Context: an optimization exercise on an open-source flow, tuned for small area, a short achievable clock period and few clock cycles. The choices shown serve that exercise and are no tape-out recipe.
Only simulation tests tie the RTL to the original design; equivalence was not proved.
Not every run is shown, and edits may drop behaviour that the tests do not exercise.

==> flow/design.v, too long to show whole: its modules and the start of the top module <==
// module lampFPU_addsub: 613 lines
// module lampFPU_mul: 579 lines
// module lampFPU_fractDiv: 509 lines
// module lampFPU_div: 624 lines
// module lampFPU_fractSqrt: 526 lines
// module lampFPU_sqrt: 573 lines
// module lampFPU_f2i: 519 lines
// module lampFPU_i2f: 507 lines
// module lampFPU_cmp: 87 lines
// module lampFPU_top: 1028 lines
module lampFPU_top (
	clk, rst,
	flush_i, padv_i,
	opcode_i, rndMode_i, op1_i, op2_i,
	result_o, isResultValid_o, isReady_o
);
  // ...
==> flow/run.sh <==
#!/bin/bash
# synth_recipe.tcl (not shown) runs the flow's synth.tcl, then flattens the netlist and writes it again
# the make line also repeats each setting of config.mk as NAME=value (left out here)
make -C /OpenROAD-flow-scripts/flow DESIGN_CONFIG=/design/flow/config.mk WORK_HOME=/design/flow/orfs CLKGATE_MAP_FILE= SYNTH_SCRIPT=/design/flow/synth_recipe.tcl finish
==> flow/config.mk <==
export PLATFORM = sky130hd
export DESIGN_NAME = lampFPU_top
export DESIGN_NICKNAME = lampFPU_top
export VERILOG_FILES = /design/flow/design.v
export SDC_FILE = /design/flow/constraint.sdc
export NUM_CORES = 4
export LEC_CHECK = 0
export CAP_MARGIN = 20
export CORE_MARGIN = 2
export CORE_UTILIZATION = 40
export SLEW_MARGIN = 20
==> flow/constraint.sdc <==
create_clock -name core_clock -period 15.0 [get_ports {clk}]
set_input_delay 3.0000 -clock core_clock [delete_from_list [all_inputs] [get_ports {clk}]]
set_output_delay 3.0000 -clock core_clock [all_outputs]
set_load 0.01 [all_outputs]
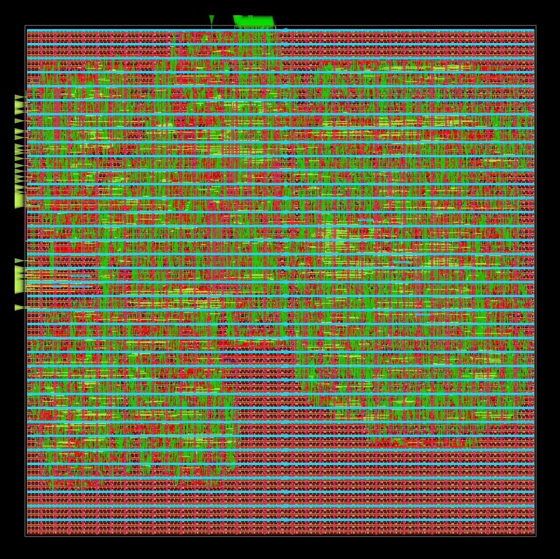
*The whole layout, all layers, run 1*
Final Util: 0.428
IO Pins: 91
Die Y-Extent: 497 microns
Non-Filler Instances: 14,610

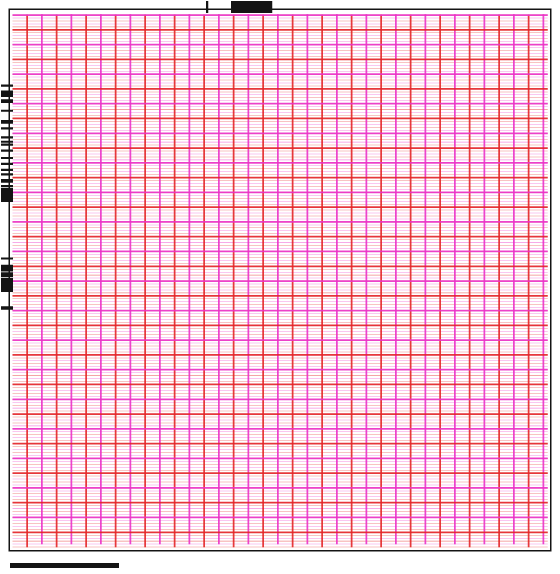
*Floorplan with the power grid, run 1*
The bar under the picture is 100 microns long. Pins as bars on the die edge.
Key: magenta = VDD; red = VSS
36 straps on met4. 91 signal pins sit on the boundary. 181 met1 rails follow the rows.
Die X: 497 microns
Core Region: 0.241 sq mm

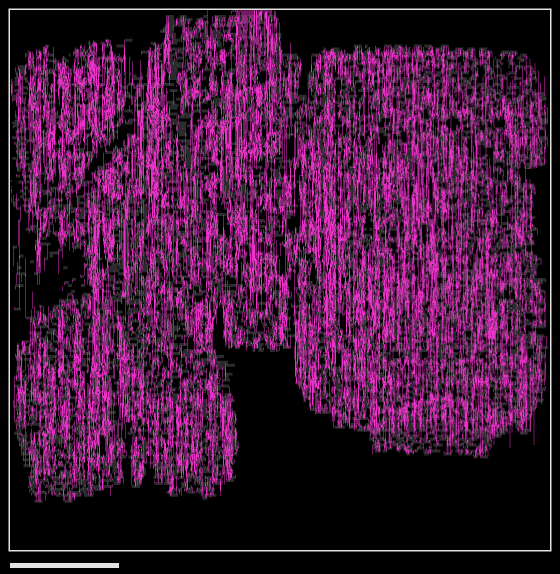
*M2 wires, run 1*
The bar under the picture is 100 microns long.
The wires run mostly vertical. 11,692 nets have wire on it.
vias: 78,440
Detailed Route WL: 282,000 microns
grt met2 use: 0.395

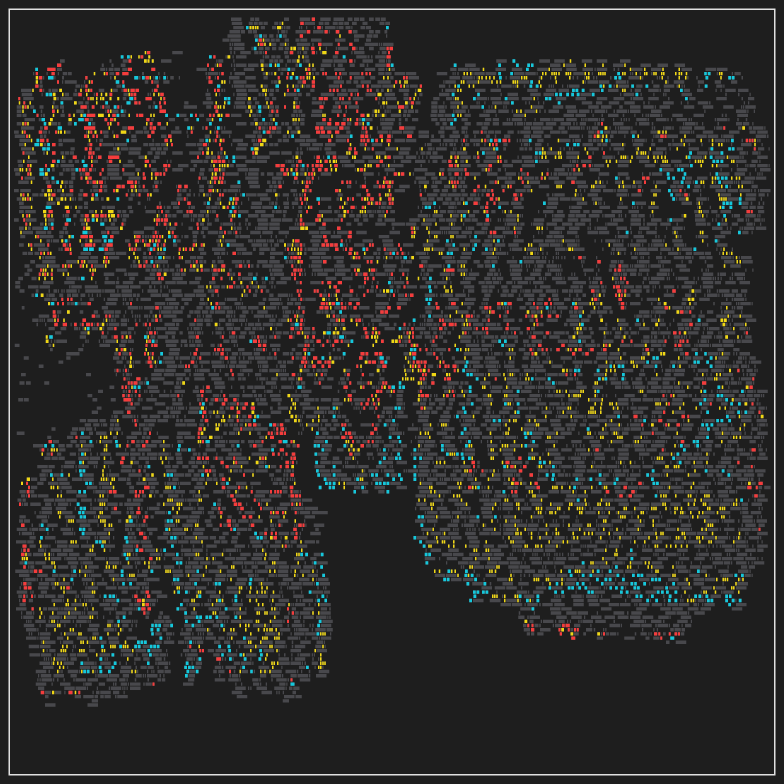
*Selected gate families, run 1*
Key: cyan = AND and OR gates [cells 790, most used and2_1, where all over the die]; red = inverting AOI/OAI gates [cells 1,300, most used a21oi_1]; yellow = NAND gates [cells 1,981, most used nand2_1, where all over the die]
fraction of area in multi-input gates: 0.736
commonest non-fill, non-tap cell in the layout: inv_1

==> results by group, run 1 <==
Synth
  – Register area share after synthesis: 0.113
  – Post-synth design cell area: 0.0972 sq mm
  – Post-Syn Nets: 14,182
  – Largest area contributor in the netlist: fa_1
  – YS warnings: 10
  – Synth area leaders: fa_1 32%, dfxtp_1 11%, ha_1 11%
  – Synth Flop Type: dfxtp_1
  – #FFs+latches synth: 551
  – Post-synth EDFFs: 0
  – Asr flop ratio synth: 0
  – Post-Synthesis Cells: 11,701
  – Synth top area share: 0.320
  – Synth cell types: 107
  – Mean Syn Cell Area: 8.31 sq um

Clock tree
  – CTS resizes: 0
  – Total CTS buffers: 69
  – CTS tree: built
  – Max clock buf depth: 3
  – Clk Latency, worst-skew pair: 0.72 ns
  – Setup Fix Bufs, Post-CTS: 0
  – Clk pin slew, worst setup/hold paths: 0.06 ns
  – Hold_buf cts: 0
  – Clk root buf: clkbuf_16
  – H-tree depth: 3
  – Sink Count: 551

Global route
  – Initial antenna violation count: 8
  – Largest net degree at the start of global routing: 126
  – Vias in the first global route: 82,245
  – Total gr overflow: 0
  – GR Util All Layers: 0.230
  – First-pass GRT wire length: 456,000 microns

Routing
  – DR pass1 iterations: 8
  – Iteration-0 DRC Markers: 5,799
  – DR vias/cell: 5.37
  – Drt wl/cell: 19.3 microns
  – DRT antenna net count: 0
  – Residual DRC: 0

Placed design
  – DPL Wire Length: 219,000 microns
  – IO buf count: 90
  – Placed Instances: 14,483
  – Final Wtd Congestion: 0.940

STA
  – Max-slew violation count: 0
  – Final setup violation count: 0
  – Rel. slew slack: 0.261
  – Clock skew: 0.0434 ns
  – RSZ-0062 raised after global routing: no
  – Final worst path period share: 0.691
  – Achievable Freq: 0.0965 GHz
  – Minimum clock period: 10.36 ns
  – Worst Tran Pin Value: 1.11 ns
  – Final Hold Vio Count: 0
  – Fin Setup TNS: 0 ns

Critical path
  – Worst-path maximum fanout: 55
  – Crit path largest cell delay: 0.88 ns
  – Worst Path Arrival: 10.97 ns
  – Critical Setup Path Class: reg -> reg
  – Cell mode on critical path: fa_1
  – Worst-case reg-to-reg path depth: 32
  – CP endpoint kind: flip-flop
  – CP max stage cell: nor4_1
  – CP Launch Type: flip-flop
  – Worst Path Required: 15.61 ns
  – Worst R2R Setup Slack: 4.64 ns

Layout
  – Layout cells sized above 1: 0.0397
  – Fin nets: 13,850
  – Largest register FFs: 34
  – Area growth syn-to-layout: 6.28%

Floorplanning
  – Die ar.: 0.247 sq mm
  – Effective utilization at floorplan: 0.403
  – Row count: 180

Min path
  – Worst Hold Class: reg -> reg
  – Depth of the worst hold-timing path: 1

Run
  – MaxCap Viol Count: 0

Status
  – Outcome: complete, no violations
Testbench counts for the RTL of run 1, summed over its fixed seeds: cycles 52,271.
run 1: layout make-up:
type                       instances  area (sq um)
inverter                        2071          7780
multi-input combinational       8431         76100
antenna                            3          7.51
fill                           24052        138000
clock buffer                      90          1920
sequential                       551         11100
timing repair buffer             245          2080
clock inverter                    34           429
tap                             3185          3990
run 1: synthesized netlist by cell type (all sizes together) (44+ instances only):
library cell,instances
a211oi,92
a21o,73
a21oi,446
a22oi,143
a31oi,56
and2,615
and3,62
buf,95
clkbuf,553
dfxtp,551
fa,1556
ha,868
inv,2060
mux2,46
mux2i,135
nand2,1709
nand2b,80
nand3,125
nand4,46
nor2,770
nor2b,84
nor3,160
nor4,47
o21ai,276
o21bai,44
xnor2,306
xor2,116
run 1: per-layer routing:
metal  global-route usage  up-vias  wire length, microns
met5                    0        -                    80
met3               0.0238      468                 14600
met2                0.395     2348                137000
met4               0.0740       12                 10000
met1                0.302    39470                121000
li1                     -    36142                     -
run 1: cells in the final DEF, fill, tap and decap left out, types with 21 or more instances in the layout:
cell type	instances
mux2i_1	134
clkbuf_16	69
a221oi_1	24
nand2_1	1707
mux2_2	42
o21a_1	42
or3_1	41
nand3_1	125
buf_4	154
nand2b_1	80
xnor2_1	302
a21oi_1	446
dfxtp_1	532
clkdlybuf4s50_1	89
a21o_1	73
o21ai_0	255
ha_1	867
or2_2	25
and3_1	61
fa_1	1556
nor2_1	767
a211oi_1	87
a31oi_1	53
nand4_1	46
nor4_1	47
o22ai_1	35
a22oi_1	143
o211ai_1	41
nor2b_1	81
nor3_1	157
and2_1	612
inv_1	2057
o21bai_1	43
xor2_1	111
o31ai_1	21
run 1: metrics by stage:
step                      hold slack [ns]   util  setup WS [ns]  area (sq um)
final                               0.440  0.428           4.64        103000
after global routing                0.469  0.428           4.08        103000
after CTS                           0.444  0.428           4.57        103000
after detailed placement            0.430  0.419           4.63        101000
after global placement              0.424  0.419           4.64        101000
after floorplan                     0.414      -           6.63         97200
run 1: logic make-up (layout without fill, tap and decap cells):
kind of cell,Yosys count,count (layout),synth area share
AND/OR/NAND/NOR,3872,3872,0.185
buffers and inverters,2719,2440,0.106
adder cells (fa/ha/maj),2424,2424,0.432
AO/OA/AOI/OAI,1510,1510,0.102
flip-flops,551,551,0.113
XOR/XNOR,425,425,0.0387
multiplexers,200,200,0.0237
other,0,3,0
run 1: critical path, delay by kind of cell (launching register included):
family / cells / cell delay [ns]
flops: 1 / 0.30
simple gates: 8 / 3.02
buf+inv: 7 / 1.39
fa+ha+maj: 7 / 3.30
compound gates: 8 / 1.96
xor+xnor: 2 / 0.27
==> run 2: a larger rewrite; changed files in full <==
==> flow/design.v <==
package lampFPU_pkg;
	parameter LAMP_FLOAT_DW		=	16;
	parameter LAMP_FLOAT_S_DW 	=	1;
	parameter LAMP_FLOAT_E_DW 	=	8;
	parameter LAMP_FLOAT_F_DW 	=	7;
	parameter LAMP_INTEGER_DW	=	32;
	parameter LAMP_INTEGER_S_DW	=	1;
	parameter LAMP_INTEGER_F_DW	=	31;
	parameter LAMP_FLOAT_E_BIAS	=	(2 ** (LAMP_FLOAT_E_DW - 1)) - 1;
	parameter LAMP_FLOAT_E_MAX	=	(2 ** LAMP_FLOAT_E_DW) - 1;
	parameter INF				=	15'h7f80;
	parameter ZERO				=	15'h0000;
	parameter SNAN				=	15'h7fbf;
	parameter QNAN				=	15'h7fc0;
	parameter PLUS_INF			=	16'h7f80;
	parameter MINUS_INF			=	16'hff80;
	parameter PLUS_ZERO			=	16'h0000;
	parameter MINUS_ZERO		=	16'h8000;
	parameter INF_E_F			=	15'b111111110000000;  
	parameter SNAN_E_F			=	15'b111111110111111;  
	parameter QNAN_E_F			=	15'b111111111000000;  
	parameter ZERO_E_F			=	15'b000000000000000;  
	parameter LAMP_APPROX_DW	=	4;
	parameter LAMP_PREC_DW		=	8;
	parameter LAMP_APPROX_MULS	=	$clog2 ((LAMP_FLOAT_DW+1)/LAMP_APPROX_DW);
	typedef enum logic
	{
		FPU_RNDMODE_NEAREST		=	'd0,
		FPU_RNDMODE_TRUNCATE	=	'd1
	} rndModeFPU_t;
	typedef enum logic[3:0]
	{
		FPU_IDLE	= 4'd0,
		FPU_I2F		= 4'd1,
		FPU_F2I		= 4'd2,
		FPU_ADD		= 4'd3,
		FPU_SUB		= 4'd4,
		FPU_MUL		= 4'd5,
		FPU_DIV		= 4'd6,
		FPU_EQ		= 4'd7,
		FPU_LT		= 4'd8,
		FPU_LE		= 4'd9,
		FPU_SQRT    = 4'd10,
		FPU_INVSQRT = 4'd11
	} opcodeFPU_t;
endpackage
	localparam logic [127:0] DIVR_B0 = 128'h00000000000000000000000000000000;
	localparam logic [127:0] DIVR_B1 = 128'h00000000000000000000000000000000;
	localparam logic [127:0] DIVR_B2 = 128'h00000000000000000000000000000000;
	localparam logic [127:0] DIVR_B3 = 128'h00aaaa00aaaa00aa00aa00aa0000aaaa;
	localparam logic [127:0] DIVR_B4 = 128'h00666600666600660066006600006666;
	localparam logic [127:0] DIVR_B5 = 128'h001e1eaa1e1e001eaa1e001eaa001e1e;
	localparam logic [127:0] DIVR_B6 = 128'h00fe0166ab54005466fe00fe6600abfe;
	localparam logic [127:0] DIVR_B7 = 128'h0001ff1e66cdaa981eab00541eaa99fe;
	localparam logic [127:0] DIVR_B8 = 128'h00aaaafe4b6966e0ab660067ab6687fe;
	localparam logic [127:0] DIVR_B9 = 128'h00666654738e1e55cce1aa87661e2a54;
	localparam logic [127:0] DIVR_B10 = 128'h001e1ecdd6a5ab66f0e066524bfe6667;
	localparam logic [127:0] DIVR_B11 = 128'haaab54969b36338700e01e3126ab4b87;
	localparam logic [127:0] DIVR_B12 = 128'h6666cdb2496d6952aa4aab5a4b338c07;
	localparam logic [127:0] DIVR_B13 = 128'h1e1e3c71c71ce73199d99936d9695aad;
	localparam logic [127:0] DIVR_B14 = 128'h01fe03f03f03e0f0783878f1c718c663;
	localparam logic [127:0] DIVR_B15 = 128'h0001fff000ffe00ff807f80fc0f83e1f;
	localparam logic [127:0] DIVR_B16 = 128'h0000000fffffe00007fff8003ff801ff;
	localparam logic [127:0] DIVR_B17 = 128'h0000000000001ffffffff8000007ffff;
	localparam logic [127:0] DIVR_B18 = 128'h0000000000000000000007ffffffffff;
	localparam logic [127:0] DIVR_B19 = 128'hffffffffffffffffffffffffffffffff;
	localparam logic [511:0] SQRT_B0 = 512'hfffffffffffffffffffffffffffffffceffffffffffefffffffbfeffffffffffffffffffffbffefffffffffffffffffcffffffffffdffffffffffdffffffffff;
	localparam logic [511:0] SQRT_B1 = 512'h4b4b5ad5aad55554ab52d24d998e3c0026664c9b24da49696b56aa5552a94b6cb696d2d2d2d6b4ad6a56ad56aa55555655555556aab55ab56a5294b496db6db2;
	localparam logic [511:0] SQRT_B2 = 512'hc738c63399cccccd99364924b4a56aaa1e1e3c78e3c638e718ce66333664d92538e71ce31ce738ce7398ce67339999989999999b33266cd9b364d926db6db6db;
	localparam logic [511:0] SQRT_B3 = 512'h3f07c1f0783c3c3c78f1c71c739ce66601fe03f81fc1f81f07c1e1f0f1e3c71c3f07e0fc1f07c0f07c1f0f87c3e1e1e0e1e1e1e3c3c78f1e3c78e1c71c71c71c;
	localparam logic [511:0] SQRT_B4 = 512'hff003ff007fc03fc07f03f03f07c1e1e0001fff8003ff800ffc01ff00fe03f03c007ff001ff800ff801ff007fc01fe00fe01fe03fc07f01fc07f01f81f81f81f;
	localparam logic [511:0] SQRT_B5 = 512'h00fffff00003fffc000fff000ffc01fe00000007fffff800003ffff0001fff000007ffffe00000ffffe00007fffe0000fffe0003fff8001fff8001ffe001ffe0;
	localparam logic [511:0] SQRT_B6 = 512'hfffffff000000003ffffff000003fffe00000000000007fffffffff0000000fffff80000000000fffffffff800000000fffffffc0000001ffffffe000001ffff;
	localparam logic [511:0] SQRT_B7 = 512'hfffffff000000000000000fffffffffe00000000000000000000000fffffffffffffffffffffff000000000000000000ffffffffffffffe0000000000001ffff;
	localparam logic [511:0] SQRT_B8 = 512'h0000000ffffffffffffffffffffffffe0000000000000000000000000000000000000000000000000000000000000000fffffffffffffffffffffffffffe0000;
	localparam logic [511:0] SQRT_B9 = 512'hfffffffffffffffffffffffffffffffe0000000000000000000000000000000000000000000000000000000000000000ffffffffffffffffffffffffffffffff;
import lampFPU_pkg::*;
module lampFPU_top (
	clk, rst,
	flush_i, padv_i,
	opcode_i, rndMode_i, op1_i, op2_i,
	result_o, isResultValid_o, isReady_o
);
	localparam logic [127:0] DIVR_B0 = 128'h00000000000000000000000000000000;
	localparam logic [127:0] DIVR_B1 = 128'h00000000000000000000000000000000;
	localparam logic [127:0] DIVR_B2 = 128'h00000000000000000000000000000000;
	localparam logic [127:0] DIVR_B3 = 128'h00aaaa00aaaa00aa00aa00aa0000aaaa;
	localparam logic [127:0] DIVR_B4 = 128'h00666600666600660066006600006666;
	localparam logic [127:0] DIVR_B5 = 128'h001e1eaa1e1e001eaa1e001eaa001e1e;
	localparam logic [127:0] DIVR_B6 = 128'h00fe0166ab54005466fe00fe6600abfe;
	localparam logic [127:0] DIVR_B7 = 128'h0001ff1e66cdaa981eab00541eaa99fe;
	localparam logic [127:0] DIVR_B8 = 128'h00aaaafe4b6966e0ab660067ab6687fe;
	localparam logic [127:0] DIVR_B9 = 128'h00666654738e1e55cce1aa87661e2a54;
	localparam logic [127:0] DIVR_B10 = 128'h001e1ecdd6a5ab66f0e066524bfe6667;
	localparam logic [127:0] DIVR_B11 = 128'haaab54969b36338700e01e3126ab4b87;
	localparam logic [127:0] DIVR_B12 = 128'h6666cdb2496d6952aa4aab5a4b338c07;
	localparam logic [127:0] DIVR_B13 = 128'h1e1e3c71c71ce73199d99936d9695aad;
	localparam logic [127:0] DIVR_B14 = 128'h01fe03f03f03e0f0783878f1c718c663;
	localparam logic [127:0] DIVR_B15 = 128'h0001fff000ffe00ff807f80fc0f83e1f;
	localparam logic [127:0] DIVR_B16 = 128'h0000000fffffe00007fff8003ff801ff;
	localparam logic [127:0] DIVR_B17 = 128'h0000000000001ffffffff8000007ffff;
	localparam logic [127:0] DIVR_B18 = 128'h0000000000000000000007ffffffffff;
	localparam logic [127:0] DIVR_B19 = 128'hffffffffffffffffffffffffffffffff;
	localparam logic [511:0] SQRT_B0 = 512'hfffffffffffffffffffffffffffffffceffffffffffefffffffbfeffffffffffffffffffffbffefffffffffffffffffcffffffffffdffffffffffdffffffffff;
	localparam logic [511:0] SQRT_B1 = 512'h4b4b5ad5aad55554ab52d24d998e3c0026664c9b24da49696b56aa5552a94b6cb696d2d2d2d6b4ad6a56ad56aa55555655555556aab55ab56a5294b496db6db2;
	localparam logic [511:0] SQRT_B2 = 512'hc738c63399cccccd99364924b4a56aaa1e1e3c78e3c638e718ce66333664d92538e71ce31ce738ce7398ce67339999989999999b33266cd9b364d926db6db6db;
	localparam logic [511:0] SQRT_B3 = 512'h3f07c1f0783c3c3c78f1c71c739ce66601fe03f81fc1f81f07c1e1f0f1e3c71c3f07e0fc1f07c0f07c1f0f87c3e1e1e0e1e1e1e3c3c78f1e3c78e1c71c71c71c;
	localparam logic [511:0] SQRT_B4 = 512'hff003ff007fc03fc07f03f03f07c1e1e0001fff8003ff800ffc01ff00fe03f03c007ff001ff800ff801ff007fc01fe00fe01fe03fc07f01fc07f01f81f81f81f;
	localparam logic [511:0] SQRT_B5 = 512'h00fffff00003fffc000fff000ffc01fe00000007fffff800003ffff0001fff000007ffffe00000ffffe00007fffe0000fffe0003fff8001fff8001ffe001ffe0;
	localparam logic [511:0] SQRT_B6 = 512'hfffffff000000003ffffff000003fffe00000000000007fffffffff0000000fffff80000000000fffffffff800000000fffffffc0000001ffffffe000001ffff;
	localparam logic [511:0] SQRT_B7 = 512'hfffffff000000000000000fffffffffe00000000000000000000000fffffffffffffffffffffff000000000000000000ffffffffffffffe0000000000001ffff;
	localparam logic [511:0] SQRT_B8 = 512'h0000000ffffffffffffffffffffffffe0000000000000000000000000000000000000000000000000000000000000000fffffffffffffffffffffffffffe0000;
	localparam logic [511:0] SQRT_B9 = 512'hfffffffffffffffffffffffffffffffe0000000000000000000000000000000000000000000000000000000000000000ffffffffffffffffffffffffffffffff;
input									clk;
input									rst;
input									flush_i;
input									padv_i;
input			[3:0]					opcode_i;
input									rndMode_i;
input			[LAMP_INTEGER_DW-1:0]	op1_i;
input			[LAMP_FLOAT_DW-1:0]		op2_i;
output	logic	[LAMP_INTEGER_DW-1:0]	result_o;
output	logic							isResultValid_o;
output	logic							isReady_o;
	logic			accept;
	logic	[31:0]	res;
	assign accept		= ~isResultValid_o & (opcode_i != FPU_IDLE) & ~flush_i;
	assign isReady_o	= (opcode_i == FPU_IDLE) | isResultValid_o;
	always_ff @(posedge clk)
	begin
		if (rst)
			isResultValid_o	<=	1'b0;
		else if (isResultValid_o)
			isResultValid_o	<=	~padv_i;
		else
			isResultValid_o	<=	accept;
		if (accept)
			result_o		<=	res;
	end
	logic			s1, s2;
	logic	[7:0]	e1, e2;
	logic	[6:0]	f1, f2;
	logic			isInf1, isDN1, isZ1, isSN1, isQN1, isNaN1;
	logic			isInf2, isDN2, isZ2, isSN2, isQN2, isNaN2;
	logic	[8:0]	E1, E2;		 
	logic	[7:0]	F1, F2;		 
	logic	[2:0]	nlz1, nlz2;
	logic	[7:0]	N1, N2;		 
	function automatic logic [2:0] lzc8(input logic [7:0] x);
		casez (x)
			8'b1???????: lzc8 = 3'd0;
			8'b01??????: lzc8 = 3'd1;
			8'b001?????: lzc8 = 3'd2;
			8'b0001????: lzc8 = 3'd3;
			8'b00001???: lzc8 = 3'd4;
			8'b000001??: lzc8 = 3'd5;
			8'b0000001?: lzc8 = 3'd6;
			8'b00000001: lzc8 = 3'd7;
			default:     lzc8 = 3'd0;
		endcase
	endfunction
	always_comb
	begin
		{s1, e1, f1}	= op1_i[15:0];
		{s2, e2, f2}	= op2_i;
		isInf1	= (&e1) & ~(|f1);
		isDN1	= ~(|e1) & (|f1);
		isZ1	= ~(|op1_i[14:0]);
		isSN1	= (&e1) & ~f1[6] & (|f1[5:0]);
		isQN1	= (&e1) & f1[6];
		isNaN1	= isSN1 | isQN1;
		isInf2	= (&e2) & ~(|f2);
		isDN2	= ~(|e2) & (|f2);
		isZ2	= ~(|op2_i[14:0]);
		isSN2	= (&e2) & ~f2[6] & (|f2[5:0]);
		isQN2	= (&e2) & f2[6];
		isNaN2	= isSN2 | isQN2;
		E1		= {1'b0, e1[7:1], e1[0] | isDN1};
		E2		= {1'b0, e2[7:1], e2[0] | isDN2};
		F1		= {~isDN1 & ~isZ1, f1};
		F2		= {~isDN2 & ~isZ2, f2};
		nlz1	= lzc8(F1);
		nlz2	= lzc8(F2);
		N1		= F1 << nlz1;
		N2		= F2 << nlz2;
	end
	logic	isAdd, isSub, isMul, isDiv, isSqrt, isInvSqrt, isF2i, isI2f, isEq, isLt, isLe;
	assign isI2f		= opcode_i == FPU_I2F;
	assign isF2i		= opcode_i == FPU_F2I;
	assign isAdd		= opcode_i == FPU_ADD;
	assign isSub		= opcode_i == FPU_SUB;
	assign isMul		= opcode_i == FPU_MUL;
	assign isDiv		= opcode_i == FPU_DIV;
	assign isEq			= opcode_i == FPU_EQ;
	assign isLt			= opcode_i == FPU_LT;
	assign isLe			= opcode_i == FPU_LE;
	assign isSqrt		= opcode_i == FPU_SQRT;
	assign isInvSqrt	= opcode_i == FPU_INVSQRT;
	logic			as_gt, as_doSub, as_sticky, as_sInit;
	logic	[8:0]	as_ediff, as_eInit;
	logic	[10:0]	as_rhs, as_rhsSh;
	logic	[11:0]	as_noSh, as_comp, as_sum, as_fInit;
	logic	[3:0]	as_lsa;
	logic	[8:0]	as_e;
	logic	[11:0]	as_f;
	logic			as_spec, as_specInf, as_specNaN, as_specSign;
	always_comb
	begin
		as_gt		= {E1, F1} > {E2, F2};
		as_ediff	= as_gt ? (E1 - E2) : (E2 - E1);
		as_rhs		= as_gt ? {F2, 3'b0} : {F1, 3'b0};
		as_noSh		= as_gt ? {1'b0, F1, 3'b0} : {1'b0, F2, 3'b0};
		as_rhsSh	= as_rhs >> as_ediff;
		case (as_ediff)
			9'd0, 9'd1, 9'd2:	as_sticky = 1'b0;
			9'd3, 9'd4:			as_sticky = as_rhs[3];
			9'd5:				as_sticky = |as_rhs[4:3];
			9'd6:				as_sticky = |as_rhs[5:3];
			9'd7:				as_sticky = |as_rhs[6:3];
			9'd8:				as_sticky = |as_rhs[7:3];
			9'd9:				as_sticky = |as_rhs[8:3];
			default:			as_sticky = |as_rhs[9:3];
		endcase
		as_rhsSh[0]	= as_rhsSh[0] | as_sticky;
		as_doSub	= isSub ^ s1 ^ s2;
		as_comp		= as_doSub ? ({1'b0, as_rhsSh} ^ 12'hfff) + 12'd1 : {1'b0, as_rhsSh};
		as_sum		= as_noSh + as_comp;
		as_eInit	= as_gt ? E1 : E2;
		as_sInit	= as_gt ? s1 : (s2 ^ isSub);
		as_fInit	= as_doSub ? {1'b0, as_sum[10:0]} : as_sum;
		casez (as_fInit)
			12'b1???????????: as_lsa = 4'd0;
			12'b01??????????: as_lsa = 4'd0;
			12'b001?????????: as_lsa = 4'd1;
			12'b0001????????: as_lsa = 4'd2;
			12'b00001???????: as_lsa = 4'd3;
			12'b000001??????: as_lsa = 4'd4;
			12'b0000001?????: as_lsa = 4'd5;
			12'b00000001????: as_lsa = 4'd6;
			12'b000000001???: as_lsa = 4'd7;
			12'b0000000001??: as_lsa = 4'd8;
			12'b00000000001?: as_lsa = 4'd9;
			12'b000000000001: as_lsa = 4'd10;
			default:          as_lsa = 4'd0;
		endcase
		if (as_fInit[11])
		begin
			if (as_eInit == 9'd254)
			begin
				as_e	= 9'd255;
				as_f	= '0;
			end
			else
			begin
				as_e	= as_eInit + 9'd1;
				as_f	= {1'b0, as_fInit[11:1]};
			end
		end
		else if (as_fInit[10])
		begin
			as_f	= {as_fInit[11:2], as_fInit[1] | as_fInit[0], 1'b0};
			as_e	= as_eInit;
		end
		else if (as_fInit == '0)
		begin
			as_e	= '0;
			as_f	= '0;
		end
		else if (as_eInit > {5'b0, as_lsa})
		begin
			as_e	= as_eInit - as_lsa;
			as_f	= as_fInit << as_lsa;
		end
		else
		begin
			as_e	= '0;
			as_f	= as_fInit << (as_eInit - 9'd1);
		end
		as_spec		= isInf1 | isInf2 | isNaN1 | isNaN2;
		as_specNaN	= isNaN1 | isNaN2 | (isInf1 & isInf2 & (s1 ^ s2 ^ isSub));
		as_specInf	= ~as_specNaN;
		if (isNaN1)
			as_specSign	= s1;
		else if (isNaN2)
			as_specSign	= s2;
		else if (isInf1 & isInf2 & (s1 ^ s2 ^ isSub))
			as_specSign	= 1'b1;
		else if (isInf1)
			as_specSign	= s1;
		else
			as_specSign	= s2 ^ isSub;
	end
	logic	[9:0]	ml_et, ml_en, ml_e;
	logic	[15:0]	ml_p;
	logic	[11:0]	ml_fi, ml_f;
	logic	[8:0]	ml_e9;
	logic			ml_st;
	always_comb
	begin
		ml_et	= {1'b0, E1} + {1'b0, E2} - 10'd127 - nlz1 - nlz2;
		ml_en	= 10'd0 - ml_et;
		ml_p	= N1 * N2;
		if (ml_et[9])
		begin
			if (ml_en > 10'd11)
				ml_p	= '0;
			else
				ml_p	= ml_p >> (ml_en + 10'd1);
			ml_e	= '0;
		end
		else if (ml_et >= 10'd255)
		begin
			ml_p	= '0;
			ml_e	= '1;
		end
		else
			ml_e	= ml_et;
		ml_st		= |ml_p[2:0];
		ml_fi		= ml_p[15:4];
		ml_fi[0]	= ml_fi[0] | ml_st;
		if (ml_fi[11])
		begin
			if (ml_e == 10'd254)
			begin
				ml_e9	= 9'd255;
				ml_f	= '0;
			end
			else
			begin
				ml_e9	= ml_e[8:0] + 9'd1;
				ml_f	= {1'b0, ml_fi[11:1]};
			end
		end
		else if (ml_e != '0)
		begin
			ml_f	= {ml_fi[11:2], ml_fi[1] | ml_fi[0], 1'b0};
			ml_e9	= ml_e[8:0];
		end
		else if (ml_fi[10])
		begin
			ml_e9	= '1;
			ml_f	= ml_fi;
		end
		else
		begin
			ml_e9	= '0;
			ml_f	= ml_fi;
		end
		ml_f[1]	= ml_f[1] | ml_st;
		ml_f[0]	= ml_st;
	end
	logic	[9:0]	dv_et, dv_en, dv_e;
	logic	[19:0]	dv_r;
	logic	[6:0]	dv_idx;
	assign dv_idx = N2[6:0];
	assign dv_r = {DIVR_B19[dv_idx], DIVR_B18[dv_idx], DIVR_B17[dv_idx], DIVR_B16[dv_idx],
				DIVR_B15[dv_idx], DIVR_B14[dv_idx], DIVR_B13[dv_idx], DIVR_B12[dv_idx],
				DIVR_B11[dv_idx], DIVR_B10[dv_idx], DIVR_B9[dv_idx], DIVR_B8[dv_idx],
				DIVR_B7[dv_idx], DIVR_B6[dv_idx], DIVR_B5[dv_idx], DIVR_B4[dv_idx],
				DIVR_B3[dv_idx], DIVR_B2[dv_idx], DIVR_B1[dv_idx], DIVR_B0[dv_idx]};
	logic	[27:0]	dv_prod;
	logic	[15:0]	dv_q;
	logic			dv_ls, dv_st;
	logic	[11:0]	dv_fi, dv_f;
	logic	[8:0]	dv_e9;
	always_comb
	begin
		dv_et	= 10'd127 + {1'b0, E1} + nlz2 - nlz1 - {1'b0, E2};
		dv_en	= 10'd0 - dv_et;
		dv_prod	= N1 * dv_r;
		dv_q	= {1'b0, dv_prod[27:13]};
		dv_ls	= ~dv_q[14];
		if (~dv_en[9])
		begin
			if (dv_en > 10'd11)
				dv_q	= '0;
			else
				dv_q	= dv_q >> (dv_en + 10'd1);
			dv_e	= '0;
		end
		else if ((dv_et >= 10'd255) & ((dv_et - 10'd255) >= {9'b0, dv_ls}))
		begin
			dv_q	= '0;
			dv_e	= '1;
		end
		else
		begin
			dv_q	= dv_q << dv_ls;
			dv_e	= dv_et - dv_ls;
		end
		dv_st		= |dv_q[2:0];
		dv_fi		= dv_q[15:4];
		dv_fi[0]	= dv_fi[0] | dv_st;
		if (dv_e != '0)
		begin
			dv_f	= {dv_fi[11:2], dv_fi[1] | dv_fi[0], 1'b0};
			dv_e9	= dv_e[8:0];
		end
		else if (dv_fi[10])
		begin
			dv_e9	= '1;
			dv_f	= dv_fi;
		end
		else
		begin
			dv_e9	= '0;
			dv_f	= dv_fi;
		end
		dv_f[1]	= dv_f[1] | dv_st;
		dv_f[0]	= dv_st;
	end
	logic	[9:0]	sq_d;
	logic	[7:0]	sq_epre, sq_e;
	logic	[9:0]	sq_t;
	logic	[8:0]	sq_idx;
	assign sq_idx = {isInvSqrt, E1[0] & ~nlz1[0], N1[6:0]};
	assign sq_t = {SQRT_B9[sq_idx], SQRT_B8[sq_idx], SQRT_B7[sq_idx], SQRT_B6[sq_idx], SQRT_B5[sq_idx],
				SQRT_B4[sq_idx], SQRT_B3[sq_idx], SQRT_B2[sq_idx], SQRT_B1[sq_idx], SQRT_B0[sq_idx]};
	always_comb
	begin
		sq_d	= {1'b0, E1} - nlz1;
		sq_epre	= isInvSqrt ? (8'd190 - sq_d[8:1]) : (8'd64 + sq_d[8:1]);
		sq_e	= sq_epre - sq_t[9];
	end
	logic			if_sign;
	logic	[31:0]	if_mag, if_norm;
	logic	[4:0]	if_lz;
	function automatic logic [4:0] lzc32(input logic [31:0] x);
		logic [4:0] n;
		n = 5'd31;
		for (int k = 0; k < 32; k++)
			if (x[k])
				n = 5'd31 - k[4:0];
		lzc32 = n;
	endfunction
	always_comb
	begin
		if_sign	= op1_i[31];
		if_mag	= (op1_i ^ {32{if_sign}}) + {31'b0, if_sign};
		if_lz	= lzc32(if_mag);
		if_norm	= if_mag << if_lz;
	end
	logic			fi_isSR;
	logic	[4:0]	fi_sr, fi_sl;
	logic	[34:0]	fi_ext, fi_sh;
	logic			fi_sticky, fi_addOne, fi_sign;
	logic	[31:0]	fi_res;
	always_comb
	begin
		fi_sr	= '0;
		fi_sl	= '0;
		fi_isSR	= 1'b0;
		if (E1 < 9'd103)
		begin
			fi_sr	= 5'd31;
			fi_isSR	= 1'b1;
		end
		else if (E1 < 9'd134)
		begin
			fi_sr	= 5'(9'd134 - E1);
			fi_isSR	= 1'b1;
		end
		else if (E1 < 9'd158 || (s1 && E1 == 9'd158 && F1 == 8'h80))
			fi_sl	= 5'(E1 - 9'd134);
		fi_ext	= {24'b0, F1, 3'b0};
		fi_sh	= fi_isSR ? (fi_ext >> fi_sr) : (fi_ext << fi_sl);
		case (fi_sr)
			5'd0, 5'd1:	fi_sticky = 1'b0;
			5'd2:		fi_sticky = fi_sh[3];
			5'd3:		fi_sticky = |fi_sh[4:3];
			5'd4:		fi_sticky = |fi_sh[5:3];
			5'd5:		fi_sticky = |fi_sh[6:3];
			5'd6:		fi_sticky = |fi_sh[7:3];
			5'd7:		fi_sticky = |fi_sh[8:3];
			5'd8:		fi_sticky = |fi_sh[9:3];
			default:	fi_sticky = 1'b0;
		endcase
		fi_addOne	= ~rndMode_i & ((fi_sh[3] & fi_sh[2]) | (fi_sh[2] & fi_sticky));
		fi_sign		= s1 & ~isNaN1;
		fi_res		= (fi_sh[34:3] ^ {32{fi_sign}}) + {31'b0, fi_sign ^ fi_addOne};
	end
	logic	cm_eq, cm_lt, cm_res, cm_nan, cm_zz;
	always_comb
	begin
		cm_nan	= isNaN1 | isNaN2;
		cm_zz	= isZ1 & isZ2;
		cm_eq	= ~cm_nan & (cm_zz | (op1_i[15:0] == op2_i));
		cm_lt	= ~cm_nan & ~cm_zz & (
					(s1 & ~s2) |
					(~s1 & ~s2 & (op1_i[14:0] < op2_i[14:0])) |
					(s1 & s2 & (op1_i[14:0] > op2_i[14:0])));
		if (isEq)
			cm_res	= cm_eq;
		else if (isLt)
			cm_res	= cm_lt;
		else
			cm_res	= cm_eq | cm_lt;
	end
	logic			r_spec;			 
	logic	[15:0]	r_specVal;
	logic			r_s;
	logic	[7:0]	r_e;
	logic	[8:0]	r_f;			 
	logic			r_up;
	logic	[6:0]	r_frac;
	logic			md_nan1, md_nan2;
	always_comb
	begin
		r_spec		= 1'b0;
		r_specVal	= '0;
		r_s			= 1'b0;
		r_e			= '0;
		r_f			= '0;
		md_nan1		= 1'b0;
		md_nan2		= 1'b0;
		res			= '0;
		if (isAdd | isSub)
		begin
			r_s			= as_sInit;
			r_e			= as_e[7:0];
			r_f			= as_f[9:1];
			r_spec		= as_spec;
			r_specVal	= {as_specSign, 8'hff, as_specNaN, 6'b0};
		end
		else if (isMul | isDiv)
		begin
			r_s			= s1 ^ s2;
			r_e			= isMul ? ml_e9[7:0] : dv_e9[7:0];
			r_f			= isMul ? ml_f[9:1] : dv_f[9:1];
			r_spec		= isZ1 | isZ2 | isInf1 | isInf2 | isNaN1 | isNaN2;
			if (isNaN1)
				r_specVal	= {s1, 15'h7fc0};
			else if (isNaN2)
				r_specVal	= {s2, 15'h7fc0};
			else if (isMul)
			begin
				if ((isZ1 & isInf2) | (isInf1 & isZ2))
					r_specVal	= 16'hffc0;
				else if (isZ1 | isZ2)
					r_specVal	= {s1 ^ s2, 15'h0000};
				else
					r_specVal	= {s1 ^ s2, 15'h7f80};
			end
			else
			begin
				if ((isZ1 & isZ2) | (isInf1 & isInf2))
					r_specVal	= {s1 ^ s2, 15'h7fc0};
				else if (isZ1 | isInf2)
					r_specVal	= {s1 ^ s2, 15'h0000};
				else
					r_specVal	= {s1 ^ s2, 15'h7f80};
			end
		end
		else if (isSqrt | isInvSqrt)
		begin
			r_s			= s1;
			r_e			= sq_e;
			r_f			= sq_t[8:0];
			r_spec		= isZ1 | s1 | isInf1 | isNaN1;
			if (isZ1)
				r_specVal	= isSqrt ? {s1, 15'h0000} : {s1, 15'h7f80};
			else if (s1)
				r_specVal	= {s1, 15'h7fc0};
			else if (isInf1)
				r_specVal	= isSqrt ? {s1, 15'h7f80} : {s1, 15'h0000};
			else
				r_specVal	= 16'hffc0;
		end
		else
		begin	 
			r_s			= if_sign;
			r_e			= 8'd158 - if_lz;
			r_f			= {if_norm[30:23], |if_norm[22:0]};
			r_spec		= ~(|op1_i);
			r_specVal	= '0;
		end
		r_up	= ~rndMode_i & r_f[1] & (r_f[0] | r_f[2]);
		if (r_up & ~(&r_f[5:2]))
			r_frac	= {r_f[8:6], r_f[5:2] + 4'd1};
		else
			r_frac	= r_f[8:2];
		if (isF2i)
			res		= fi_res;
		else if (isEq | isLt | isLe)
			res		= {31'b0, cm_res};
		else if (r_spec)
			res		= {16'b0, r_specVal};
		else
			res		= {16'b0, r_s, r_e, r_frac};
	end
endmodule
==> run 2 against run 1 <==
Cell count is 61% lower. First-iteration DRC count shrank 19%. Global-route usage is 9.8 points higher. Routed wire length shrank 52%. Area after synthesis fell by 68%. Non-clock buffer count grew 176. Sequential cell count fell by 518. Clock skew is 0.040 ns lower. Clock-buffer cell count is 83 lower.
==> results by group, run 2 <==
STA
  – Rel. slew slack: 0.170 (was 0.261)
  – Min Hold Slack: 0.532 ns (was 0.440 ns)
  – Final Hold Vio Count: 0 (unchanged)
  – Final setup violation count: 0 (unchanged)
  – Worst Tran Pin Value: 1.25 ns (was 1.11 ns)
  – Clock skew: 0.00375 ns (was 0.0434 ns)
  – Max-slew violation count: 0 (unchanged)
  – Achievable Freq: 0.0690 GHz (was 0.0965 GHz)
  – Fin Setup TNS: 0 ns (unchanged)
  – Minimum clock period: 14.49 ns (was 10.36 ns)

Critical path
  – Worst Path Arrival: 14.62 ns (was 10.97 ns)
  – Worst R2R Setup Slack: 13.59 ns (was 4.64 ns)
  – CP max stage cell: or4_1 (was nor4_1)
  – Critical Setup Path Class: in -> reg (was reg -> reg)
  – Worst-case reg-to-reg path depth: 4 (was 32)
  – Worst Path Required: 15.13 ns (was 15.61 ns)
  – CP endpoint kind: flip-flop (unchanged)

Synth
  – Post-synth design cell area: 0.0309 sq mm (was 0.0972 sq mm)
  – Post-Synthesis Cells: 4,562 (was 11,701)
  – Largest area contributor in the netlist: fa_1 (unchanged)
  – YS warnings: 1 (was 10)
  – Post-Syn Nets: 4,972 (was 14,182)
  – Mean Syn Cell Area: 6.77 sq um (was 8.31 sq um)
  – Top cells by count, synth: 497 x nor2_1, 464 x nand2_1, 337 x a21oi_1, 324 x o21ai_0, 317 x inv_1 (was 2,058 x inv_1, 1,707 x nand2_1, 1,556 x fa_1, 868 x ha_1, 769 x nor2_1)
  – Most common cell in the synthesized netlist: nor2_1 (was inv_1)
  – Synth cell types: 129 (was 107)
  – Synth top area share: 0.0934 (was 0.320)
  – #FFs+latches synth: 33 (was 551)
  – Synth area leaders: fa_1 9.3%, ha_1 8.5%, nor2_1 6.0% (was fa_1 32%, dfxtp_1 11%, ha_1 11%)

Clock tree
  – Clk pin slew, worst setup/hold paths: 0.05 ns (was 0.06 ns)
  – Total CTS buffers: 5 (was 69)
  – CTS tree: built (unchanged)
  – H-tree depth: 2 (was 3)
  – Clk root buf: clkbuf_16 (unchanged)
  – Max clock buf depth: 2 (was 3)

Routing
  – DRT antenna net count: 0 (unchanged)
  – DR vias/cell: 6.51 (was 5.37)
  – Drt wl/cell: 23.6 microns (was 19.3 microns)
  – Iteration-0 DRC Markers: 4,671 (was 5,799)
  – Residual DRC: 0 (unchanged)
  – Vias: 37,156 (was 78,440)
  – DR pass1 iterations: 6 (was 8)

Layout
  – Layout cells sized above 1: 0.114 (was 0.0397)
  – Largest register FFs: 32 (was 34)
  – Fin nets: 5,083 (was 13,850)
  – Most frequent cells in the layout: 494 x nor2_1, 462 x nand2_1, 332 x a21oi_1 (was 2,057 x inv_1, 1,707 x nand2_1, 1,556 x fa_1)

Global route
  – Initial antenna violation count: 4 (was 8)
  – First-pass GRT wire length: 206,000 microns (was 456,000 microns)
  – Total gr overflow: 0 (unchanged)
  – Largest net degree at the start of global routing: 72 (was 126)
  – Vias in the first global route: 34,370 (was 82,245)

Min path
  – Worst Hold Class: reg -> reg (unchanged)
  – Depth of the worst hold-timing path: 2 (was 1)

Floorplanning
  – Core Region: 0.0762 sq mm (was 0.241 sq mm)
  – Row count: 101 (was 180)

Placed design
  – Final Wtd Congestion: 1.04 (was 0.940)
  – DPL Wire Length: 106,000 microns (was 219,000 microns)

Status
  – Outcome: complete, no violations (unchanged)
Testbench counts for the RTL of run 2, summed over its fixed seeds: cycles 19,192.
==> run 2: cell count changes in the layout (fill, tap and decap cells not counted), moves of 114 or more <==
cell | previous run | this run
ha_1 | 867 | 207
inv_1 | 2057 | 315
dfxtp_1 | 532 | 1
fa_1 | 1556 | 144
nand2_1 | 1707 | 462
a21oi_1 | 446 | 332
and2_1 | 612 | 52
buf_4 | 154 | 327
a22oi_1 | 143 | 19
nor2_1 | 767 | 494
xnor2_1 | 302 | 137
==> run 2: logic make-up (layout without fill, tap and decap cells) <==
group           after synthesis  in the layout  synth area share
simple gates               1669           1669             0.261
compound gates             1496           1496             0.327
buf+inv                     649            761            0.0837
fa+ha+maj                   354            354             0.178
xor+xnor                    197            197            0.0570
mux                         164            164            0.0605
flops                        33             33            0.0318
other cells                   0              2                 0
==> run 2: worst max-delay path, delay by kind of cell <==
kind / cells / cell delay (ns)
adders and majority gates: 7 / 2.97
and+or+nand+nor: 15 / 3.60
AOI/OAI and AO/OA: 16 / 3.34
buffers and inverters: 9 / 1.36
muxes: 1 / 0.33
==> run 2: what timing repair did <==
item | in CTS | in global routing
endpoints found under the setup margin | 1 | 11
resized for setup | 1 | 28
pin swaps | 0 | 3
endpoints found under the hold margin | 0 | 0
hold buffers | 0 | 0
gates cloned | 0 | 0
setup buffers | 0 | 2
==> run 2: per-layer routing <==
metal,vias to the layer above,wire [microns],track usage
li1,16973,-,-
met2,2224,58900,0.522
met4,2,6640,0.137
met5,-,8,0
met3,362,13200,0.0459
met1,17595,55800,0.442
==> run 2: cell type report <==
class,count,area (sq um)
flip-flops and latches,33,981
clock buffers,7,133
inverters,332,1250
fillers,7976,41600
multi-input cells,3880,27500
well taps,1030,1290
diodes,2,5.00
repair buffers,421,3440
clock inverters,1,5.00
==> run 2: metrics by stage <==
stage          setup WS (ns)  cell area (sq um)
2_1_floorplan          0.357              30900
3_3_place_gp          0.0460              34300
3_5_place_dp          -0.243              34300
4_1_cts                0.183              34500
5_1_grt              -0.0568              34600
6_report               0.511              34600
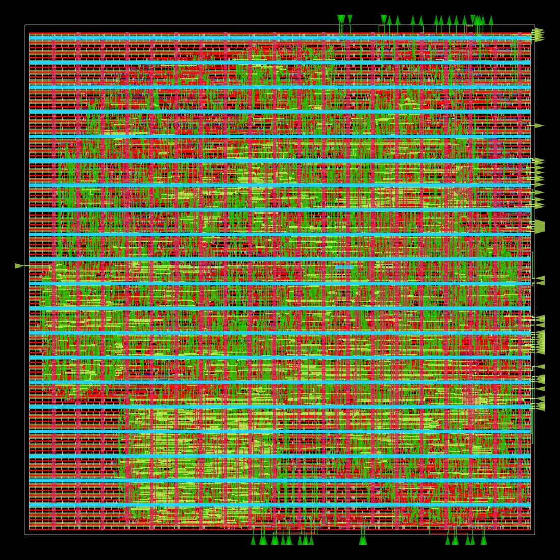
*The whole layout, all layers, run 2*
Die X: 282 microns
Die ar.: 0.0794 sq mm

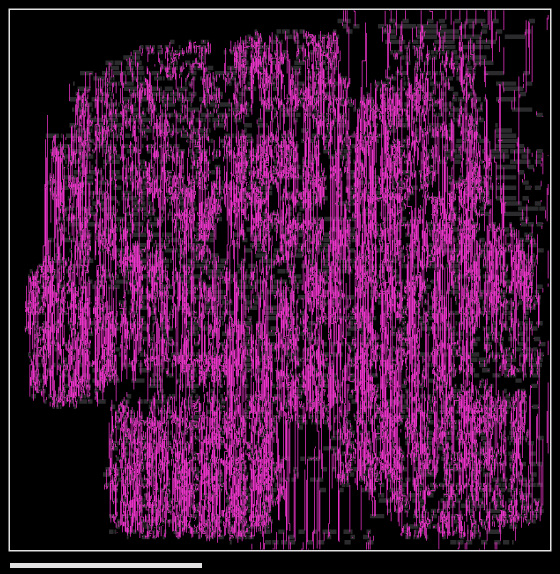
*M2 wires, run 2*
The bar under the picture is 100 microns long.
The layer carries 58.9 mm of wire. 4,219 nets have wire on it. The wires run mostly vertical. The layer holds 44% of the routed length. The longest straight run is 96.6 microns.
grt met2 use: 0.522
Detailed Route WL: 135,000 microns

--- run 3 (changed files replaced; the others as in run 2) ---
==> flow/design.v <==
package lampFPU_pkg;
	parameter LAMP_FLOAT_DW		=	16;
	parameter LAMP_FLOAT_S_DW 	=	1;
	parameter LAMP_FLOAT_E_DW 	=	8;
	parameter LAMP_FLOAT_F_DW 	=	7;
	parameter LAMP_INTEGER_DW	=	32;
	parameter LAMP_INTEGER_S_DW	=	1;
	parameter LAMP_INTEGER_F_DW	=	31;
	parameter LAMP_FLOAT_E_BIAS	=	(2 ** (LAMP_FLOAT_E_DW - 1)) - 1;
	parameter LAMP_FLOAT_E_MAX	=	(2 ** LAMP_FLOAT_E_DW) - 1;
	parameter INF				=	15'h7f80;
	parameter ZERO				=	15'h0000;
	parameter SNAN				=	15'h7fbf;
	parameter QNAN				=	15'h7fc0;
	parameter PLUS_INF			=	16'h7f80;
	parameter MINUS_INF			=	16'hff80;
	parameter PLUS_ZERO			=	16'h0000;
	parameter MINUS_ZERO		=	16'h8000;
	parameter INF_E_F			=	15'b111111110000000;  
	parameter SNAN_E_F			=	15'b111111110111111;  
	parameter QNAN_E_F			=	15'b111111111000000;  
	parameter ZERO_E_F			=	15'b000000000000000;  
	parameter LAMP_APPROX_DW	=	4;
	parameter LAMP_PREC_DW		=	8;
	parameter LAMP_APPROX_MULS	=	$clog2 ((LAMP_FLOAT_DW+1)/LAMP_APPROX_DW);
	typedef enum logic
	{
		FPU_RNDMODE_NEAREST		=	'd0,
		FPU_RNDMODE_TRUNCATE	=	'd1
	} rndModeFPU_t;
	typedef enum logic[3:0]
	{
		FPU_IDLE	= 4'd0,
		FPU_I2F		= 4'd1,
		FPU_F2I		= 4'd2,
		FPU_ADD		= 4'd3,
		FPU_SUB		= 4'd4,
		FPU_MUL		= 4'd5,
		FPU_DIV		= 4'd6,
		FPU_EQ		= 4'd7,
		FPU_LT		= 4'd8,
		FPU_LE		= 4'd9,
		FPU_SQRT    = 4'd10,
		FPU_INVSQRT = 4'd11
	} opcodeFPU_t;
endpackage
	localparam logic [127:0] DIVR_B0 = 128'h00000000000000000000000000000000;
	localparam logic [127:0] DIVR_B1 = 128'h00000000000000000000000000000000;
	localparam logic [127:0] DIVR_B2 = 128'h00000000000000000000000000000000;
	localparam logic [127:0] DIVR_B3 = 128'h00aaaa00aaaa00aa00aa00aa0000aaaa;
	localparam logic [127:0] DIVR_B4 = 128'h00666600666600660066006600006666;
	localparam logic [127:0] DIVR_B5 = 128'h001e1eaa1e1e001eaa1e001eaa001e1e;
	localparam logic [127:0] DIVR_B6 = 128'h00fe0166ab54005466fe00fe6600abfe;
	localparam logic [127:0] DIVR_B7 = 128'h0001ff1e66cdaa981eab00541eaa99fe;
	localparam logic [127:0] DIVR_B8 = 128'h00aaaafe4b6966e0ab660067ab6687fe;
	localparam logic [127:0] DIVR_B9 = 128'h00666654738e1e55cce1aa87661e2a54;
	localparam logic [127:0] DIVR_B10 = 128'h001e1ecdd6a5ab66f0e066524bfe6667;
	localparam logic [127:0] DIVR_B11 = 128'haaab54969b36338700e01e3126ab4b87;
	localparam logic [127:0] DIVR_B12 = 128'h6666cdb2496d6952aa4aab5a4b338c07;
	localparam logic [127:0] DIVR_B13 = 128'h1e1e3c71c71ce73199d99936d9695aad;
	localparam logic [127:0] DIVR_B14 = 128'h01fe03f03f03e0f0783878f1c718c663;
	localparam logic [127:0] DIVR_B15 = 128'h0001fff000ffe00ff807f80fc0f83e1f;
	localparam logic [127:0] DIVR_B16 = 128'h0000000fffffe00007fff8003ff801ff;
	localparam logic [127:0] DIVR_B17 = 128'h0000000000001ffffffff8000007ffff;
	localparam logic [127:0] DIVR_B18 = 128'h0000000000000000000007ffffffffff;
	localparam logic [127:0] DIVR_B19 = 128'hffffffffffffffffffffffffffffffff;
	localparam logic [511:0] SQRT_B0 = 512'hfffffffffffffffffffffffffffffffceffffffffffefffffffbfeffffffffffffffffffffbffefffffffffffffffffcffffffffffdffffffffffdffffffffff;
	localparam logic [511:0] SQRT_B1 = 512'h4b4b5ad5aad55554ab52d24d998e3c0026664c9b24da49696b56aa5552a94b6cb696d2d2d2d6b4ad6a56ad56aa55555655555556aab55ab56a5294b496db6db2;
	localparam logic [511:0] SQRT_B2 = 512'hc738c63399cccccd99364924b4a56aaa1e1e3c78e3c638e718ce66333664d92538e71ce31ce738ce7398ce67339999989999999b33266cd9b364d926db6db6db;
	localparam logic [511:0] SQRT_B3 = 512'h3f07c1f0783c3c3c78f1c71c739ce66601fe03f81fc1f81f07c1e1f0f1e3c71c3f07e0fc1f07c0f07c1f0f87c3e1e1e0e1e1e1e3c3c78f1e3c78e1c71c71c71c;
	localparam logic [511:0] SQRT_B4 = 512'hff003ff007fc03fc07f03f03f07c1e1e0001fff8003ff800ffc01ff00fe03f03c007ff001ff800ff801ff007fc01fe00fe01fe03fc07f01fc07f01f81f81f81f;
	localparam logic [511:0] SQRT_B5 = 512'h00fffff00003fffc000fff000ffc01fe00000007fffff800003ffff0001fff000007ffffe00000ffffe00007fffe0000fffe0003fff8001fff8001ffe001ffe0;
	localparam logic [511:0] SQRT_B6 = 512'hfffffff000000003ffffff000003fffe00000000000007fffffffff0000000fffff80000000000fffffffff800000000fffffffc0000001ffffffe000001ffff;
	localparam logic [511:0] SQRT_B7 = 512'hfffffff000000000000000fffffffffe00000000000000000000000fffffffffffffffffffffff000000000000000000ffffffffffffffe0000000000001ffff;
	localparam logic [511:0] SQRT_B8 = 512'h0000000ffffffffffffffffffffffffe0000000000000000000000000000000000000000000000000000000000000000fffffffffffffffffffffffffffe0000;
	localparam logic [511:0] SQRT_B9 = 512'hfffffffffffffffffffffffffffffffe0000000000000000000000000000000000000000000000000000000000000000ffffffffffffffffffffffffffffffff;
import lampFPU_pkg::*;
module lampFPU_top (
	clk, rst,
	flush_i, padv_i,
	opcode_i, rndMode_i, op1_i, op2_i,
	result_o, isResultValid_o, isReady_o
);
	localparam logic [127:0] DIVR_B0 = 128'h00000000000000000000000000000000;
	localparam logic [127:0] DIVR_B1 = 128'h00000000000000000000000000000000;
	localparam logic [127:0] DIVR_B2 = 128'h00000000000000000000000000000000;
	localparam logic [127:0] DIVR_B3 = 128'h00aaaa00aaaa00aa00aa00aa0000aaaa;
	localparam logic [127:0] DIVR_B4 = 128'h00666600666600660066006600006666;
	localparam logic [127:0] DIVR_B5 = 128'h001e1eaa1e1e001eaa1e001eaa001e1e;
	localparam logic [127:0] DIVR_B6 = 128'h00fe0166ab54005466fe00fe6600abfe;
	localparam logic [127:0] DIVR_B7 = 128'h0001ff1e66cdaa981eab00541eaa99fe;
	localparam logic [127:0] DIVR_B8 = 128'h00aaaafe4b6966e0ab660067ab6687fe;
	localparam logic [127:0] DIVR_B9 = 128'h00666654738e1e55cce1aa87661e2a54;
	localparam logic [127:0] DIVR_B10 = 128'h001e1ecdd6a5ab66f0e066524bfe6667;
	localparam logic [127:0] DIVR_B11 = 128'haaab54969b36338700e01e3126ab4b87;
	localparam logic [127:0] DIVR_B12 = 128'h6666cdb2496d6952aa4aab5a4b338c07;
	localparam logic [127:0] DIVR_B13 = 128'h1e1e3c71c71ce73199d99936d9695aad;
	localparam logic [127:0] DIVR_B14 = 128'h01fe03f03f03e0f0783878f1c718c663;
	localparam logic [127:0] DIVR_B15 = 128'h0001fff000ffe00ff807f80fc0f83e1f;
	localparam logic [127:0] DIVR_B16 = 128'h0000000fffffe00007fff8003ff801ff;
	localparam logic [127:0] DIVR_B17 = 128'h0000000000001ffffffff8000007ffff;
	localparam logic [127:0] DIVR_B18 = 128'h0000000000000000000007ffffffffff;
	localparam logic [127:0] DIVR_B19 = 128'hffffffffffffffffffffffffffffffff;
	localparam logic [511:0] SQRT_B0 = 512'hfffffffffffffffffffffffffffffffceffffffffffefffffffbfeffffffffffffffffffffbffefffffffffffffffffcffffffffffdffffffffffdffffffffff;
	localparam logic [511:0] SQRT_B1 = 512'h4b4b5ad5aad55554ab52d24d998e3c0026664c9b24da49696b56aa5552a94b6cb696d2d2d2d6b4ad6a56ad56aa55555655555556aab55ab56a5294b496db6db2;
	localparam logic [511:0] SQRT_B2 = 512'hc738c63399cccccd99364924b4a56aaa1e1e3c78e3c638e718ce66333664d92538e71ce31ce738ce7398ce67339999989999999b33266cd9b364d926db6db6db;
	localparam logic [511:0] SQRT_B3 = 512'h3f07c1f0783c3c3c78f1c71c739ce66601fe03f81fc1f81f07c1e1f0f1e3c71c3f07e0fc1f07c0f07c1f0f87c3e1e1e0e1e1e1e3c3c78f1e3c78e1c71c71c71c;
	localparam logic [511:0] SQRT_B4 = 512'hff003ff007fc03fc07f03f03f07c1e1e0001fff8003ff800ffc01ff00fe03f03c007ff001ff800ff801ff007fc01fe00fe01fe03fc07f01fc07f01f81f81f81f;
	localparam logic [511:0] SQRT_B5 = 512'h00fffff00003fffc000fff000ffc01fe00000007fffff800003ffff0001fff000007ffffe00000ffffe00007fffe0000fffe0003fff8001fff8001ffe001ffe0;
	localparam logic [511:0] SQRT_B6 = 512'hfffffff000000003ffffff000003fffe00000000000007fffffffff0000000fffff80000000000fffffffff800000000fffffffc0000001ffffffe000001ffff;
	localparam logic [511:0] SQRT_B7 = 512'hfffffff000000000000000fffffffffe00000000000000000000000fffffffffffffffffffffff000000000000000000ffffffffffffffe0000000000001ffff;
	localparam logic [511:0] SQRT_B8 = 512'h0000000ffffffffffffffffffffffffe0000000000000000000000000000000000000000000000000000000000000000fffffffffffffffffffffffffffe0000;
	localparam logic [511:0] SQRT_B9 = 512'hfffffffffffffffffffffffffffffffe0000000000000000000000000000000000000000000000000000000000000000ffffffffffffffffffffffffffffffff;
input									clk;
input									rst;
input									flush_i;
input									padv_i;
input			[3:0]					opcode_i;
input									rndMode_i;
input			[LAMP_INTEGER_DW-1:0]	op1_i;
input			[LAMP_FLOAT_DW-1:0]		op2_i;
output	logic	[LAMP_INTEGER_DW-1:0]	result_o;
output	logic							isResultValid_o;
output	logic							isReady_o;
	logic			accept;
	assign accept		= ~isResultValid_o & (opcode_i != FPU_IDLE) & ~flush_i;
	assign isReady_o	= (opcode_i == FPU_IDLE) | isResultValid_o;
	always_ff @(posedge clk)
	begin
		if (rst)
			isResultValid_o	<=	1'b0;
		else if (isResultValid_o)
			isResultValid_o	<=	~padv_i;
		else
			isResultValid_o	<=	accept;
	end
	logic			s1, s2;
	logic	[7:0]	e1, e2;
	logic	[6:0]	f1, f2;
	logic			isInf1, isDN1, isZ1, isSN1, isQN1, isNaN1;
	logic			isInf2, isDN2, isZ2, isSN2, isQN2, isNaN2;
	logic	[8:0]	E1, E2;		 
	logic	[7:0]	F1, F2;		 
	logic	[2:0]	nlz1, nlz2;
	logic	[7:0]	N1, N2;		 
	function automatic logic [2:0] lzc8(input logic [7:0] x);
		casez (x)
			8'b1???????: lzc8 = 3'd0;
			8'b01??????: lzc8 = 3'd1;
			8'b001?????: lzc8 = 3'd2;
			8'b0001????: lzc8 = 3'd3;
			8'b00001???: lzc8 = 3'd4;
			8'b000001??: lzc8 = 3'd5;
			8'b0000001?: lzc8 = 3'd6;
			8'b00000001: lzc8 = 3'd7;
			default:     lzc8 = 3'd0;
		endcase
	endfunction
	always_comb
	begin
		{s1, e1, f1}	= op1_i[15:0];
		{s2, e2, f2}	= op2_i;
		isInf1	= (&e1) & ~(|f1);
		isDN1	= ~(|e1) & (|f1);
		isZ1	= ~(|op1_i[14:0]);
		isSN1	= (&e1) & ~f1[6] & (|f1[5:0]);
		isQN1	= (&e1) & f1[6];
		isNaN1	= isSN1 | isQN1;
		isInf2	= (&e2) & ~(|f2);
		isDN2	= ~(|e2) & (|f2);
		isZ2	= ~(|op2_i[14:0]);
		isSN2	= (&e2) & ~f2[6] & (|f2[5:0]);
		isQN2	= (&e2) & f2[6];
		isNaN2	= isSN2 | isQN2;
		E1		= {1'b0, e1[7:1], e1[0] | isDN1};
		E2		= {1'b0, e2[7:1], e2[0] | isDN2};
		F1		= {~isDN1 & ~isZ1, f1};
		F2		= {~isDN2 & ~isZ2, f2};
		nlz1	= lzc8(F1);
		nlz2	= lzc8(F2);
		N1		= F1 << nlz1;
		N2		= F2 << nlz2;
	end
	logic	isAdd, isSub, isMul, isDiv, isSqrt, isInvSqrt, isF2i, isI2f, isEq, isLt, isLe;
	assign isI2f		= opcode_i == FPU_I2F;
	assign isF2i		= opcode_i == FPU_F2I;
	assign isAdd		= opcode_i == FPU_ADD;
	assign isSub		= opcode_i == FPU_SUB;
	assign isMul		= opcode_i == FPU_MUL;
	assign isDiv		= opcode_i == FPU_DIV;
	assign isEq			= opcode_i == FPU_EQ;
	assign isLt			= opcode_i == FPU_LT;
	assign isLe			= opcode_i == FPU_LE;
	assign isSqrt		= opcode_i == FPU_SQRT;
	assign isInvSqrt	= opcode_i == FPU_INVSQRT;
	logic			as_gt, as_doSub, as_sticky, as_sInit;
	logic	[8:0]	as_ediff, as_eInit;
	logic	[10:0]	as_rhs, as_rhsSh;
	logic	[11:0]	as_noSh, as_comp, as_sum, as_fInit;
	logic			as_specNaN, as_specSign;
	always_comb
	begin
		as_gt		= {E1, F1} > {E2, F2};
		as_ediff	= as_gt ? (E1 - E2) : (E2 - E1);
		as_rhs		= as_gt ? {F2, 3'b0} : {F1, 3'b0};
		as_noSh		= as_gt ? {1'b0, F1, 3'b0} : {1'b0, F2, 3'b0};
		as_rhsSh	= as_rhs >> as_ediff;
		case (as_ediff)
			9'd0, 9'd1, 9'd2:	as_sticky = 1'b0;
			9'd3, 9'd4:			as_sticky = as_rhs[3];
			9'd5:				as_sticky = |as_rhs[4:3];
			9'd6:				as_sticky = |as_rhs[5:3];
			9'd7:				as_sticky = |as_rhs[6:3];
			9'd8:				as_sticky = |as_rhs[7:3];
			9'd9:				as_sticky = |as_rhs[8:3];
			default:			as_sticky = |as_rhs[9:3];
		endcase
		as_rhsSh[0]	= as_rhsSh[0] | as_sticky;
		as_doSub	= isSub ^ s1 ^ s2;
		as_comp		= as_doSub ? ({1'b0, as_rhsSh} ^ 12'hfff) + 12'd1 : {1'b0, as_rhsSh};
		as_sum		= as_noSh + as_comp;
		as_eInit	= as_gt ? E1 : E2;
		as_sInit	= as_gt ? s1 : (s2 ^ isSub);
		as_fInit	= as_doSub ? {1'b0, as_sum[10:0]} : as_sum;
		as_specNaN	= isNaN1 | isNaN2 | (isInf1 & isInf2 & (s1 ^ s2 ^ isSub));
		if (isNaN1)
			as_specSign	= s1;
		else if (isNaN2)
			as_specSign	= s2;
		else if (isInf1 & isInf2 & (s1 ^ s2 ^ isSub))
			as_specSign	= 1'b1;
		else if (isInf1)
			as_specSign	= s1;
		else
			as_specSign	= s2 ^ isSub;
	end
	logic	[9:0]	md_et, md_en;
	logic	[19:0]	md_b;
	logic	[27:0]	md_x;
	logic	[15:0]	md_m0;
	logic	[19:0]	dv_r;
	logic	[6:0]	dv_idx;
	assign dv_idx = N2[6:0];
	assign dv_r = {DIVR_B19[dv_idx], DIVR_B18[dv_idx], DIVR_B17[dv_idx], DIVR_B16[dv_idx],
				DIVR_B15[dv_idx], DIVR_B14[dv_idx], DIVR_B13[dv_idx], DIVR_B12[dv_idx],
				DIVR_B11[dv_idx], DIVR_B10[dv_idx], DIVR_B9[dv_idx], DIVR_B8[dv_idx],
				DIVR_B7[dv_idx], DIVR_B6[dv_idx], DIVR_B5[dv_idx], DIVR_B4[dv_idx],
				DIVR_B3[dv_idx], DIVR_B2[dv_idx], DIVR_B1[dv_idx], DIVR_B0[dv_idx]};
	always_comb
	begin
		if (isDiv)
			md_et	= 10'd127 + {1'b0, E1} + nlz2 - nlz1 - {1'b0, E2};
		else
			md_et	= {1'b0, E1} + {1'b0, E2} - 10'd127 - nlz1 - nlz2;
		md_en	= 10'd0 - md_et;
		md_b	= isDiv ? dv_r : {12'b0, N2};
		md_x	= N1 * md_b;
		md_m0	= isDiv ? {1'b0, md_x[27:13]} : md_x[15:0];
	end
	logic	[9:0]	sq_d;
	logic	[7:0]	sq_epre, sq_e;
	logic	[9:0]	sq_t;
	logic	[8:0]	sq_idx;
	assign sq_idx = {isInvSqrt, E1[0] & ~nlz1[0], N1[6:0]};
	assign sq_t = {SQRT_B9[sq_idx], SQRT_B8[sq_idx], SQRT_B7[sq_idx], SQRT_B6[sq_idx], SQRT_B5[sq_idx],
				SQRT_B4[sq_idx], SQRT_B3[sq_idx], SQRT_B2[sq_idx], SQRT_B1[sq_idx], SQRT_B0[sq_idx]};
	always_comb
	begin
		sq_d	= {1'b0, E1} - nlz1;
		sq_epre	= isInvSqrt ? (8'd190 - sq_d[8:1]) : (8'd64 + sq_d[8:1]);
		sq_e	= sq_epre - sq_t[9];
	end
	logic			fi_isSR;
	logic	[4:0]	fi_sr, fi_sl;
	logic	[34:0]	fi_ext, fi_sh;
	logic			fi_sticky, fi_addOne, fi_sign;
	always_comb
	begin
		fi_sr	= '0;
		fi_sl	= '0;
		fi_isSR	= 1'b0;
		if (E1 < 9'd103)
		begin
			fi_sr	= 5'd31;
			fi_isSR	= 1'b1;
		end
		else if (E1 < 9'd134)
		begin
			fi_sr	= 5'(9'd134 - E1);
			fi_isSR	= 1'b1;
		end
		else if (E1 < 9'd158 || (s1 && E1 == 9'd158 && F1 == 8'h80))
			fi_sl	= 5'(E1 - 9'd134);
		fi_ext	= {24'b0, F1, 3'b0};
		fi_sh	= fi_isSR ? (fi_ext >> fi_sr) : (fi_ext << fi_sl);
		case (fi_sr)
			5'd0, 5'd1:	fi_sticky = 1'b0;
			5'd2:		fi_sticky = fi_sh[3];
			5'd3:		fi_sticky = |fi_sh[4:3];
			5'd4:		fi_sticky = |fi_sh[5:3];
			5'd5:		fi_sticky = |fi_sh[6:3];
			5'd6:		fi_sticky = |fi_sh[7:3];
			5'd7:		fi_sticky = |fi_sh[8:3];
			5'd8:		fi_sticky = |fi_sh[9:3];
			default:	fi_sticky = 1'b0;
		endcase
		fi_addOne	= ~rndMode_i & ((fi_sh[3] & fi_sh[2]) | (fi_sh[2] & fi_sticky));
		fi_sign		= s1 & ~isNaN1;
	end
	logic	cm_eq, cm_lt, cm_res, cm_nan, cm_zz;
	always_comb
	begin
		cm_nan	= isNaN1 | isNaN2;
		cm_zz	= isZ1 & isZ2;
		cm_eq	= ~cm_nan & (cm_zz | (op1_i[15:0] == op2_i));
		cm_lt	= ~cm_nan & ~cm_zz & (
					(s1 & ~s2) |
					(~s1 & ~s2 & (op1_i[14:0] < op2_i[14:0])) |
					(s1 & s2 & (op1_i[14:0] > op2_i[14:0])));
		if (isEq)
			cm_res	= cm_eq;
		else if (isLt)
			cm_res	= cm_lt;
		else
			cm_res	= cm_eq | cm_lt;
	end
	logic			c_as, c_md, c_i2f, c_sq, c_f2i, c_cmp;
	logic			c_as_r, c_md_r, c_i2f_r, c_sq_r, c_f2i_r, c_cmp_r;
	logic			isDiv_r, rnd_r;
	logic			sp, spSign, spZero, spNaN;
	logic			sp_r, spSign_r, spZero_r, spNaN_r;
	logic			s_n, s_r;
	logic	[9:0]	e_n, e_r;
	logic	[31:0]	d_n, d_r;
	logic			md_under, md_zero, md_ge255, md_ge256;
	logic	[3:0]	md_sh;
	logic			md_under_r, md_zero_r, md_ge255_r, md_ge256_r;
	logic	[3:0]	md_sh_r;
	logic			fi_neg_r, fi_inc_r;
	always_comb
	begin
		c_as	= isAdd | isSub;
		c_md	= isMul | isDiv;
		c_i2f	= isI2f;
		c_sq	= isSqrt | isInvSqrt;
		c_f2i	= isF2i;
		c_cmp	= isEq | isLt | isLe;
		md_under	= isDiv ? ~md_en[9] : md_et[9];
		md_zero		= md_en > 10'd11;
		md_sh		= md_en[3:0] + 4'd1;
		md_ge255	= md_et >= 10'd255;
		md_ge256	= md_et >= 10'd256;
		sp		= 1'b0;
		spSign	= 1'b0;
		spZero	= 1'b0;
		spNaN	= 1'b0;
		s_n		= 1'b0;
		e_n		= '0;
		d_n		= '0;
		if (c_as)
		begin
			sp		= isInf1 | isInf2 | isNaN1 | isNaN2;
			spSign	= as_specSign;
			spNaN	= as_specNaN;
			s_n		= as_sInit;
			e_n		= {1'b0, as_eInit};
			d_n		= {20'b0, as_fInit};
		end
		else if (c_md)
		begin
			sp		= isZ1 | isZ2 | isInf1 | isInf2 | isNaN1 | isNaN2;
			if (isNaN1)
			begin
				spSign	= s1;
				spNaN	= 1'b1;
			end
			else if (isNaN2)
			begin
				spSign	= s2;
				spNaN	= 1'b1;
			end
			else if (isMul)
			begin
				if ((isZ1 & isInf2) | (isInf1 & isZ2))
				begin
					spSign	= 1'b1;
					spNaN	= 1'b1;
				end
				else
				begin
					spSign	= s1 ^ s2;
					spZero	= isZ1 | isZ2;
				end
			end
			else
			begin
				spSign	= s1 ^ s2;
				spNaN	= (isZ1 & isZ2) | (isInf1 & isInf2);
				spZero	= ~spNaN & (isZ1 | isInf2);
			end
			s_n		= s1 ^ s2;
			e_n		= md_et;
			d_n		= {16'b0, md_m0};
		end
		else if (c_sq)
		begin
			sp		= isZ1 | s1 | isInf1 | isNaN1;
			if (isZ1)
			begin
				spSign	= s1;
				spZero	= isSqrt;
			end
			else if (s1)
			begin
				spSign	= 1'b1;
				spNaN	= 1'b1;
			end
			else if (isInf1)
			begin
				spSign	= s1;
				spZero	= isInvSqrt;
			end
			else
			begin
				spSign	= 1'b1;
				spNaN	= 1'b1;
			end
			s_n		= s1;
			e_n		= {2'b0, sq_e};
			d_n		= {23'b0, sq_t[8:0]};
		end
		else if (c_i2f)
		begin
			sp		= ~(|op1_i);
			spZero	= 1'b1;
			s_n		= op1_i[31];
			d_n		= (op1_i ^ {32{op1_i[31]}}) + {31'b0, op1_i[31]};
		end
		else if (c_f2i)
			d_n		= fi_sh[34:3];
		else
			d_n		= {31'b0, cm_res};
	end
	always_ff @(posedge clk)
	begin
		if (accept)
		begin
			c_as_r		<=	c_as;
			c_md_r		<=	c_md;
			c_i2f_r		<=	c_i2f;
			c_sq_r		<=	c_sq;
			c_f2i_r		<=	c_f2i;
			c_cmp_r		<=	c_cmp;
			isDiv_r		<=	isDiv;
			rnd_r		<=	rndMode_i;
			sp_r		<=	sp;
			spSign_r	<=	spSign;
			spZero_r	<=	spZero;
			spNaN_r		<=	spNaN;
			s_r			<=	s_n;
			e_r			<=	e_n;
			d_r			<=	d_n;
			md_under_r	<=	md_under;
			md_zero_r	<=	md_zero;
			md_sh_r		<=	md_sh;
			md_ge255_r	<=	md_ge255;
			md_ge256_r	<=	md_ge256;
			fi_neg_r	<=	fi_sign;
			fi_inc_r	<=	fi_sign ^ fi_addOne;
		end
	end
	logic	[11:0]	as_fi, as_f;
	logic	[8:0]	as_ei, as_e;
	logic	[3:0]	as_lsa;
	always_comb
	begin
		as_fi	= d_r[11:0];
		as_ei	= e_r[8:0];
		casez (as_fi)
			12'b1???????????: as_lsa = 4'd0;
			12'b01??????????: as_lsa = 4'd0;
			12'b001?????????: as_lsa = 4'd1;
			12'b0001????????: as_lsa = 4'd2;
			12'b00001???????: as_lsa = 4'd3;
			12'b000001??????: as_lsa = 4'd4;
			12'b0000001?????: as_lsa = 4'd5;
			12'b00000001????: as_lsa = 4'd6;
			12'b000000001???: as_lsa = 4'd7;
			12'b0000000001??: as_lsa = 4'd8;
			12'b00000000001?: as_lsa = 4'd9;
			12'b000000000001: as_lsa = 4'd10;
			default:          as_lsa = 4'd0;
		endcase
		if (as_fi[11])
		begin
			if (as_ei == 9'd254)
			begin
				as_e	= 9'd255;
				as_f	= '0;
			end
			else
			begin
				as_e	= as_ei + 9'd1;
				as_f	= {1'b0, as_fi[11:1]};
			end
		end
		else if (as_fi[10])
		begin
			as_f	= {as_fi[11:2], as_fi[1] | as_fi[0], 1'b0};
			as_e	= as_ei;
		end
		else if (as_fi == '0)
		begin
			as_e	= '0;
			as_f	= '0;
		end
		else if (as_ei > {5'b0, as_lsa})
		begin
			as_e	= as_ei - as_lsa;
			as_f	= as_fi << as_lsa;
		end
		else
		begin
			as_e	= '0;
			as_f	= as_fi << (as_ei[3:0] - 4'd1);
		end
	end
	logic	[15:0]	md_m;
	logic	[9:0]	md_e;
	logic			md_ls, md_st;
	logic	[11:0]	md_fi, md_f;
	logic	[8:0]	md_e9;
	always_comb
	begin
		md_ls	= isDiv_r & ~d_r[14];
		if (md_under_r)
		begin
			md_m	= md_zero_r ? 16'b0 : (d_r[15:0] >> md_sh_r);
			md_e	= '0;
		end
		else if (md_ge255_r & (~md_ls | md_ge256_r))
		begin
			md_m	= '0;
			md_e	= '1;
		end
		else
		begin
			md_m	= d_r[15:0] << md_ls;
			md_e	= e_r - md_ls;
		end
		md_st		= |md_m[2:0];
		md_fi		= md_m[15:4];
		md_fi[0]	= md_fi[0] | md_st;
		if (md_fi[11])
		begin
			if (md_e == 10'd254)
			begin
				md_e9	= 9'd255;
				md_f	= '0;
			end
			else
			begin
				md_e9	= md_e[8:0] + 9'd1;
				md_f	= {1'b0, md_fi[11:1]};
			end
		end
		else if (md_e != '0)
		begin
			md_f	= {md_fi[11:2], md_fi[1] | md_fi[0], 1'b0};
			md_e9	= md_e[8:0];
		end
		else if (md_fi[10])
		begin
			md_e9	= '1;
			md_f	= md_fi;
		end
		else
		begin
			md_e9	= '0;
			md_f	= md_fi;
		end
		md_f[1]	= md_f[1] | md_st;
		md_f[0]	= md_st;
	end
	logic	[31:0]	if_norm;
	logic	[4:0]	if_lz;
	function automatic logic [4:0] lzc32(input logic [31:0] x);
		logic [4:0] n;
		n = 5'd31;
		for (int k = 0; k < 32; k++)
			if (x[k])
				n = 5'd31 - k[4:0];
		lzc32 = n;
	endfunction
	always_comb
	begin
		if_lz	= lzc32(d_r);
		if_norm	= d_r << if_lz;
	end
	logic	[7:0]	r_e;
	logic	[8:0]	r_f;			 
	logic			r_up;
	logic	[6:0]	r_frac;
	always_comb
	begin
		if (c_as_r)
		begin
			r_e		= as_e[7:0];
			r_f		= as_f[9:1];
		end
		else if (c_md_r)
		begin
			r_e		= md_e9[7:0];
			r_f		= md_f[9:1];
		end
		else if (c_sq_r)
		begin
			r_e		= e_r[7:0];
			r_f		= d_r[8:0];
		end
		else
		begin
			r_e		= 8'd158 - if_lz;
			r_f		= {if_norm[30:23], |if_norm[22:0]};
		end
		r_up	= ~rnd_r & r_f[1] & (r_f[0] | r_f[2]);
		if (r_up & ~(&r_f[5:2]))
			r_frac	= {r_f[8:6], r_f[5:2] + 4'd1};
		else
			r_frac	= r_f[8:2];
		if (c_f2i_r)
			result_o	= (d_r ^ {32{fi_neg_r}}) + {31'b0, fi_inc_r};
		else if (c_cmp_r)
			result_o	= {31'b0, d_r[0]};
		else if (sp_r)
			result_o	= {16'b0, spSign_r, {8{~spZero_r}}, spNaN_r, 6'b0};
		else
			result_o	= {16'b0, s_r, r_e, r_frac};
	end
endmodule
==> run 3 against run 2 <==
Clock skew grew 0.0093 ns. Highest routed layer is now met4. Setup slack gained 1.6 ns. Clock-buffer cell count grew 2. Register-to-register slack lost 0.31 ns. Still clean.
==> results by group, run 3 <==
Routing
  – Drt wl/cell: 25.1 microns (was 23.6 microns)
  – Iteration-0 DRC Markers: 4,662 (was 4,671)
  – DR pass1 iterations: 7 (was 6)
  – Residual DRC: 0 (unchanged)
  – DRT antenna net count: 0 (unchanged)
  – Vias: 33,421 (was 37,156)
  – DR vias/cell: 6.68 (was 6.51)

STA
  – Max-slew violation count: 0 (unchanged)
  – Achievable Freq: 0.0775 GHz (was 0.0690 GHz)
  – Clock skew: 0.0131 ns (was 0.00375 ns)
  – Rel. slew slack: 0.306 (was 0.170)
  – Final Hold Vio Count: 0 (unchanged)
  – Final setup violation count: 0 (unchanged)
  – Final worst path period share: 0.861 (was 0.966)
  – RSZ-0062 raised after global routing: no (was yes)

Critical path
  – Worst Path Required: 15.12 ns (was 15.13 ns)
  – Worst-case reg-to-reg path depth: 3 (was 4)
  – CP Depth: 36 (was 48)
  – Critical Setup Path Class: in -> reg (unchanged)
  – CP Launch Type: input pin (unchanged)
  – Worst Path Arrival: 13.03 ns (was 14.62 ns)
  – Worst R2R Setup Slack: 13.28 ns (was 13.59 ns)
  – Delay-heaviest family, CP: compound AO/OA/AOI/OAI gates (was simple AND/OR/NAND/NOR gates)
  – Crit path largest cell delay: 0.75 ns (was 0.69 ns)
  – Worst-path maximum fanout: 15 (was 20)

Floorplanning
  – Row count: 98 (was 101)
  – Effective utilization at floorplan: 0.402 (was 0.405)

Placed design
  – Final Wtd Congestion: 1.01 (was 1.04)
  – DPL Wire Length: 93,900 microns (was 106,000 microns)
  – Placed cell area: 0.0300 sq mm (was 0.0343 sq mm)
  – IO buf count: 90 (unchanged)

Clock tree
  – Clk Latency, worst-skew pair: 0.38 ns (was 0.28 ns)
  – H-tree depth: 3 (was 2)
  – Clk pin slew, worst setup/hold paths: 0.07 ns (was 0.05 ns)
  – Setup Fix Bufs, Post-CTS: 0 (unchanged)
  – CTS tree: built (unchanged)
  – Max clock buf depth: 2 (unchanged)
  – Clk root buf: clkbuf_16 (unchanged)

Synth
  – Synth cell types: 126 (was 129)
  – Synth Flop Type: edfxtp_1 (unchanged)
  – #FFs+latches synth: 65 (was 33)
  – Register area share after synthesis: 0.0677 (was 0.0318)
  – Post-synth design cell area: 0.0287 sq mm (was 0.0309 sq mm)
  – Most common cell in the synthesized netlist: nor2_1 (unchanged)
  – Mean Syn Cell Area: 6.82 sq um (was 6.77 sq um)
  – Synth top area share: 0.0908 (was 0.0934)
  – YS warnings: 1 (unchanged)
  – Top cells by count, synth: 488 x nor2_1, 376 x nand2_1, 342 x a21oi_1, 296 x o21ai_0, 266 x inv_1 (was 497 x nor2_1, 464 x nand2_1, 337 x a21oi_1, 324 x o21ai_0, 317 x inv_1)
  – Post-Synthesis Cells: 4,204 (was 4,562)
  – Synth area leaders: fa_1 9.1%, ha_1 7.5%, edfxtp_1 6.7% (was fa_1 9.3%, ha_1 8.5%, nor2_1 6.0%)
  – Largest area contributor in the netlist: fa_1 (unchanged)

Layout
  – Fin nets: 4,403 (was 5,083)
  – Area growth syn-to-layout: 6.04% (was 12.2%)
  – Layout cells sized above 1: 0.0640 (was 0.114)
  – Commonest non-fill, non-tap cell in the layout: nor2_1 (unchanged)

Min path
  – Worst Hold Class: reg -> reg (unchanged)
  – Depth of the worst hold-timing path: 2 (unchanged)

Global route
  – Initial antenna violation count: 0 (was 4)
  – Vias in the first global route: 31,612 (was 34,370)
  – Largest net degree at the start of global routing: 66 (was 72)
  – Total gr overflow: 0 (unchanged)

Status
  – Outcome: complete, no violations (unchanged)

Run
  – MaxCap Viol Count: 0 (unchanged)
Testbench counts for the RTL of run 3, summed over its fixed seeds: cycles 19,192.
run 3: cells by family (layout without fill, tap and decap cells):
group / after synthesis / after routing / synth area share
and+or+nand+nor: 1466 / 1466 / 0.240
AOI/OAI and AO/OA: 1438 / 1438 / 0.335
buffers and inverters: 638 / 483 / 0.0893
adders and majority gates: 302 / 302 / 0.166
xor gates and xnor gates: 168 / 168 / 0.0513
muxes: 127 / 127 / 0.0508
DFF: 65 / 65 / 0.0677
other: 0 / 1 / 0
run 3: per-stage QoR:
| step | hold slack (ns) | std cells | util | setup WS [ns] |
|---|---|---|---|---|
| after floorplan | 0.537 | 4204 | - | 3.96 |
| after global placement | 0.519 | 4982 | 0.421 | 2.12 |
| after detailed placement | 0.528 | 4982 | 0.422 | 1.79 |
| after CTS | 0.535 | 4998 | 0.426 | 2.17 |
| after global routing | 0.588 | 4999 | 0.427 | 1.16 |
| final | 0.530 | 5000 | 0.427 | 2.09 |
run 3: worst min-delay path, cell delays in order (launching register included):
cell and delay [ns]:
dfxtp_1 0.35, a21oi_1 0.07, nor2_1 0.07
run 3: area by class of cell:
class,count,area [sq um]
fillers,7564,40800
inverters,285,1070
flip-flops and latches,65,1940
clock inverters,7,125
clock buffers,9,225
repair buffers,182,1590
multi-input cells,3501,24300
well taps,950,1190
diodes,1,2.50
run 3: per-layer routing:
metal	vias to the layer above	GRT usage	wire length, microns
met5	-	0	0
li1	15101	-	-
met3	476	0.0578	12200
met4	0	0.190	8570
met2	2108	0.530	56000
met1	15736	0.413	48800
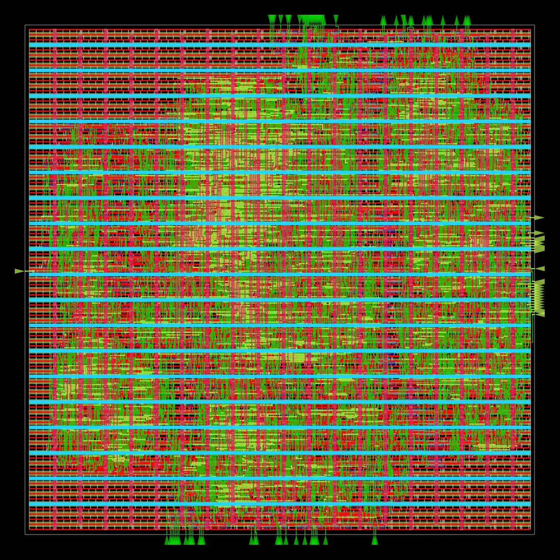
*The whole layout, all layers, run 3*
Finished Cell Area: 0.0304 sq mm
Detailed Route WL: 126,000 microns
Die ar.: 0.0738 sq mm
Final Util: 0.427

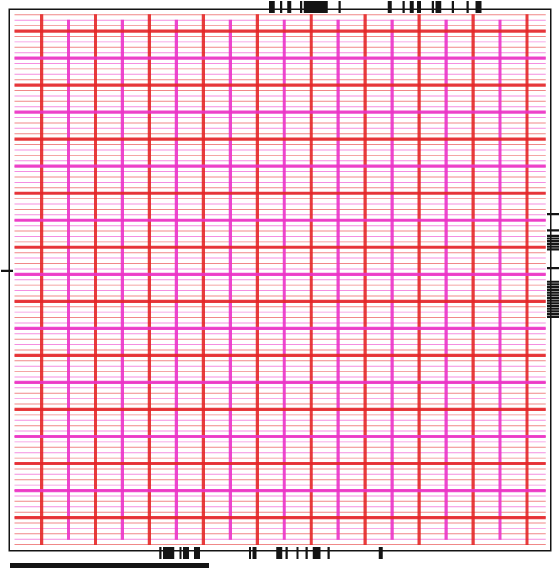
*Floorplan with the power grid, run 3*
The bar under the picture is 100 microns long. Pins as bars on the die edge.
Core Region: 0.0712 sq mm
Die Y-Extent: 272 microns
Die X: 272 microns

==> run 4, diff against run 3 <==
--- a/flow/design.v
+++ b/flow/design.v
@@ -126,12 +126,26 @@
 	assign accept		= ~isResultValid_o & (opcode_i != FPU_IDLE) & ~flush_i;
 	assign isReady_o	= (opcode_i == FPU_IDLE) | isResultValid_o;
+	logic			dv_pend;
+	logic			isDivOp;
+	assign isDivOp		= opcode_i == FPU_DIV;
 	always_ff @(posedge clk)
 	begin
 		if (rst)
+		begin
 			isResultValid_o	<=	1'b0;
+			dv_pend			<=	1'b0;
+		end
 		else if (isResultValid_o)
 			isResultValid_o	<=	~padv_i;
+		else if (dv_pend)
+		begin
+			isResultValid_o	<=	1'b1;
+			dv_pend			<=	1'b0;
+		end
 		else
-			isResultValid_o	<=	accept;
+		begin
+			isResultValid_o	<=	accept & ~isDivOp;
+			dv_pend			<=	accept & isDivOp;
+		end
 	end
 	logic			s1, s2;
@@ -175,6 +189,6 @@
 		E1		= {1'b0, e1[7:1], e1[0] | isDN1};
 		E2		= {1'b0, e2[7:1], e2[0] | isDN2};
-		F1		= {~isDN1 & ~isZ1, f1};
-		F2		= {~isDN2 & ~isZ2, f2};
+		F1		= {|e1, f1};		 
+		F2		= {|e2, f2};
 		nlz1	= lzc8(F1);
 		nlz2	= lzc8(F2);
@@ -197,10 +211,13 @@
 	logic	[8:0]	as_ediff, as_eInit;
 	logic	[10:0]	as_rhs, as_rhsSh;
-	logic	[11:0]	as_noSh, as_comp, as_sum, as_fInit;
+	logic	[11:0]	as_noSh, as_sum, as_fInit;
+	logic	[12:0]	as_sum13;
+	logic			as_eGt;
 	logic			as_specNaN, as_specSign;
 	always_comb
 	begin
-		as_gt		= {E1, F1} > {E2, F2};
-		as_ediff	= as_gt ? (E1 - E2) : (E2 - E1);
+		as_eGt		= E1 > E2;
+		as_gt		= as_eGt | ((E1 == E2) & (F1 > F2));
+		as_ediff	= as_eGt ? (E1 - E2) : (E2 - E1);
 		as_rhs		= as_gt ? {F2, 3'b0} : {F1, 3'b0};
 		as_noSh		= as_gt ? {1'b0, F1, 3'b0} : {1'b0, F2, 3'b0};
@@ -218,6 +235,6 @@
 		as_rhsSh[0]	= as_rhsSh[0] | as_sticky;
 		as_doSub	= isSub ^ s1 ^ s2;
-		as_comp		= as_doSub ? ({1'b0, as_rhsSh} ^ 12'hfff) + 12'd1 : {1'b0, as_rhsSh};
-		as_sum		= as_noSh + as_comp;
+		as_sum13	= {as_noSh, 1'b1} + {{1'b0, as_rhsSh} ^ {12{as_doSub}}, as_doSub};
+		as_sum		= as_sum13[12:1];
 		as_eInit	= as_gt ? E1 : E2;
 		as_sInit	= as_gt ? s1 : (s2 ^ isSub);
@@ -238,5 +255,4 @@
 	logic	[19:0]	md_b;
 	logic	[27:0]	md_x;
-	logic	[15:0]	md_m0;
 	logic	[19:0]	dv_r;
 	logic	[6:0]	dv_idx;
@@ -247,14 +263,25 @@
 				DIVR_B7[dv_idx], DIVR_B6[dv_idx], DIVR_B5[dv_idx], DIVR_B4[dv_idx],
 				DIVR_B3[dv_idx], DIVR_B2[dv_idx], DIVR_B1[dv_idx], DIVR_B0[dv_idx]};
+	logic	[19:0]	dv_r_r;
+	logic	[3:0]	md_nlzs;
+	logic	[9:0]	md_kmu, md_kdu;
+	logic	[4:0]	md_k;
+	logic	[29:0]	md_v;
+	always_ff @(posedge clk)
+		if (~dv_pend)
+			dv_r_r	<=	dv_r;
 	always_comb
 	begin
-		if (isDiv)
+		if (dv_pend)
 			md_et	= 10'd127 + {1'b0, E1} + nlz2 - nlz1 - {1'b0, E2};
 		else
 			md_et	= {1'b0, E1} + {1'b0, E2} - 10'd127 - nlz1 - nlz2;
 		md_en	= 10'd0 - md_et;
-		md_b	= isDiv ? dv_r : {12'b0, N2};
-		md_x	= N1 * md_b;
-		md_m0	= isDiv ? {1'b0, md_x[27:13]} : md_x[15:0];
+		md_b	= dv_pend ? dv_r_r : {12'b0, F2};
+		md_x	= F1 * md_b;
+		md_v	= dv_pend ? {2'b0, md_x} : {md_x[15:0], 14'b0};
+		md_nlzs	= nlz1 + nlz2;
+		md_kmu	= 10'd142 - {1'b0, E1} - {1'b0, E2};
+		md_kdu	= {1'b0, E2} - {1'b0, E1} - nlz2 - 10'd113;
 	end
 	logic	[9:0]	sq_d;
@@ -269,5 +296,4 @@
 		sq_d	= {1'b0, E1} - nlz1;
 		sq_epre	= isInvSqrt ? (8'd190 - sq_d[8:1]) : (8'd64 + sq_d[8:1]);
-		sq_e	= sq_epre - sq_t[9];
 	end
 	logic			fi_isSR;
@@ -334,7 +360,6 @@
 	logic	[31:0]	d_n, d_r;
 	logic			md_under, md_zero, md_ge255, md_ge256;
-	logic	[3:0]	md_sh;
 	logic			md_under_r, md_zero_r, md_ge255_r, md_ge256_r;
-	logic	[3:0]	md_sh_r;
+	logic	[4:0]	md_k_r;
 	logic			fi_neg_r, fi_inc_r;
 	always_comb
@@ -346,7 +371,10 @@
 		c_f2i	= isF2i;
 		c_cmp	= isEq | isLt | isLe;
-		md_under	= isDiv ? ~md_en[9] : md_et[9];
+		md_under	= dv_pend ? ~md_en[9] : md_et[9];
 		md_zero		= md_en > 10'd11;
-		md_sh		= md_en[3:0] + 4'd1;
+		if (md_under)
+			md_k	= dv_pend ? md_kdu[4:0] : md_kmu[4:0];
+		else
+			md_k	= dv_pend ? (5'd13 - nlz1) : (5'd14 - md_nlzs);
 		md_ge255	= md_et >= 10'd255;
 		md_ge256	= md_et >= 10'd256;
@@ -357,5 +385,4 @@
 		s_n		= 1'b0;
 		e_n		= '0;
-		d_n		= '0;
 		if (c_as)
 		begin
@@ -365,5 +392,4 @@
 			s_n		= as_sInit;
 			e_n		= {1'b0, as_eInit};
-			d_n		= {20'b0, as_fInit};
 		end
 		else if (c_md)
@@ -401,5 +427,4 @@
 			s_n		= s1 ^ s2;
 			e_n		= md_et;
-			d_n		= {16'b0, md_m0};
 		end
 		else if (c_sq)
@@ -427,6 +452,5 @@
 			end
 			s_n		= s1;
-			e_n		= {2'b0, sq_e};
-			d_n		= {23'b0, sq_t[8:0]};
+			e_n		= {2'b0, sq_epre};
 		end
 		else if (c_i2f)
@@ -435,14 +459,15 @@
 			spZero	= 1'b1;
 			s_n		= op1_i[31];
-			d_n		= (op1_i ^ {32{op1_i[31]}}) + {31'b0, op1_i[31]};
 		end
-		else if (c_f2i)
-			d_n		= fi_sh[34:3];
-		else
-			d_n		= {31'b0, cm_res};
+		d_n		= ({32{c_as}} & {20'b0, as_fInit})
+				| ({32{c_md}} & {2'b0, md_v})
+				| ({32{c_sq}} & {22'b0, sq_t})
+				| ({32{c_i2f}} & ((op1_i ^ {32{op1_i[31]}}) + {31'b0, op1_i[31]}))
+				| ({32{c_f2i}} & fi_sh[34:3])
+				| ({32{c_cmp}} & {31'b0, cm_res});
 	end
 	always_ff @(posedge clk)
 	begin
-		if (accept)
+		if (~isResultValid_o)
 		begin
 			c_as_r		<=	c_as;
@@ -452,5 +477,5 @@
 			c_f2i_r		<=	c_f2i;
 			c_cmp_r		<=	c_cmp;
-			isDiv_r		<=	isDiv;
+			isDiv_r		<=	dv_pend;
 			rnd_r		<=	rndMode_i;
 			sp_r		<=	sp;
@@ -463,5 +488,5 @@
 			md_under_r	<=	md_under;
 			md_zero_r	<=	md_zero;
-			md_sh_r		<=	md_sh;
+			md_k_r		<=	md_k;
 			md_ge255_r	<=	md_ge255;
 			md_ge256_r	<=	md_ge256;
@@ -526,5 +551,5 @@
 		end
 	end
-	logic	[15:0]	md_m;
+	logic	[15:0]	md_m, md_msh;
 	logic	[9:0]	md_e;
 	logic			md_ls, md_st;
@@ -533,8 +558,9 @@
 	always_comb
 	begin
-		md_ls	= isDiv_r & ~d_r[14];
+		md_msh	= 16'(d_r[29:0] >> md_k_r);
+		md_ls	= isDiv_r & ~md_msh[14];
 		if (md_under_r)
 		begin
-			md_m	= md_zero_r ? 16'b0 : (d_r[15:0] >> md_sh_r);
+			md_m	= md_zero_r ? 16'b0 : md_msh;
 			md_e	= '0;
 		end
@@ -546,5 +572,5 @@
 		else
 		begin
-			md_m	= d_r[15:0] << md_ls;
+			md_m	= md_ls ? {md_msh[14:0], 1'b0} : md_msh;
 			md_e	= e_r - md_ls;
 		end
@@ -616,5 +642,5 @@
 		else if (c_sq_r)
 		begin
-			r_e		= e_r[7:0];
+			r_e		= e_r[7:0] - d_r[9];
 			r_f		= d_r[8:0];
 		end
==> run 4 against run 3 <==
First-iteration DRC count grew 3.3%. Final area grew 2.9%. Non-clock buffer count shrank 15. Critical path depth shrank 8. Still clean on timing, DRC and antenna.
==> results by group, run 4 <==
Critical path
  – Worst R2R Setup Slack: 8.17 ns (was 13.28 ns)
  – CP Buf/Inv Count: 3 (was 6)
  – Worst Path Arrival: 11.32 ns (was 13.03 ns)
  – Crit path largest cell delay: 0.73 ns (was 0.75 ns)
  – CP endpoint kind: flip-flop (unchanged)
  – CP Depth: 28 (was 36)
  – Worst-case reg-to-reg path depth: 24 (was 3)
  – Worst Path Required: 15.12 ns (about the same)
  – Delay-heaviest family, CP: simple AND/OR/NAND/NOR gates (was compound AO/OA/AOI/OAI gates)
  – CP Launch Type: input pin (unchanged)
  – CP max stage cell: clkdlybuf4s50_1 (was ha_1)
  – Critical Setup Path Class: in -> reg (unchanged)
  – Worst-path maximum fanout: 46 (was 15)

Layout
  – ANT cells: 0 (was 1)
  – Largest register FFs: 32 (unchanged)
  – Final Util: 0.427 (about the same)
  – Area growth syn-to-layout: 5.25% (was 6.04%)
  – Most frequent cells in the layout: 500 x nand2_1, 353 x nor2_1, 325 x a21oi_1 (was 484 x nor2_1, 375 x nand2_1, 341 x a21oi_1)
  – Layout cells sized above 1: 0.0614 (was 0.0640)
  – Fin nets: 4,398 (was 4,403)
  – Commonest non-fill, non-tap cell in the layout: nand2_1 (was nor2_1)

Synth
  – Largest area contributor in the netlist: fa_1 (unchanged)
  – Synth area leaders: fa_1 8.8%, edfxtp_1 8.2%, ha_1 8.1% (was fa_1 9.1%, ha_1 7.5%, edfxtp_1 6.7%)
  – Synth cell types: 121 (was 126)
  – Post-Synthesis Cells: 4,176 (was 4,204)
  – Mean Syn Cell Area: 7.12 sq um (was 6.82 sq um)
  – #FFs+latches synth: 83 (was 65)
  – Most common cell in the synthesized netlist: nand2_1 (was nor2_1)
  – Synth top area share: 0.0882 (was 0.0908)
  – Top cells by count, synth: 500 x nand2_1, 354 x nor2_1, 326 x a21oi_1, 276 x o21ai_0, 248 x inv_1 (was 488 x nor2_1, 376 x nand2_1, 342 x a21oi_1, 296 x o21ai_0, 266 x inv_1)
  – Post-synth design cell area: 0.0297 sq mm (was 0.0287 sq mm)
  – Asr flop ratio synth: 0 (unchanged)
  – Synth Flop Type: edfxtp_1 (unchanged)
  – Post-synth EDFFs: 81 (was 64)
  – Register area share after synthesis: 0.0832 (was 0.0677)
  – Post-Syn Nets: 4,556 (was 4,563)
  – YS warnings: 1 (unchanged)

STA
  – Max-slew violation count: 0 (unchanged)
  – Fin Setup TNS: 0 ns (unchanged)
  – PnR worst setup slack: 3.80 ns (was 2.09 ns)
  – Final setup violation count: 0 (unchanged)
  – Final worst path period share: 0.747 (was 0.861)
  – RSZ-0062 raised after global routing: no (unchanged)
  – Achievable Freq: 0.0893 GHz (was 0.0775 GHz)
  – Rel. slew slack: 0.228 (was 0.306)
  – Clock skew: 0.0116 ns (was 0.0131 ns)
  – Worst Tran Pin Value: 1.14 ns (was 1.04 ns)
  – Minimum clock period: 11.20 ns (was 12.91 ns)
  – Final Hold Vio Count: 0 (unchanged)

Routing
  – Residual DRC: 0 (unchanged)
  – DRT antenna net count: 0 (unchanged)
  – Vias: 32,947 (was 33,421)
  – Iteration-0 DRC Markers: 4,818 (was 4,662)
  – Drt wl/cell: 24.2 microns (was 25.1 microns)
  – DR vias/cell: 6.61 (was 6.68)
  – DR pass1 iterations: 7 (unchanged)

Clock tree
  – Sink Count: 83 (was 65)
  – Max clock buf depth: 2 (unchanged)
  – Setup Fix Bufs, Post-CTS: 0 (unchanged)
  – Total CTS buffers: 9 (unchanged)
  – CTS tree: built (unchanged)
  – Clk root buf: clkbuf_16 (unchanged)
  – Hold_buf cts: 0 (unchanged)
  – Clk pin slew, worst setup/hold paths: 0.07 ns (about the same)
  – CTS resizes: 0 (unchanged)
  – H-tree depth: 3 (unchanged)
  – Clk Latency, worst-skew pair: 0.38 ns (about the same)

Min path
  – Depth of the worst hold-timing path: 2 (unchanged)
  – Worst Hold Class: reg -> reg (unchanged)

Floorplanning
  – Effective utilization at floorplan: 0.405 (was 0.402)
  – Row count: 99 (was 98)
  – IO Pins: 91 (unchanged)

Status
  – Outcome: complete, no violations (unchanged)

Placed design
  – Pre-CTS setup slack: 3.55 ns (was 1.79 ns)
  – IO buf count: 90 (unchanged)
  – Final Wtd Congestion: 1.01 (about the same)
  – DPL Wire Length: 90,500 microns (was 93,900 microns)

Global route
  – Vias in the first global route: 30,051 (was 31,612)
  – First-pass GRT wire length: 183,000 microns (was 193,000 microns)
  – Total gr overflow: 0 (unchanged)
  – Largest net degree at the start of global routing: 86 (was 66)
  – Initial antenna violation count: 5 (was 0)
  – GR Util All Layers: 0.301 (was 0.329)

Run
  – MaxCap Viol Count: 0 (unchanged)
Testbench counts for the RTL of run 4, summed over its fixed seeds: cycles 20,075.
==> run 4: area by class of cell <==
class                   instances  area (sq um)
flip-flops and latches         83          2480
inverters                     264           998
repair buffers                167          1470
clock buffers                   9           225
clock inverters                 7          87.6
multi-input cells            3493         24800
fillers                      7695         42000
well taps                     959          1200
==> run 4: cell families after synthesis <==
family / Yosys count / synth area share
buf+inv: 600 / 0.0832
xor+xnor: 184 / 0.0542
simple gates: 1456 / 0.232
mux: 183 / 0.0772
fa+ha+maj: 325 / 0.170
compound gates: 1345 / 0.300
flops: 83 / 0.0832
==> run 4: tightest hold or removal path, stage by stage, from the launching register on <==
cell and delay, ns:
dfxtp_1 0.40, nand2_1 0.10, a21oi_1 0.06
==> run 4: through the flow <==
stage | std cells | hold slack [ns] | instance area [sq um]
2_1_floorplan | 4176 | 0.520 | 29700
3_3_place_gp | 4965 | 0.578 | 31000
3_5_place_dp | 4965 | 0.564 | 31000
4_1_cts | 4981 | 0.585 | 31300
5_1_grt | 4982 | 0.623 | 31300
6_report | 4982 | 0.597 | 31300
==> run 4: layer usage <==
| layer | routed length [microns] | global-route usage | vias to the layer above |
|---|---|---|---|
| li1 | - | - | 14984 |
| met1 | 51100 | 0.419 | 15741 |
| met2 | 52900 | 0.468 | 1922 |
| met3 | 11000 | 0.0446 | 292 |
| met4 | 5200 | 0.116 | 8 |
| met5 | 49 | 0 | - |
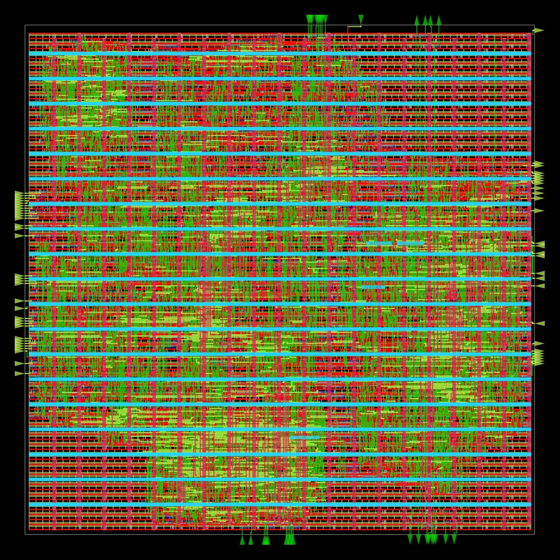
*The whole layout, all layers, run 4*
Die X: 277 microns
Die ar.: 0.0765 sq mm
Detailed Route WL: 120,000 microns

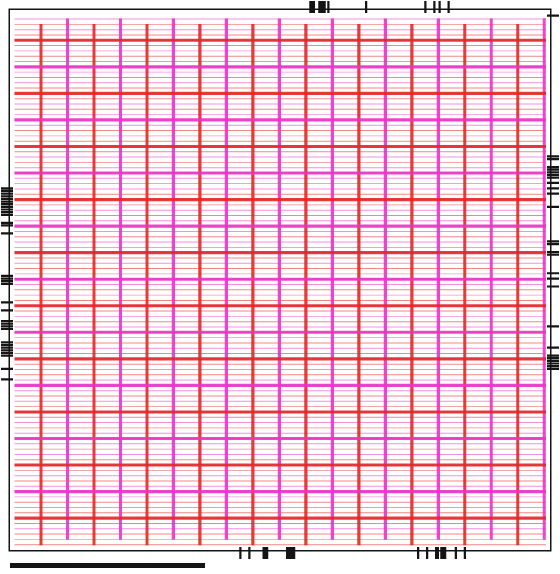
*Floorplan with the power grid, run 4*
The bar under the picture is 100 microns long. Pins as bars on the die edge.
Die Y-Extent: 277 microns
Core Region: 0.0733 sq mm

==> run 5, diff against run 4 <==
--- a/flow/config.mk
+++ b/flow/config.mk
@@ -6,6 +6,8 @@
 export NUM_CORES = 4
 export LEC_CHECK = 0
+export ABC_AREA = 1
 export CAP_MARGIN = 20
 export CORE_MARGIN = 2
 export CORE_UTILIZATION = 40
+export SETUP_SLACK_MARGIN = 5
 export SLEW_MARGIN = 20
==> run 5 against run 4 <==
Critical path type is now reg -> out. Still clean on timing, DRC and antenna. Final area shrank 6.8%. Clock-buffer cell count grew 2. Highest routed layer is now met4. Setup slack gained 1.7 ns. First-iteration DRC count shrank 21%.
==> results by group, run 5 <==
Synth
  – Post-synth design cell area: 0.0274 sq mm (was 0.0297 sq mm)
  – #FFs+latches synth: 83 (unchanged)
  – Post-Syn Nets: 4,883 (was 4,556)
  – Asr flop ratio synth: 0 (unchanged)
  – Register area share after synthesis: 0.0902 (was 0.0832)
  – Top cells by count, synth: 1,032 x nand2_1, 579 x inv_1, 515 x nor2_1, 390 x o21ai_0, 279 x nand3_1 (was 500 x nand2_1, 354 x nor2_1, 326 x a21oi_1, 276 x o21ai_0, 248 x inv_1)
  – Post-Synthesis Cells: 4,503 (was 4,176)
  – Post-synth EDFFs: 81 (unchanged)
  – Post-synthesis mux area share: 0.00767 (was 0.0772)
  – YS warnings: 1 (unchanged)
  – Synth cell types: 87 (was 121)
  – Post-synthesis adder-cell area fraction: 0.183 (was 0.170)
  – Post-synthesis compound-gate area fraction: 0.228 (was 0.300)
  – Mean Syn Cell Area: 6.09 sq um (was 7.12 sq um)
  – XOR/XNOR Fraction of Synth Area: 0.0470 (was 0.0542)
  – Synth Area in Simple Gates: 0.320 (was 0.232)
  – Most common cell in the synthesized netlist: nand2_1 (unchanged)

Layout
  – Finished Cell Area: 0.0292 sq mm (was 0.0313 sq mm)
  – Fin nets: 4,848 (was 4,398)
  – Layout cells sized above 1: 0.0548 (was 0.0614)
  – Most frequent cells in the layout: 1,032 x nand2_1, 574 x inv_1, 510 x nor2_1 (was 500 x nand2_1, 353 x nor2_1, 325 x a21oi_1)
  – Commonest non-fill, non-tap cell in the layout: nand2_1 (unchanged)

Clock tree
  – Hold_buf cts: 0 (unchanged)
  – Max clock buf depth: 2 (unchanged)
  – Sink Count: 83 (unchanged)
  – Clk Latency, worst-skew pair: 0.38 ns (about the same)
  – Clk root buf: clkbuf_16 (unchanged)
  – CTS tree: built (unchanged)
  – H-tree depth: 3 (unchanged)
  – Total CTS buffers: 9 (unchanged)
  – Clk pin slew, worst setup/hold paths: 0.07 ns (about the same)

Run
  – MaxCap Viol Count: 0 (unchanged)

STA
  – Max-slew violation count: 0 (unchanged)
  – Rel. slew slack: 0.169 (was 0.228)
  – Minimum clock period: 9.53 ns (was 11.20 ns)
  – RSZ-0062 raised after global routing: yes (was no)
  – Min Hold Slack: 0.532 ns (was 0.597 ns)
  – Worst Tran Pin Value: 1.24 ns (was 1.14 ns)
  – Final Hold Vio Count: 0 (unchanged)
  – Clock skew: 0.0109 ns (was 0.0116 ns)
  – Fin Setup TNS: 0 ns (unchanged)
  – Final setup violation count: 0 (unchanged)

Critical path
  – Crit path largest cell delay: 0.63 ns (was 0.73 ns)
  – Critical Setup Path Class: reg -> out (was in -> reg)
  – Worst Path Arrival: 6.53 ns (was 11.32 ns)
  – Worst-case reg-to-reg path depth: 35 (was 24)
  – Worst Path Required: 12.00 ns (was 15.12 ns)
  – Worst R2R Setup Slack: 7.82 ns (was 8.17 ns)
  – CP Launch Type: flip-flop (was input pin)
  – CP endpoint kind: output port (was flip-flop)

Global route
  – Vias in the first global route: 29,554 (was 30,051)
  – GR Util All Layers: 0.309 (was 0.301)
  – Total gr overflow: 0 (unchanged)
  – First-pass GRT wire length: 172,000 microns (was 183,000 microns)
  – Initial antenna violation count: 2 (was 5)

Routing
  – DRT antenna net count: 0 (unchanged)
  – DR pass1 iterations: 7 (unchanged)
  – Residual DRC: 0 (unchanged)
  – DR vias/cell: 5.86 (was 6.61)
  – Vias: 31,323 (was 32,947)
  – Iteration-0 DRC Markers: 3,805 (was 4,818)

Min path
  – Worst Hold Class: reg -> reg (unchanged)
  – Depth of the worst hold-timing path: 2 (unchanged)

Placed design
  – DPL Wire Length: 88,700 microns (was 90,500 microns)
  – Placed cell area: 0.0288 sq mm (was 0.0310 sq mm)
  – IO buf count: 90 (unchanged)
  – Final Wtd Congestion: 1.02 (was 1.01)

Floorplanning
  – Row count: 95 (was 99)
  – Die ar.: 0.0706 sq mm (was 0.0765 sq mm)

Status
  – Outcome: complete, no violations (unchanged)
## run 5: cell types whose count changed after synthesis, moves of 114 or more
| cell | change |
|---|---|
| nor2_1 | +161 |
| nand3_1 | +164 |
| nand2_1 | +532 |
| inv_1 | +331 |
| o21ai_0 | +114 |
| clkbuf_1 | -117 |
## run 5: cell families (layout without fill, tap and decap cells)
logic type | after synthesis | count (layout)
adder cells (fa/ha/maj) | 323 | 323
XOR/XNOR | 147 | 147
buffers and inverters | 828 | 797
AO/OA/AOI/OAI | 1043 | 1043
multiplexers | 21 | 21
AND/OR/NAND/NOR | 2058 | 2058
other | 0 | 2
flip-flops | 83 | 83
## run 5: cell type report
type | count | area (sq um)
diodes | 2 | 5.00
clock buffers | 11 | 233
clock inverters | 4 | 52.6
fillers | 7406 | 38400
inverters | 641 | 2430
multi-input cells | 3592 | 21600
flip-flops and latches | 83 | 2470
well taps | 873 | 1090
repair buffers | 141 | 1290
## run 5: critical path: cells and delay by family (launching register included)
family / cells / cell delay (ns)
DFF: 1 / 0.63
buffers and inverters: 5 / 1.32
adders and majority gates: 2 / 0.63
and+or+nand+nor: 19 / 2.11
AOI/OAI and AO/OA: 8 / 1.46
## run 5: repair_timing
action / in CTS / in global routing
setup buffers: 0 / 7
hold endpoints to repair: 0 / 0
endpoints found under the setup margin: 1 / 28
cloned: 0 / 0
pin swaps: 0 / 1
resized for setup: 1 / 23
## run 5: layer usage
layer,up-vias,wire (microns),track usage
met1,14591,48200,0.431
met4,0,3990,0.107
li1,14927,-,-
met3,238,9320,0.0305
met2,1567,49600,0.497
met5,-,0,0
## run 5: metrics by stage
| step | setup WS, ns | instances |
|---|---|---|
| after global placement | 4.73 | 5323 |
| after detailed placement | 4.57 | 5323 |
| final | 5.47 | 5347 |
| after global routing | 4.96 | 5346 |
| after CTS | 5.00 | 5338 |
| after floorplan | 6.14 | 4503 |
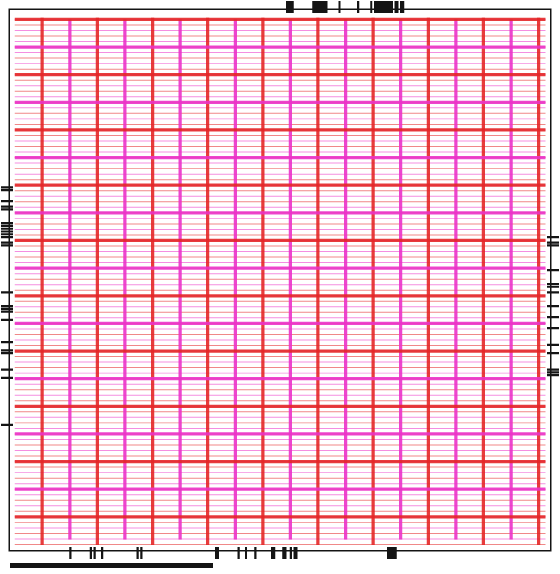
*Floorplan with the power grid, run 5*
The bar under the picture is 100 microns long. Pins as bars on the die edge.
Key: red = VSS; magenta = VDD
96 met1 rails follow the rows. 19 straps on met4.
Core Region: 0.0675 sq mm
Die Y-Extent: 266 microns
Die X: 266 microns

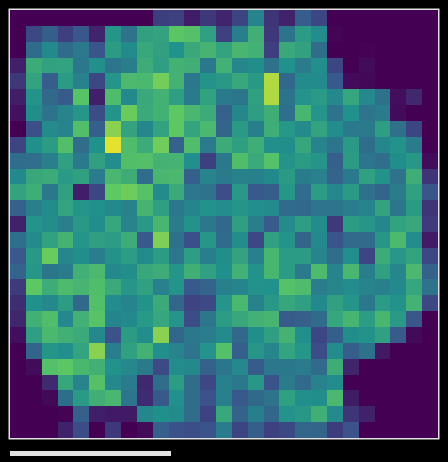
*Placement density heat map, run 5*
The bar under the picture is 100 microns long. The die is cut into 27 by 27 equal tiles; dark purple is low, yellow is high, 0 to 100% covered.
1.8% of the tiles are over 75% full. The mean over all tiles is 40%. The fullest tile reaches 96%. 13% of the tiles are nearly empty.
effective utilization at floorplan: 0.406
Final Util: 0.432

==> run 6, diff against run 5 <==
==> flow/flow/run.sh (new file) <==
#!/bin/bash
set -euo pipefail
bash standard.sh SETUP_SLACK_MARGIN=8 finish > standard.log 2>&1
==> flow/standard.sh (new file) <==
#!/bin/bash
# synth_recipe.tcl (not shown) runs the flow's synth.tcl, then flattens the netlist and writes it again
# the make line also repeats each setting of config.mk as NAME=value (left out here)
make -C /OpenROAD-flow-scripts/flow DESIGN_CONFIG=/design/flow/config.mk WORK_HOME=/design/flow/orfs CLKGATE_MAP_FILE= SYNTH_SCRIPT=/design/flow/synth_recipe.tcl "${@:-finish}"
removed: flow/run.sh
==> run 6 against run 5 <==
Non-clock buffer count grew 470. Fmax grew 12%. Highest routed layer is now met5. Setup slack gained 1.0 ns. Critical path depth grew 6. Area after synthesis is the same. Die area is the same. Global-route usage grew 3.3 points. Critical path type is now in -> reg. Sequential cell count is the same. First-iteration DRC count grew 0.37%. Synthesized cell count is the same.
==> results by group, run 6 <==
Routing
  – Metal-1 WL: 51,000 microns (was 48,200 microns)
  – Detailed Route WL: 128,000 microns (was 111,000 microns)
  – DR vias/cell: 5.92 (was 5.86)
  – Drt wl/cell: 21.9 microns (was 20.8 microns)
  – DR pass1 iterations: 6 (was 7)
  – Residual DRC: 0 (unchanged)

Placed design
  – Placed Instances: 5,330 (was 5,323)
  – DPL Wire Length: 89,600 microns (was 88,700 microns)
  – IO buf count: 90 (unchanged)

Layout
  – ANT cells: 0 (was 2)
  – Area growth syn-to-layout: 33.5% (was 6.40%)
  – Most frequent cells in the layout: 954 x nand2_1, 501 x inv_1, 413 x nor2_1 (was 1,032 x nand2_1, 574 x inv_1, 510 x nor2_1)
  – Fin nets: 5,325 (was 4,848)
  – Commonest non-fill, non-tap cell in the layout: nand2_1 (unchanged)

Synth
  – Post-synth design cell area: 0.0274 sq mm (unchanged)
  – Post-Syn Nets: 4,883 (unchanged)
  – Synth Flop Type: edfxtp_1 (unchanged)
  – Most common cell in the synthesized netlist: nand2_1 (unchanged)
  – Top cells by count, synth: 1,032 x nand2_1, 579 x inv_1, 515 x nor2_1, 390 x o21ai_0, 279 x nand3_1 (unchanged)
  – Synth cell types: 87 (unchanged)
  – YS warnings: 1 (unchanged)
  – Synth area leaders: nand2_1 14%, fa_1 9.6%, edfxtp_1 8.9% (unchanged)
  – Asr flop ratio synth: 0 (unchanged)
  – Largest area contributor in the netlist: nand2_1 (unchanged)
  – Post-synth EDFFs: 81 (unchanged)
  – Post-Synthesis Cells: 4,503 (unchanged)

Global route
  – GR Util All Layers: 0.342 (was 0.309)
  – Vias in the first global route: 32,241 (was 29,554)
  – Total gr overflow: 0 (unchanged)
  – Initial antenna violation count: 1 (was 2)
  – Largest net degree at the start of global routing: 67 (unchanged)

Floorplanning
  – Die ar.: 0.0706 sq mm (unchanged)
  – Row count: 95 (unchanged)
  – Die Y-Extent: 266 microns (unchanged)

STA
  – Minimum clock period: 8.50 ns (was 9.53 ns)
  – Final Hold Vio Count: 0 (unchanged)
  – Clock skew: 0.0185 ns (was 0.0109 ns)
  – Final worst path period share: 0.567 (was 0.636)
  – Final setup violation count: 0 (unchanged)
  – Min Hold Slack: 0.562 ns (was 0.532 ns)
  – Max-slew violation count: 0 (unchanged)
  – RSZ-0062 raised after global routing: yes (unchanged)
  – Rel. slew slack: 0.159 (was 0.169)
  – Fin Setup TNS: 0 ns (unchanged)
  – Achievable Freq: 0.118 GHz (was 0.105 GHz)

Critical path
  – CP endpoint kind: flip-flop (was output port)
  – Cell mode on critical path: nor2_4 (was nand2_1)
  – Critical Setup Path Class: in -> reg (was reg -> out)
  – Worst Path Arrival: 8.62 ns (was 6.53 ns)
  – CP Launch Type: input pin (was flip-flop)
  – Worst R2R Setup Slack: 8.27 ns (was 7.82 ns)
  – Crit path largest cell delay: 0.39 ns (was 0.63 ns)
  – Worst Path Required: 15.12 ns (was 12.00 ns)
  – CP max stage cell: fa_2 (was edfxtp_1)

Clock tree
  – Clk pin slew, worst setup/hold paths: 0.08 ns (was 0.07 ns)
  – Sink Count: 83 (unchanged)
  – Hold_buf cts: 0 (unchanged)
  – Clk Latency, worst-skew pair: 0.39 ns (was 0.38 ns)
  – Clk root buf: clkbuf_16 (unchanged)
  – Max clock buf depth: 2 (unchanged)

Min path
  – Depth of the worst hold-timing path: 2 (unchanged)

Status
  – Outcome: complete, no violations (unchanged)

Run
  – MaxCap Viol Count: 0 (unchanged)
-- run 6: routing by layer --
layer | vias up | track usage
met3 | 490 | 0.0459
li1 | 15925 | -
met5 | - | 0
met4 | 2 | 0.147
met1 | 16017 | 0.454
met2 | 2026 | 0.556
-- run 6: repair_timing --
| action | CTS | global route |
|---|---|---|
| buffers inserted | 331 | 133 |
| endpoints found under the setup margin | 97 | 96 |
| pin swaps | 242 | 250 |
| cloned | 11 | 2 |
| resized for setup | 777 | 394 |
-- run 6: metrics by stage --
step                utilization  setup slack [ns]  instance area (sq um)
CTS                       0.505              6.79                  34100
floorplan                     -              6.64                  27700
global route              0.542              6.37                  36600
global placement          0.431              4.88                  29100
finish                    0.542              6.50                  36600
detailed placement        0.431              4.69                  29100
-- run 6: critical path, delay by kind of cell --
family,cells,cell delay (ns)
AOI/OAI and AO/OA,9,1.71
xor gates and xnor gates,1,0.15
and+or+nand+nor,14,1.44
buffers and inverters,13,1.38
adders and majority gates,3,0.87
-- run 6: final cells by class --
type / instances / area share
timing repair inverter: 1 / 0.000205
timing repair buffer: 611 / 0.149
clock inverter: 5 / 0.00171
multi-input combinational: 3598 / 0.674
sequential: 83 / 0.0676
inverter: 641 / 0.0709
clock buffer: 11 / 0.00636
tap: 873 / 0.0299
-- run 6: cell families (layout without fill, tap and decap cells) --
kind of cell,Yosys count,after routing,synth area share
compound gates,1043,1047,0.228
mux,21,21,0.00767
fa+ha+maj,323,323,0.183
buf+inv,828,1269,0.123
xor+xnor,147,147,0.0470
simple gates,2058,2060,0.320
flops,83,83,0.0902
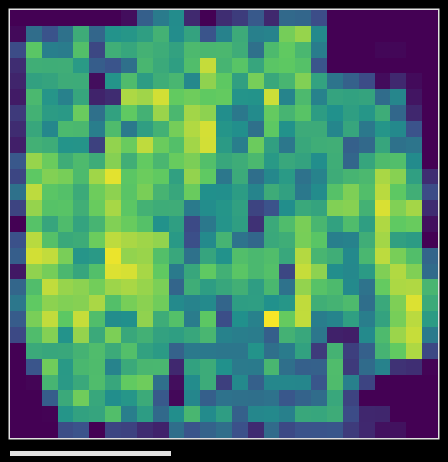
*Placement density heat map, run 6*
The bar under the picture is 100 microns long. The die is cut into 27 by 27 equal tiles; dark purple is low, yellow is high, 0 to 100% covered.
Final Util: 0.542

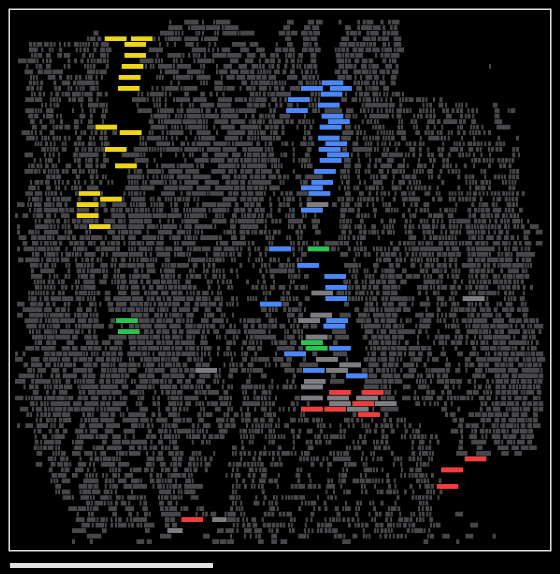
*Sequential cells colored by netlist name, run 6*
The bar under the picture is 100 microns long.
Key: yellow = dv_r_r [placed flops 16, where north-west]; blue = d_r [placed flops 32]; red = e_r [placed flops 10]; green = md_k_r [placed flops 5, where center]
Another 20 sequential cells are not colored.
sequential cell area: 0.00247 sq mm
sequential share of cell area: 0.0676


## Gallery

Sequential cells colored by netlist name.
The bar under the picture is 100 microns long.
image #1
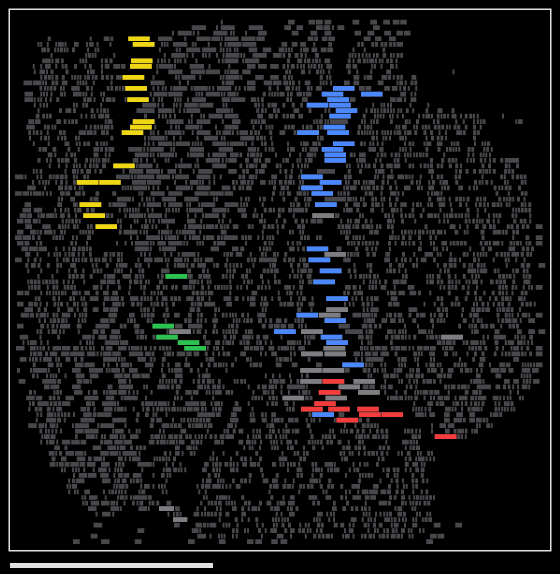
image #2
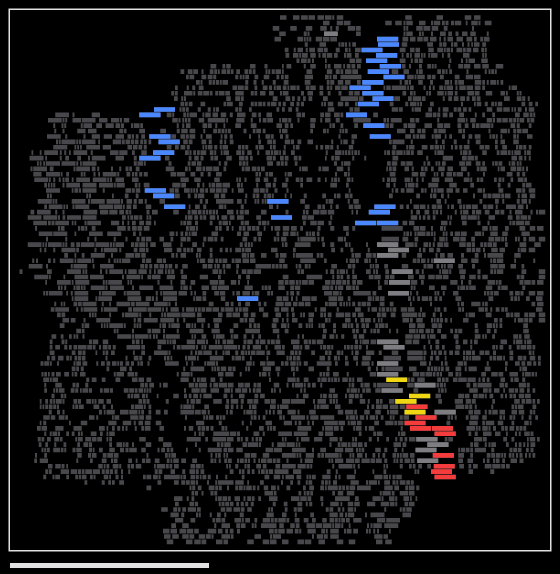
image #3
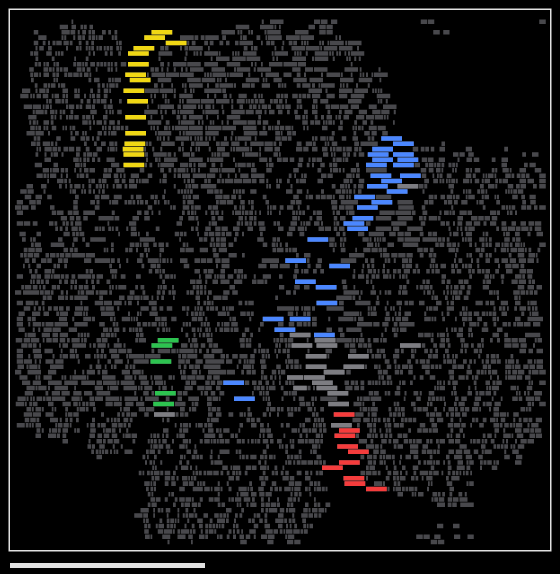
Image #2 comes from run 3.
Image #3 comes from run 4.
Image #1 comes from run 5.
- fewest sequential cells: image #2


==> gallery <==
M2 wires.
The bar under the picture is 100 microns long.
picture 1
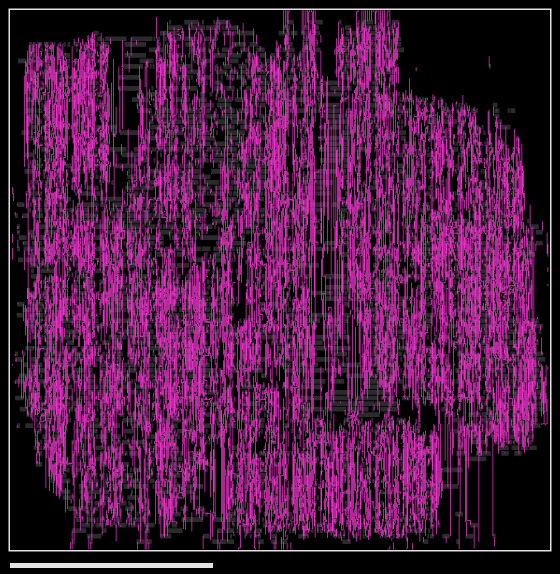
picture 2
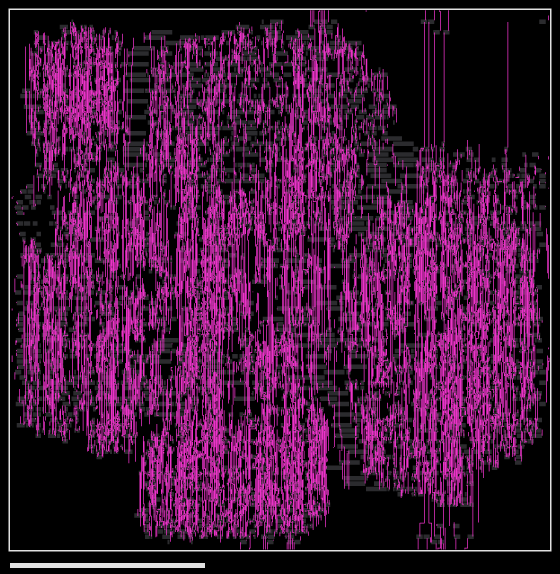
picture 3
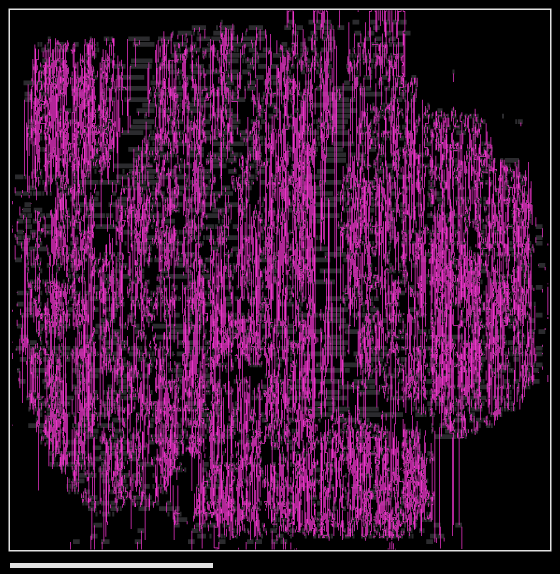
picture 4
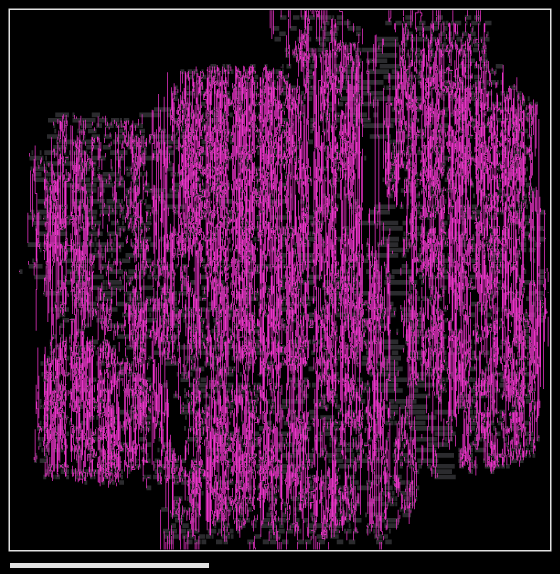
Picture 1 is run 6.
Picture 4 is run 3.
Picture 2 is run 4.
Picture 3 is run 5.

## separate check: timing with driven ports
Ports are ideal in the flow. The routed layouts listed here were re-timed in OpenROAD.
Step 1 (the two cells are an assumption about what drives the block):
set clk [get_ports {clk}]
set_driving_cell -lib_cell sky130_fd_sc_hd__clkbuf_16 $clk
set_driving_cell -lib_cell sky130_fd_sc_hd__buf_2 [delete_from_list [all_inputs] $clk]
Step 2 also shifts input and output timing later by t, the mid clock arrival at the registers, as if the neighbouring blocks saw the same clock.
Slacks: ideal ports / drivers / drivers and shift; pairs: ideal ports / drivers.
run	shift t [ns]	setup slack, ns	worst register clock-pin slew, ns	worst slew at a driven data input, ns	pins driven straight from the clock port
run 1	0.773	4.642 / 4.642 / 4.642	0.07 / 0.07	0.08	1
run 2	0.306	0.511 / 0.523 / 0.217	0.05 / 0.05	0.18	1
run 3	0.426	2.090 / 2.123 / 1.697	0.07 / 0.07	0.10	1
run 4	0.432	3.800 / 3.831 / 3.399	0.08 / 0.08	0.12	1
run 5	0.426	5.466 / 5.416 / 5.143	0.07 / 0.07	0.07	1
run 6	0.434	6.497 / 6.504 / 6.069	0.08 / 0.08	0.06	1
After both steps every run listed still meets setup and hold. The setup slack of run 6, which loses most, moves by +0.007 ns with the drivers and by -0.428 ns with both steps.
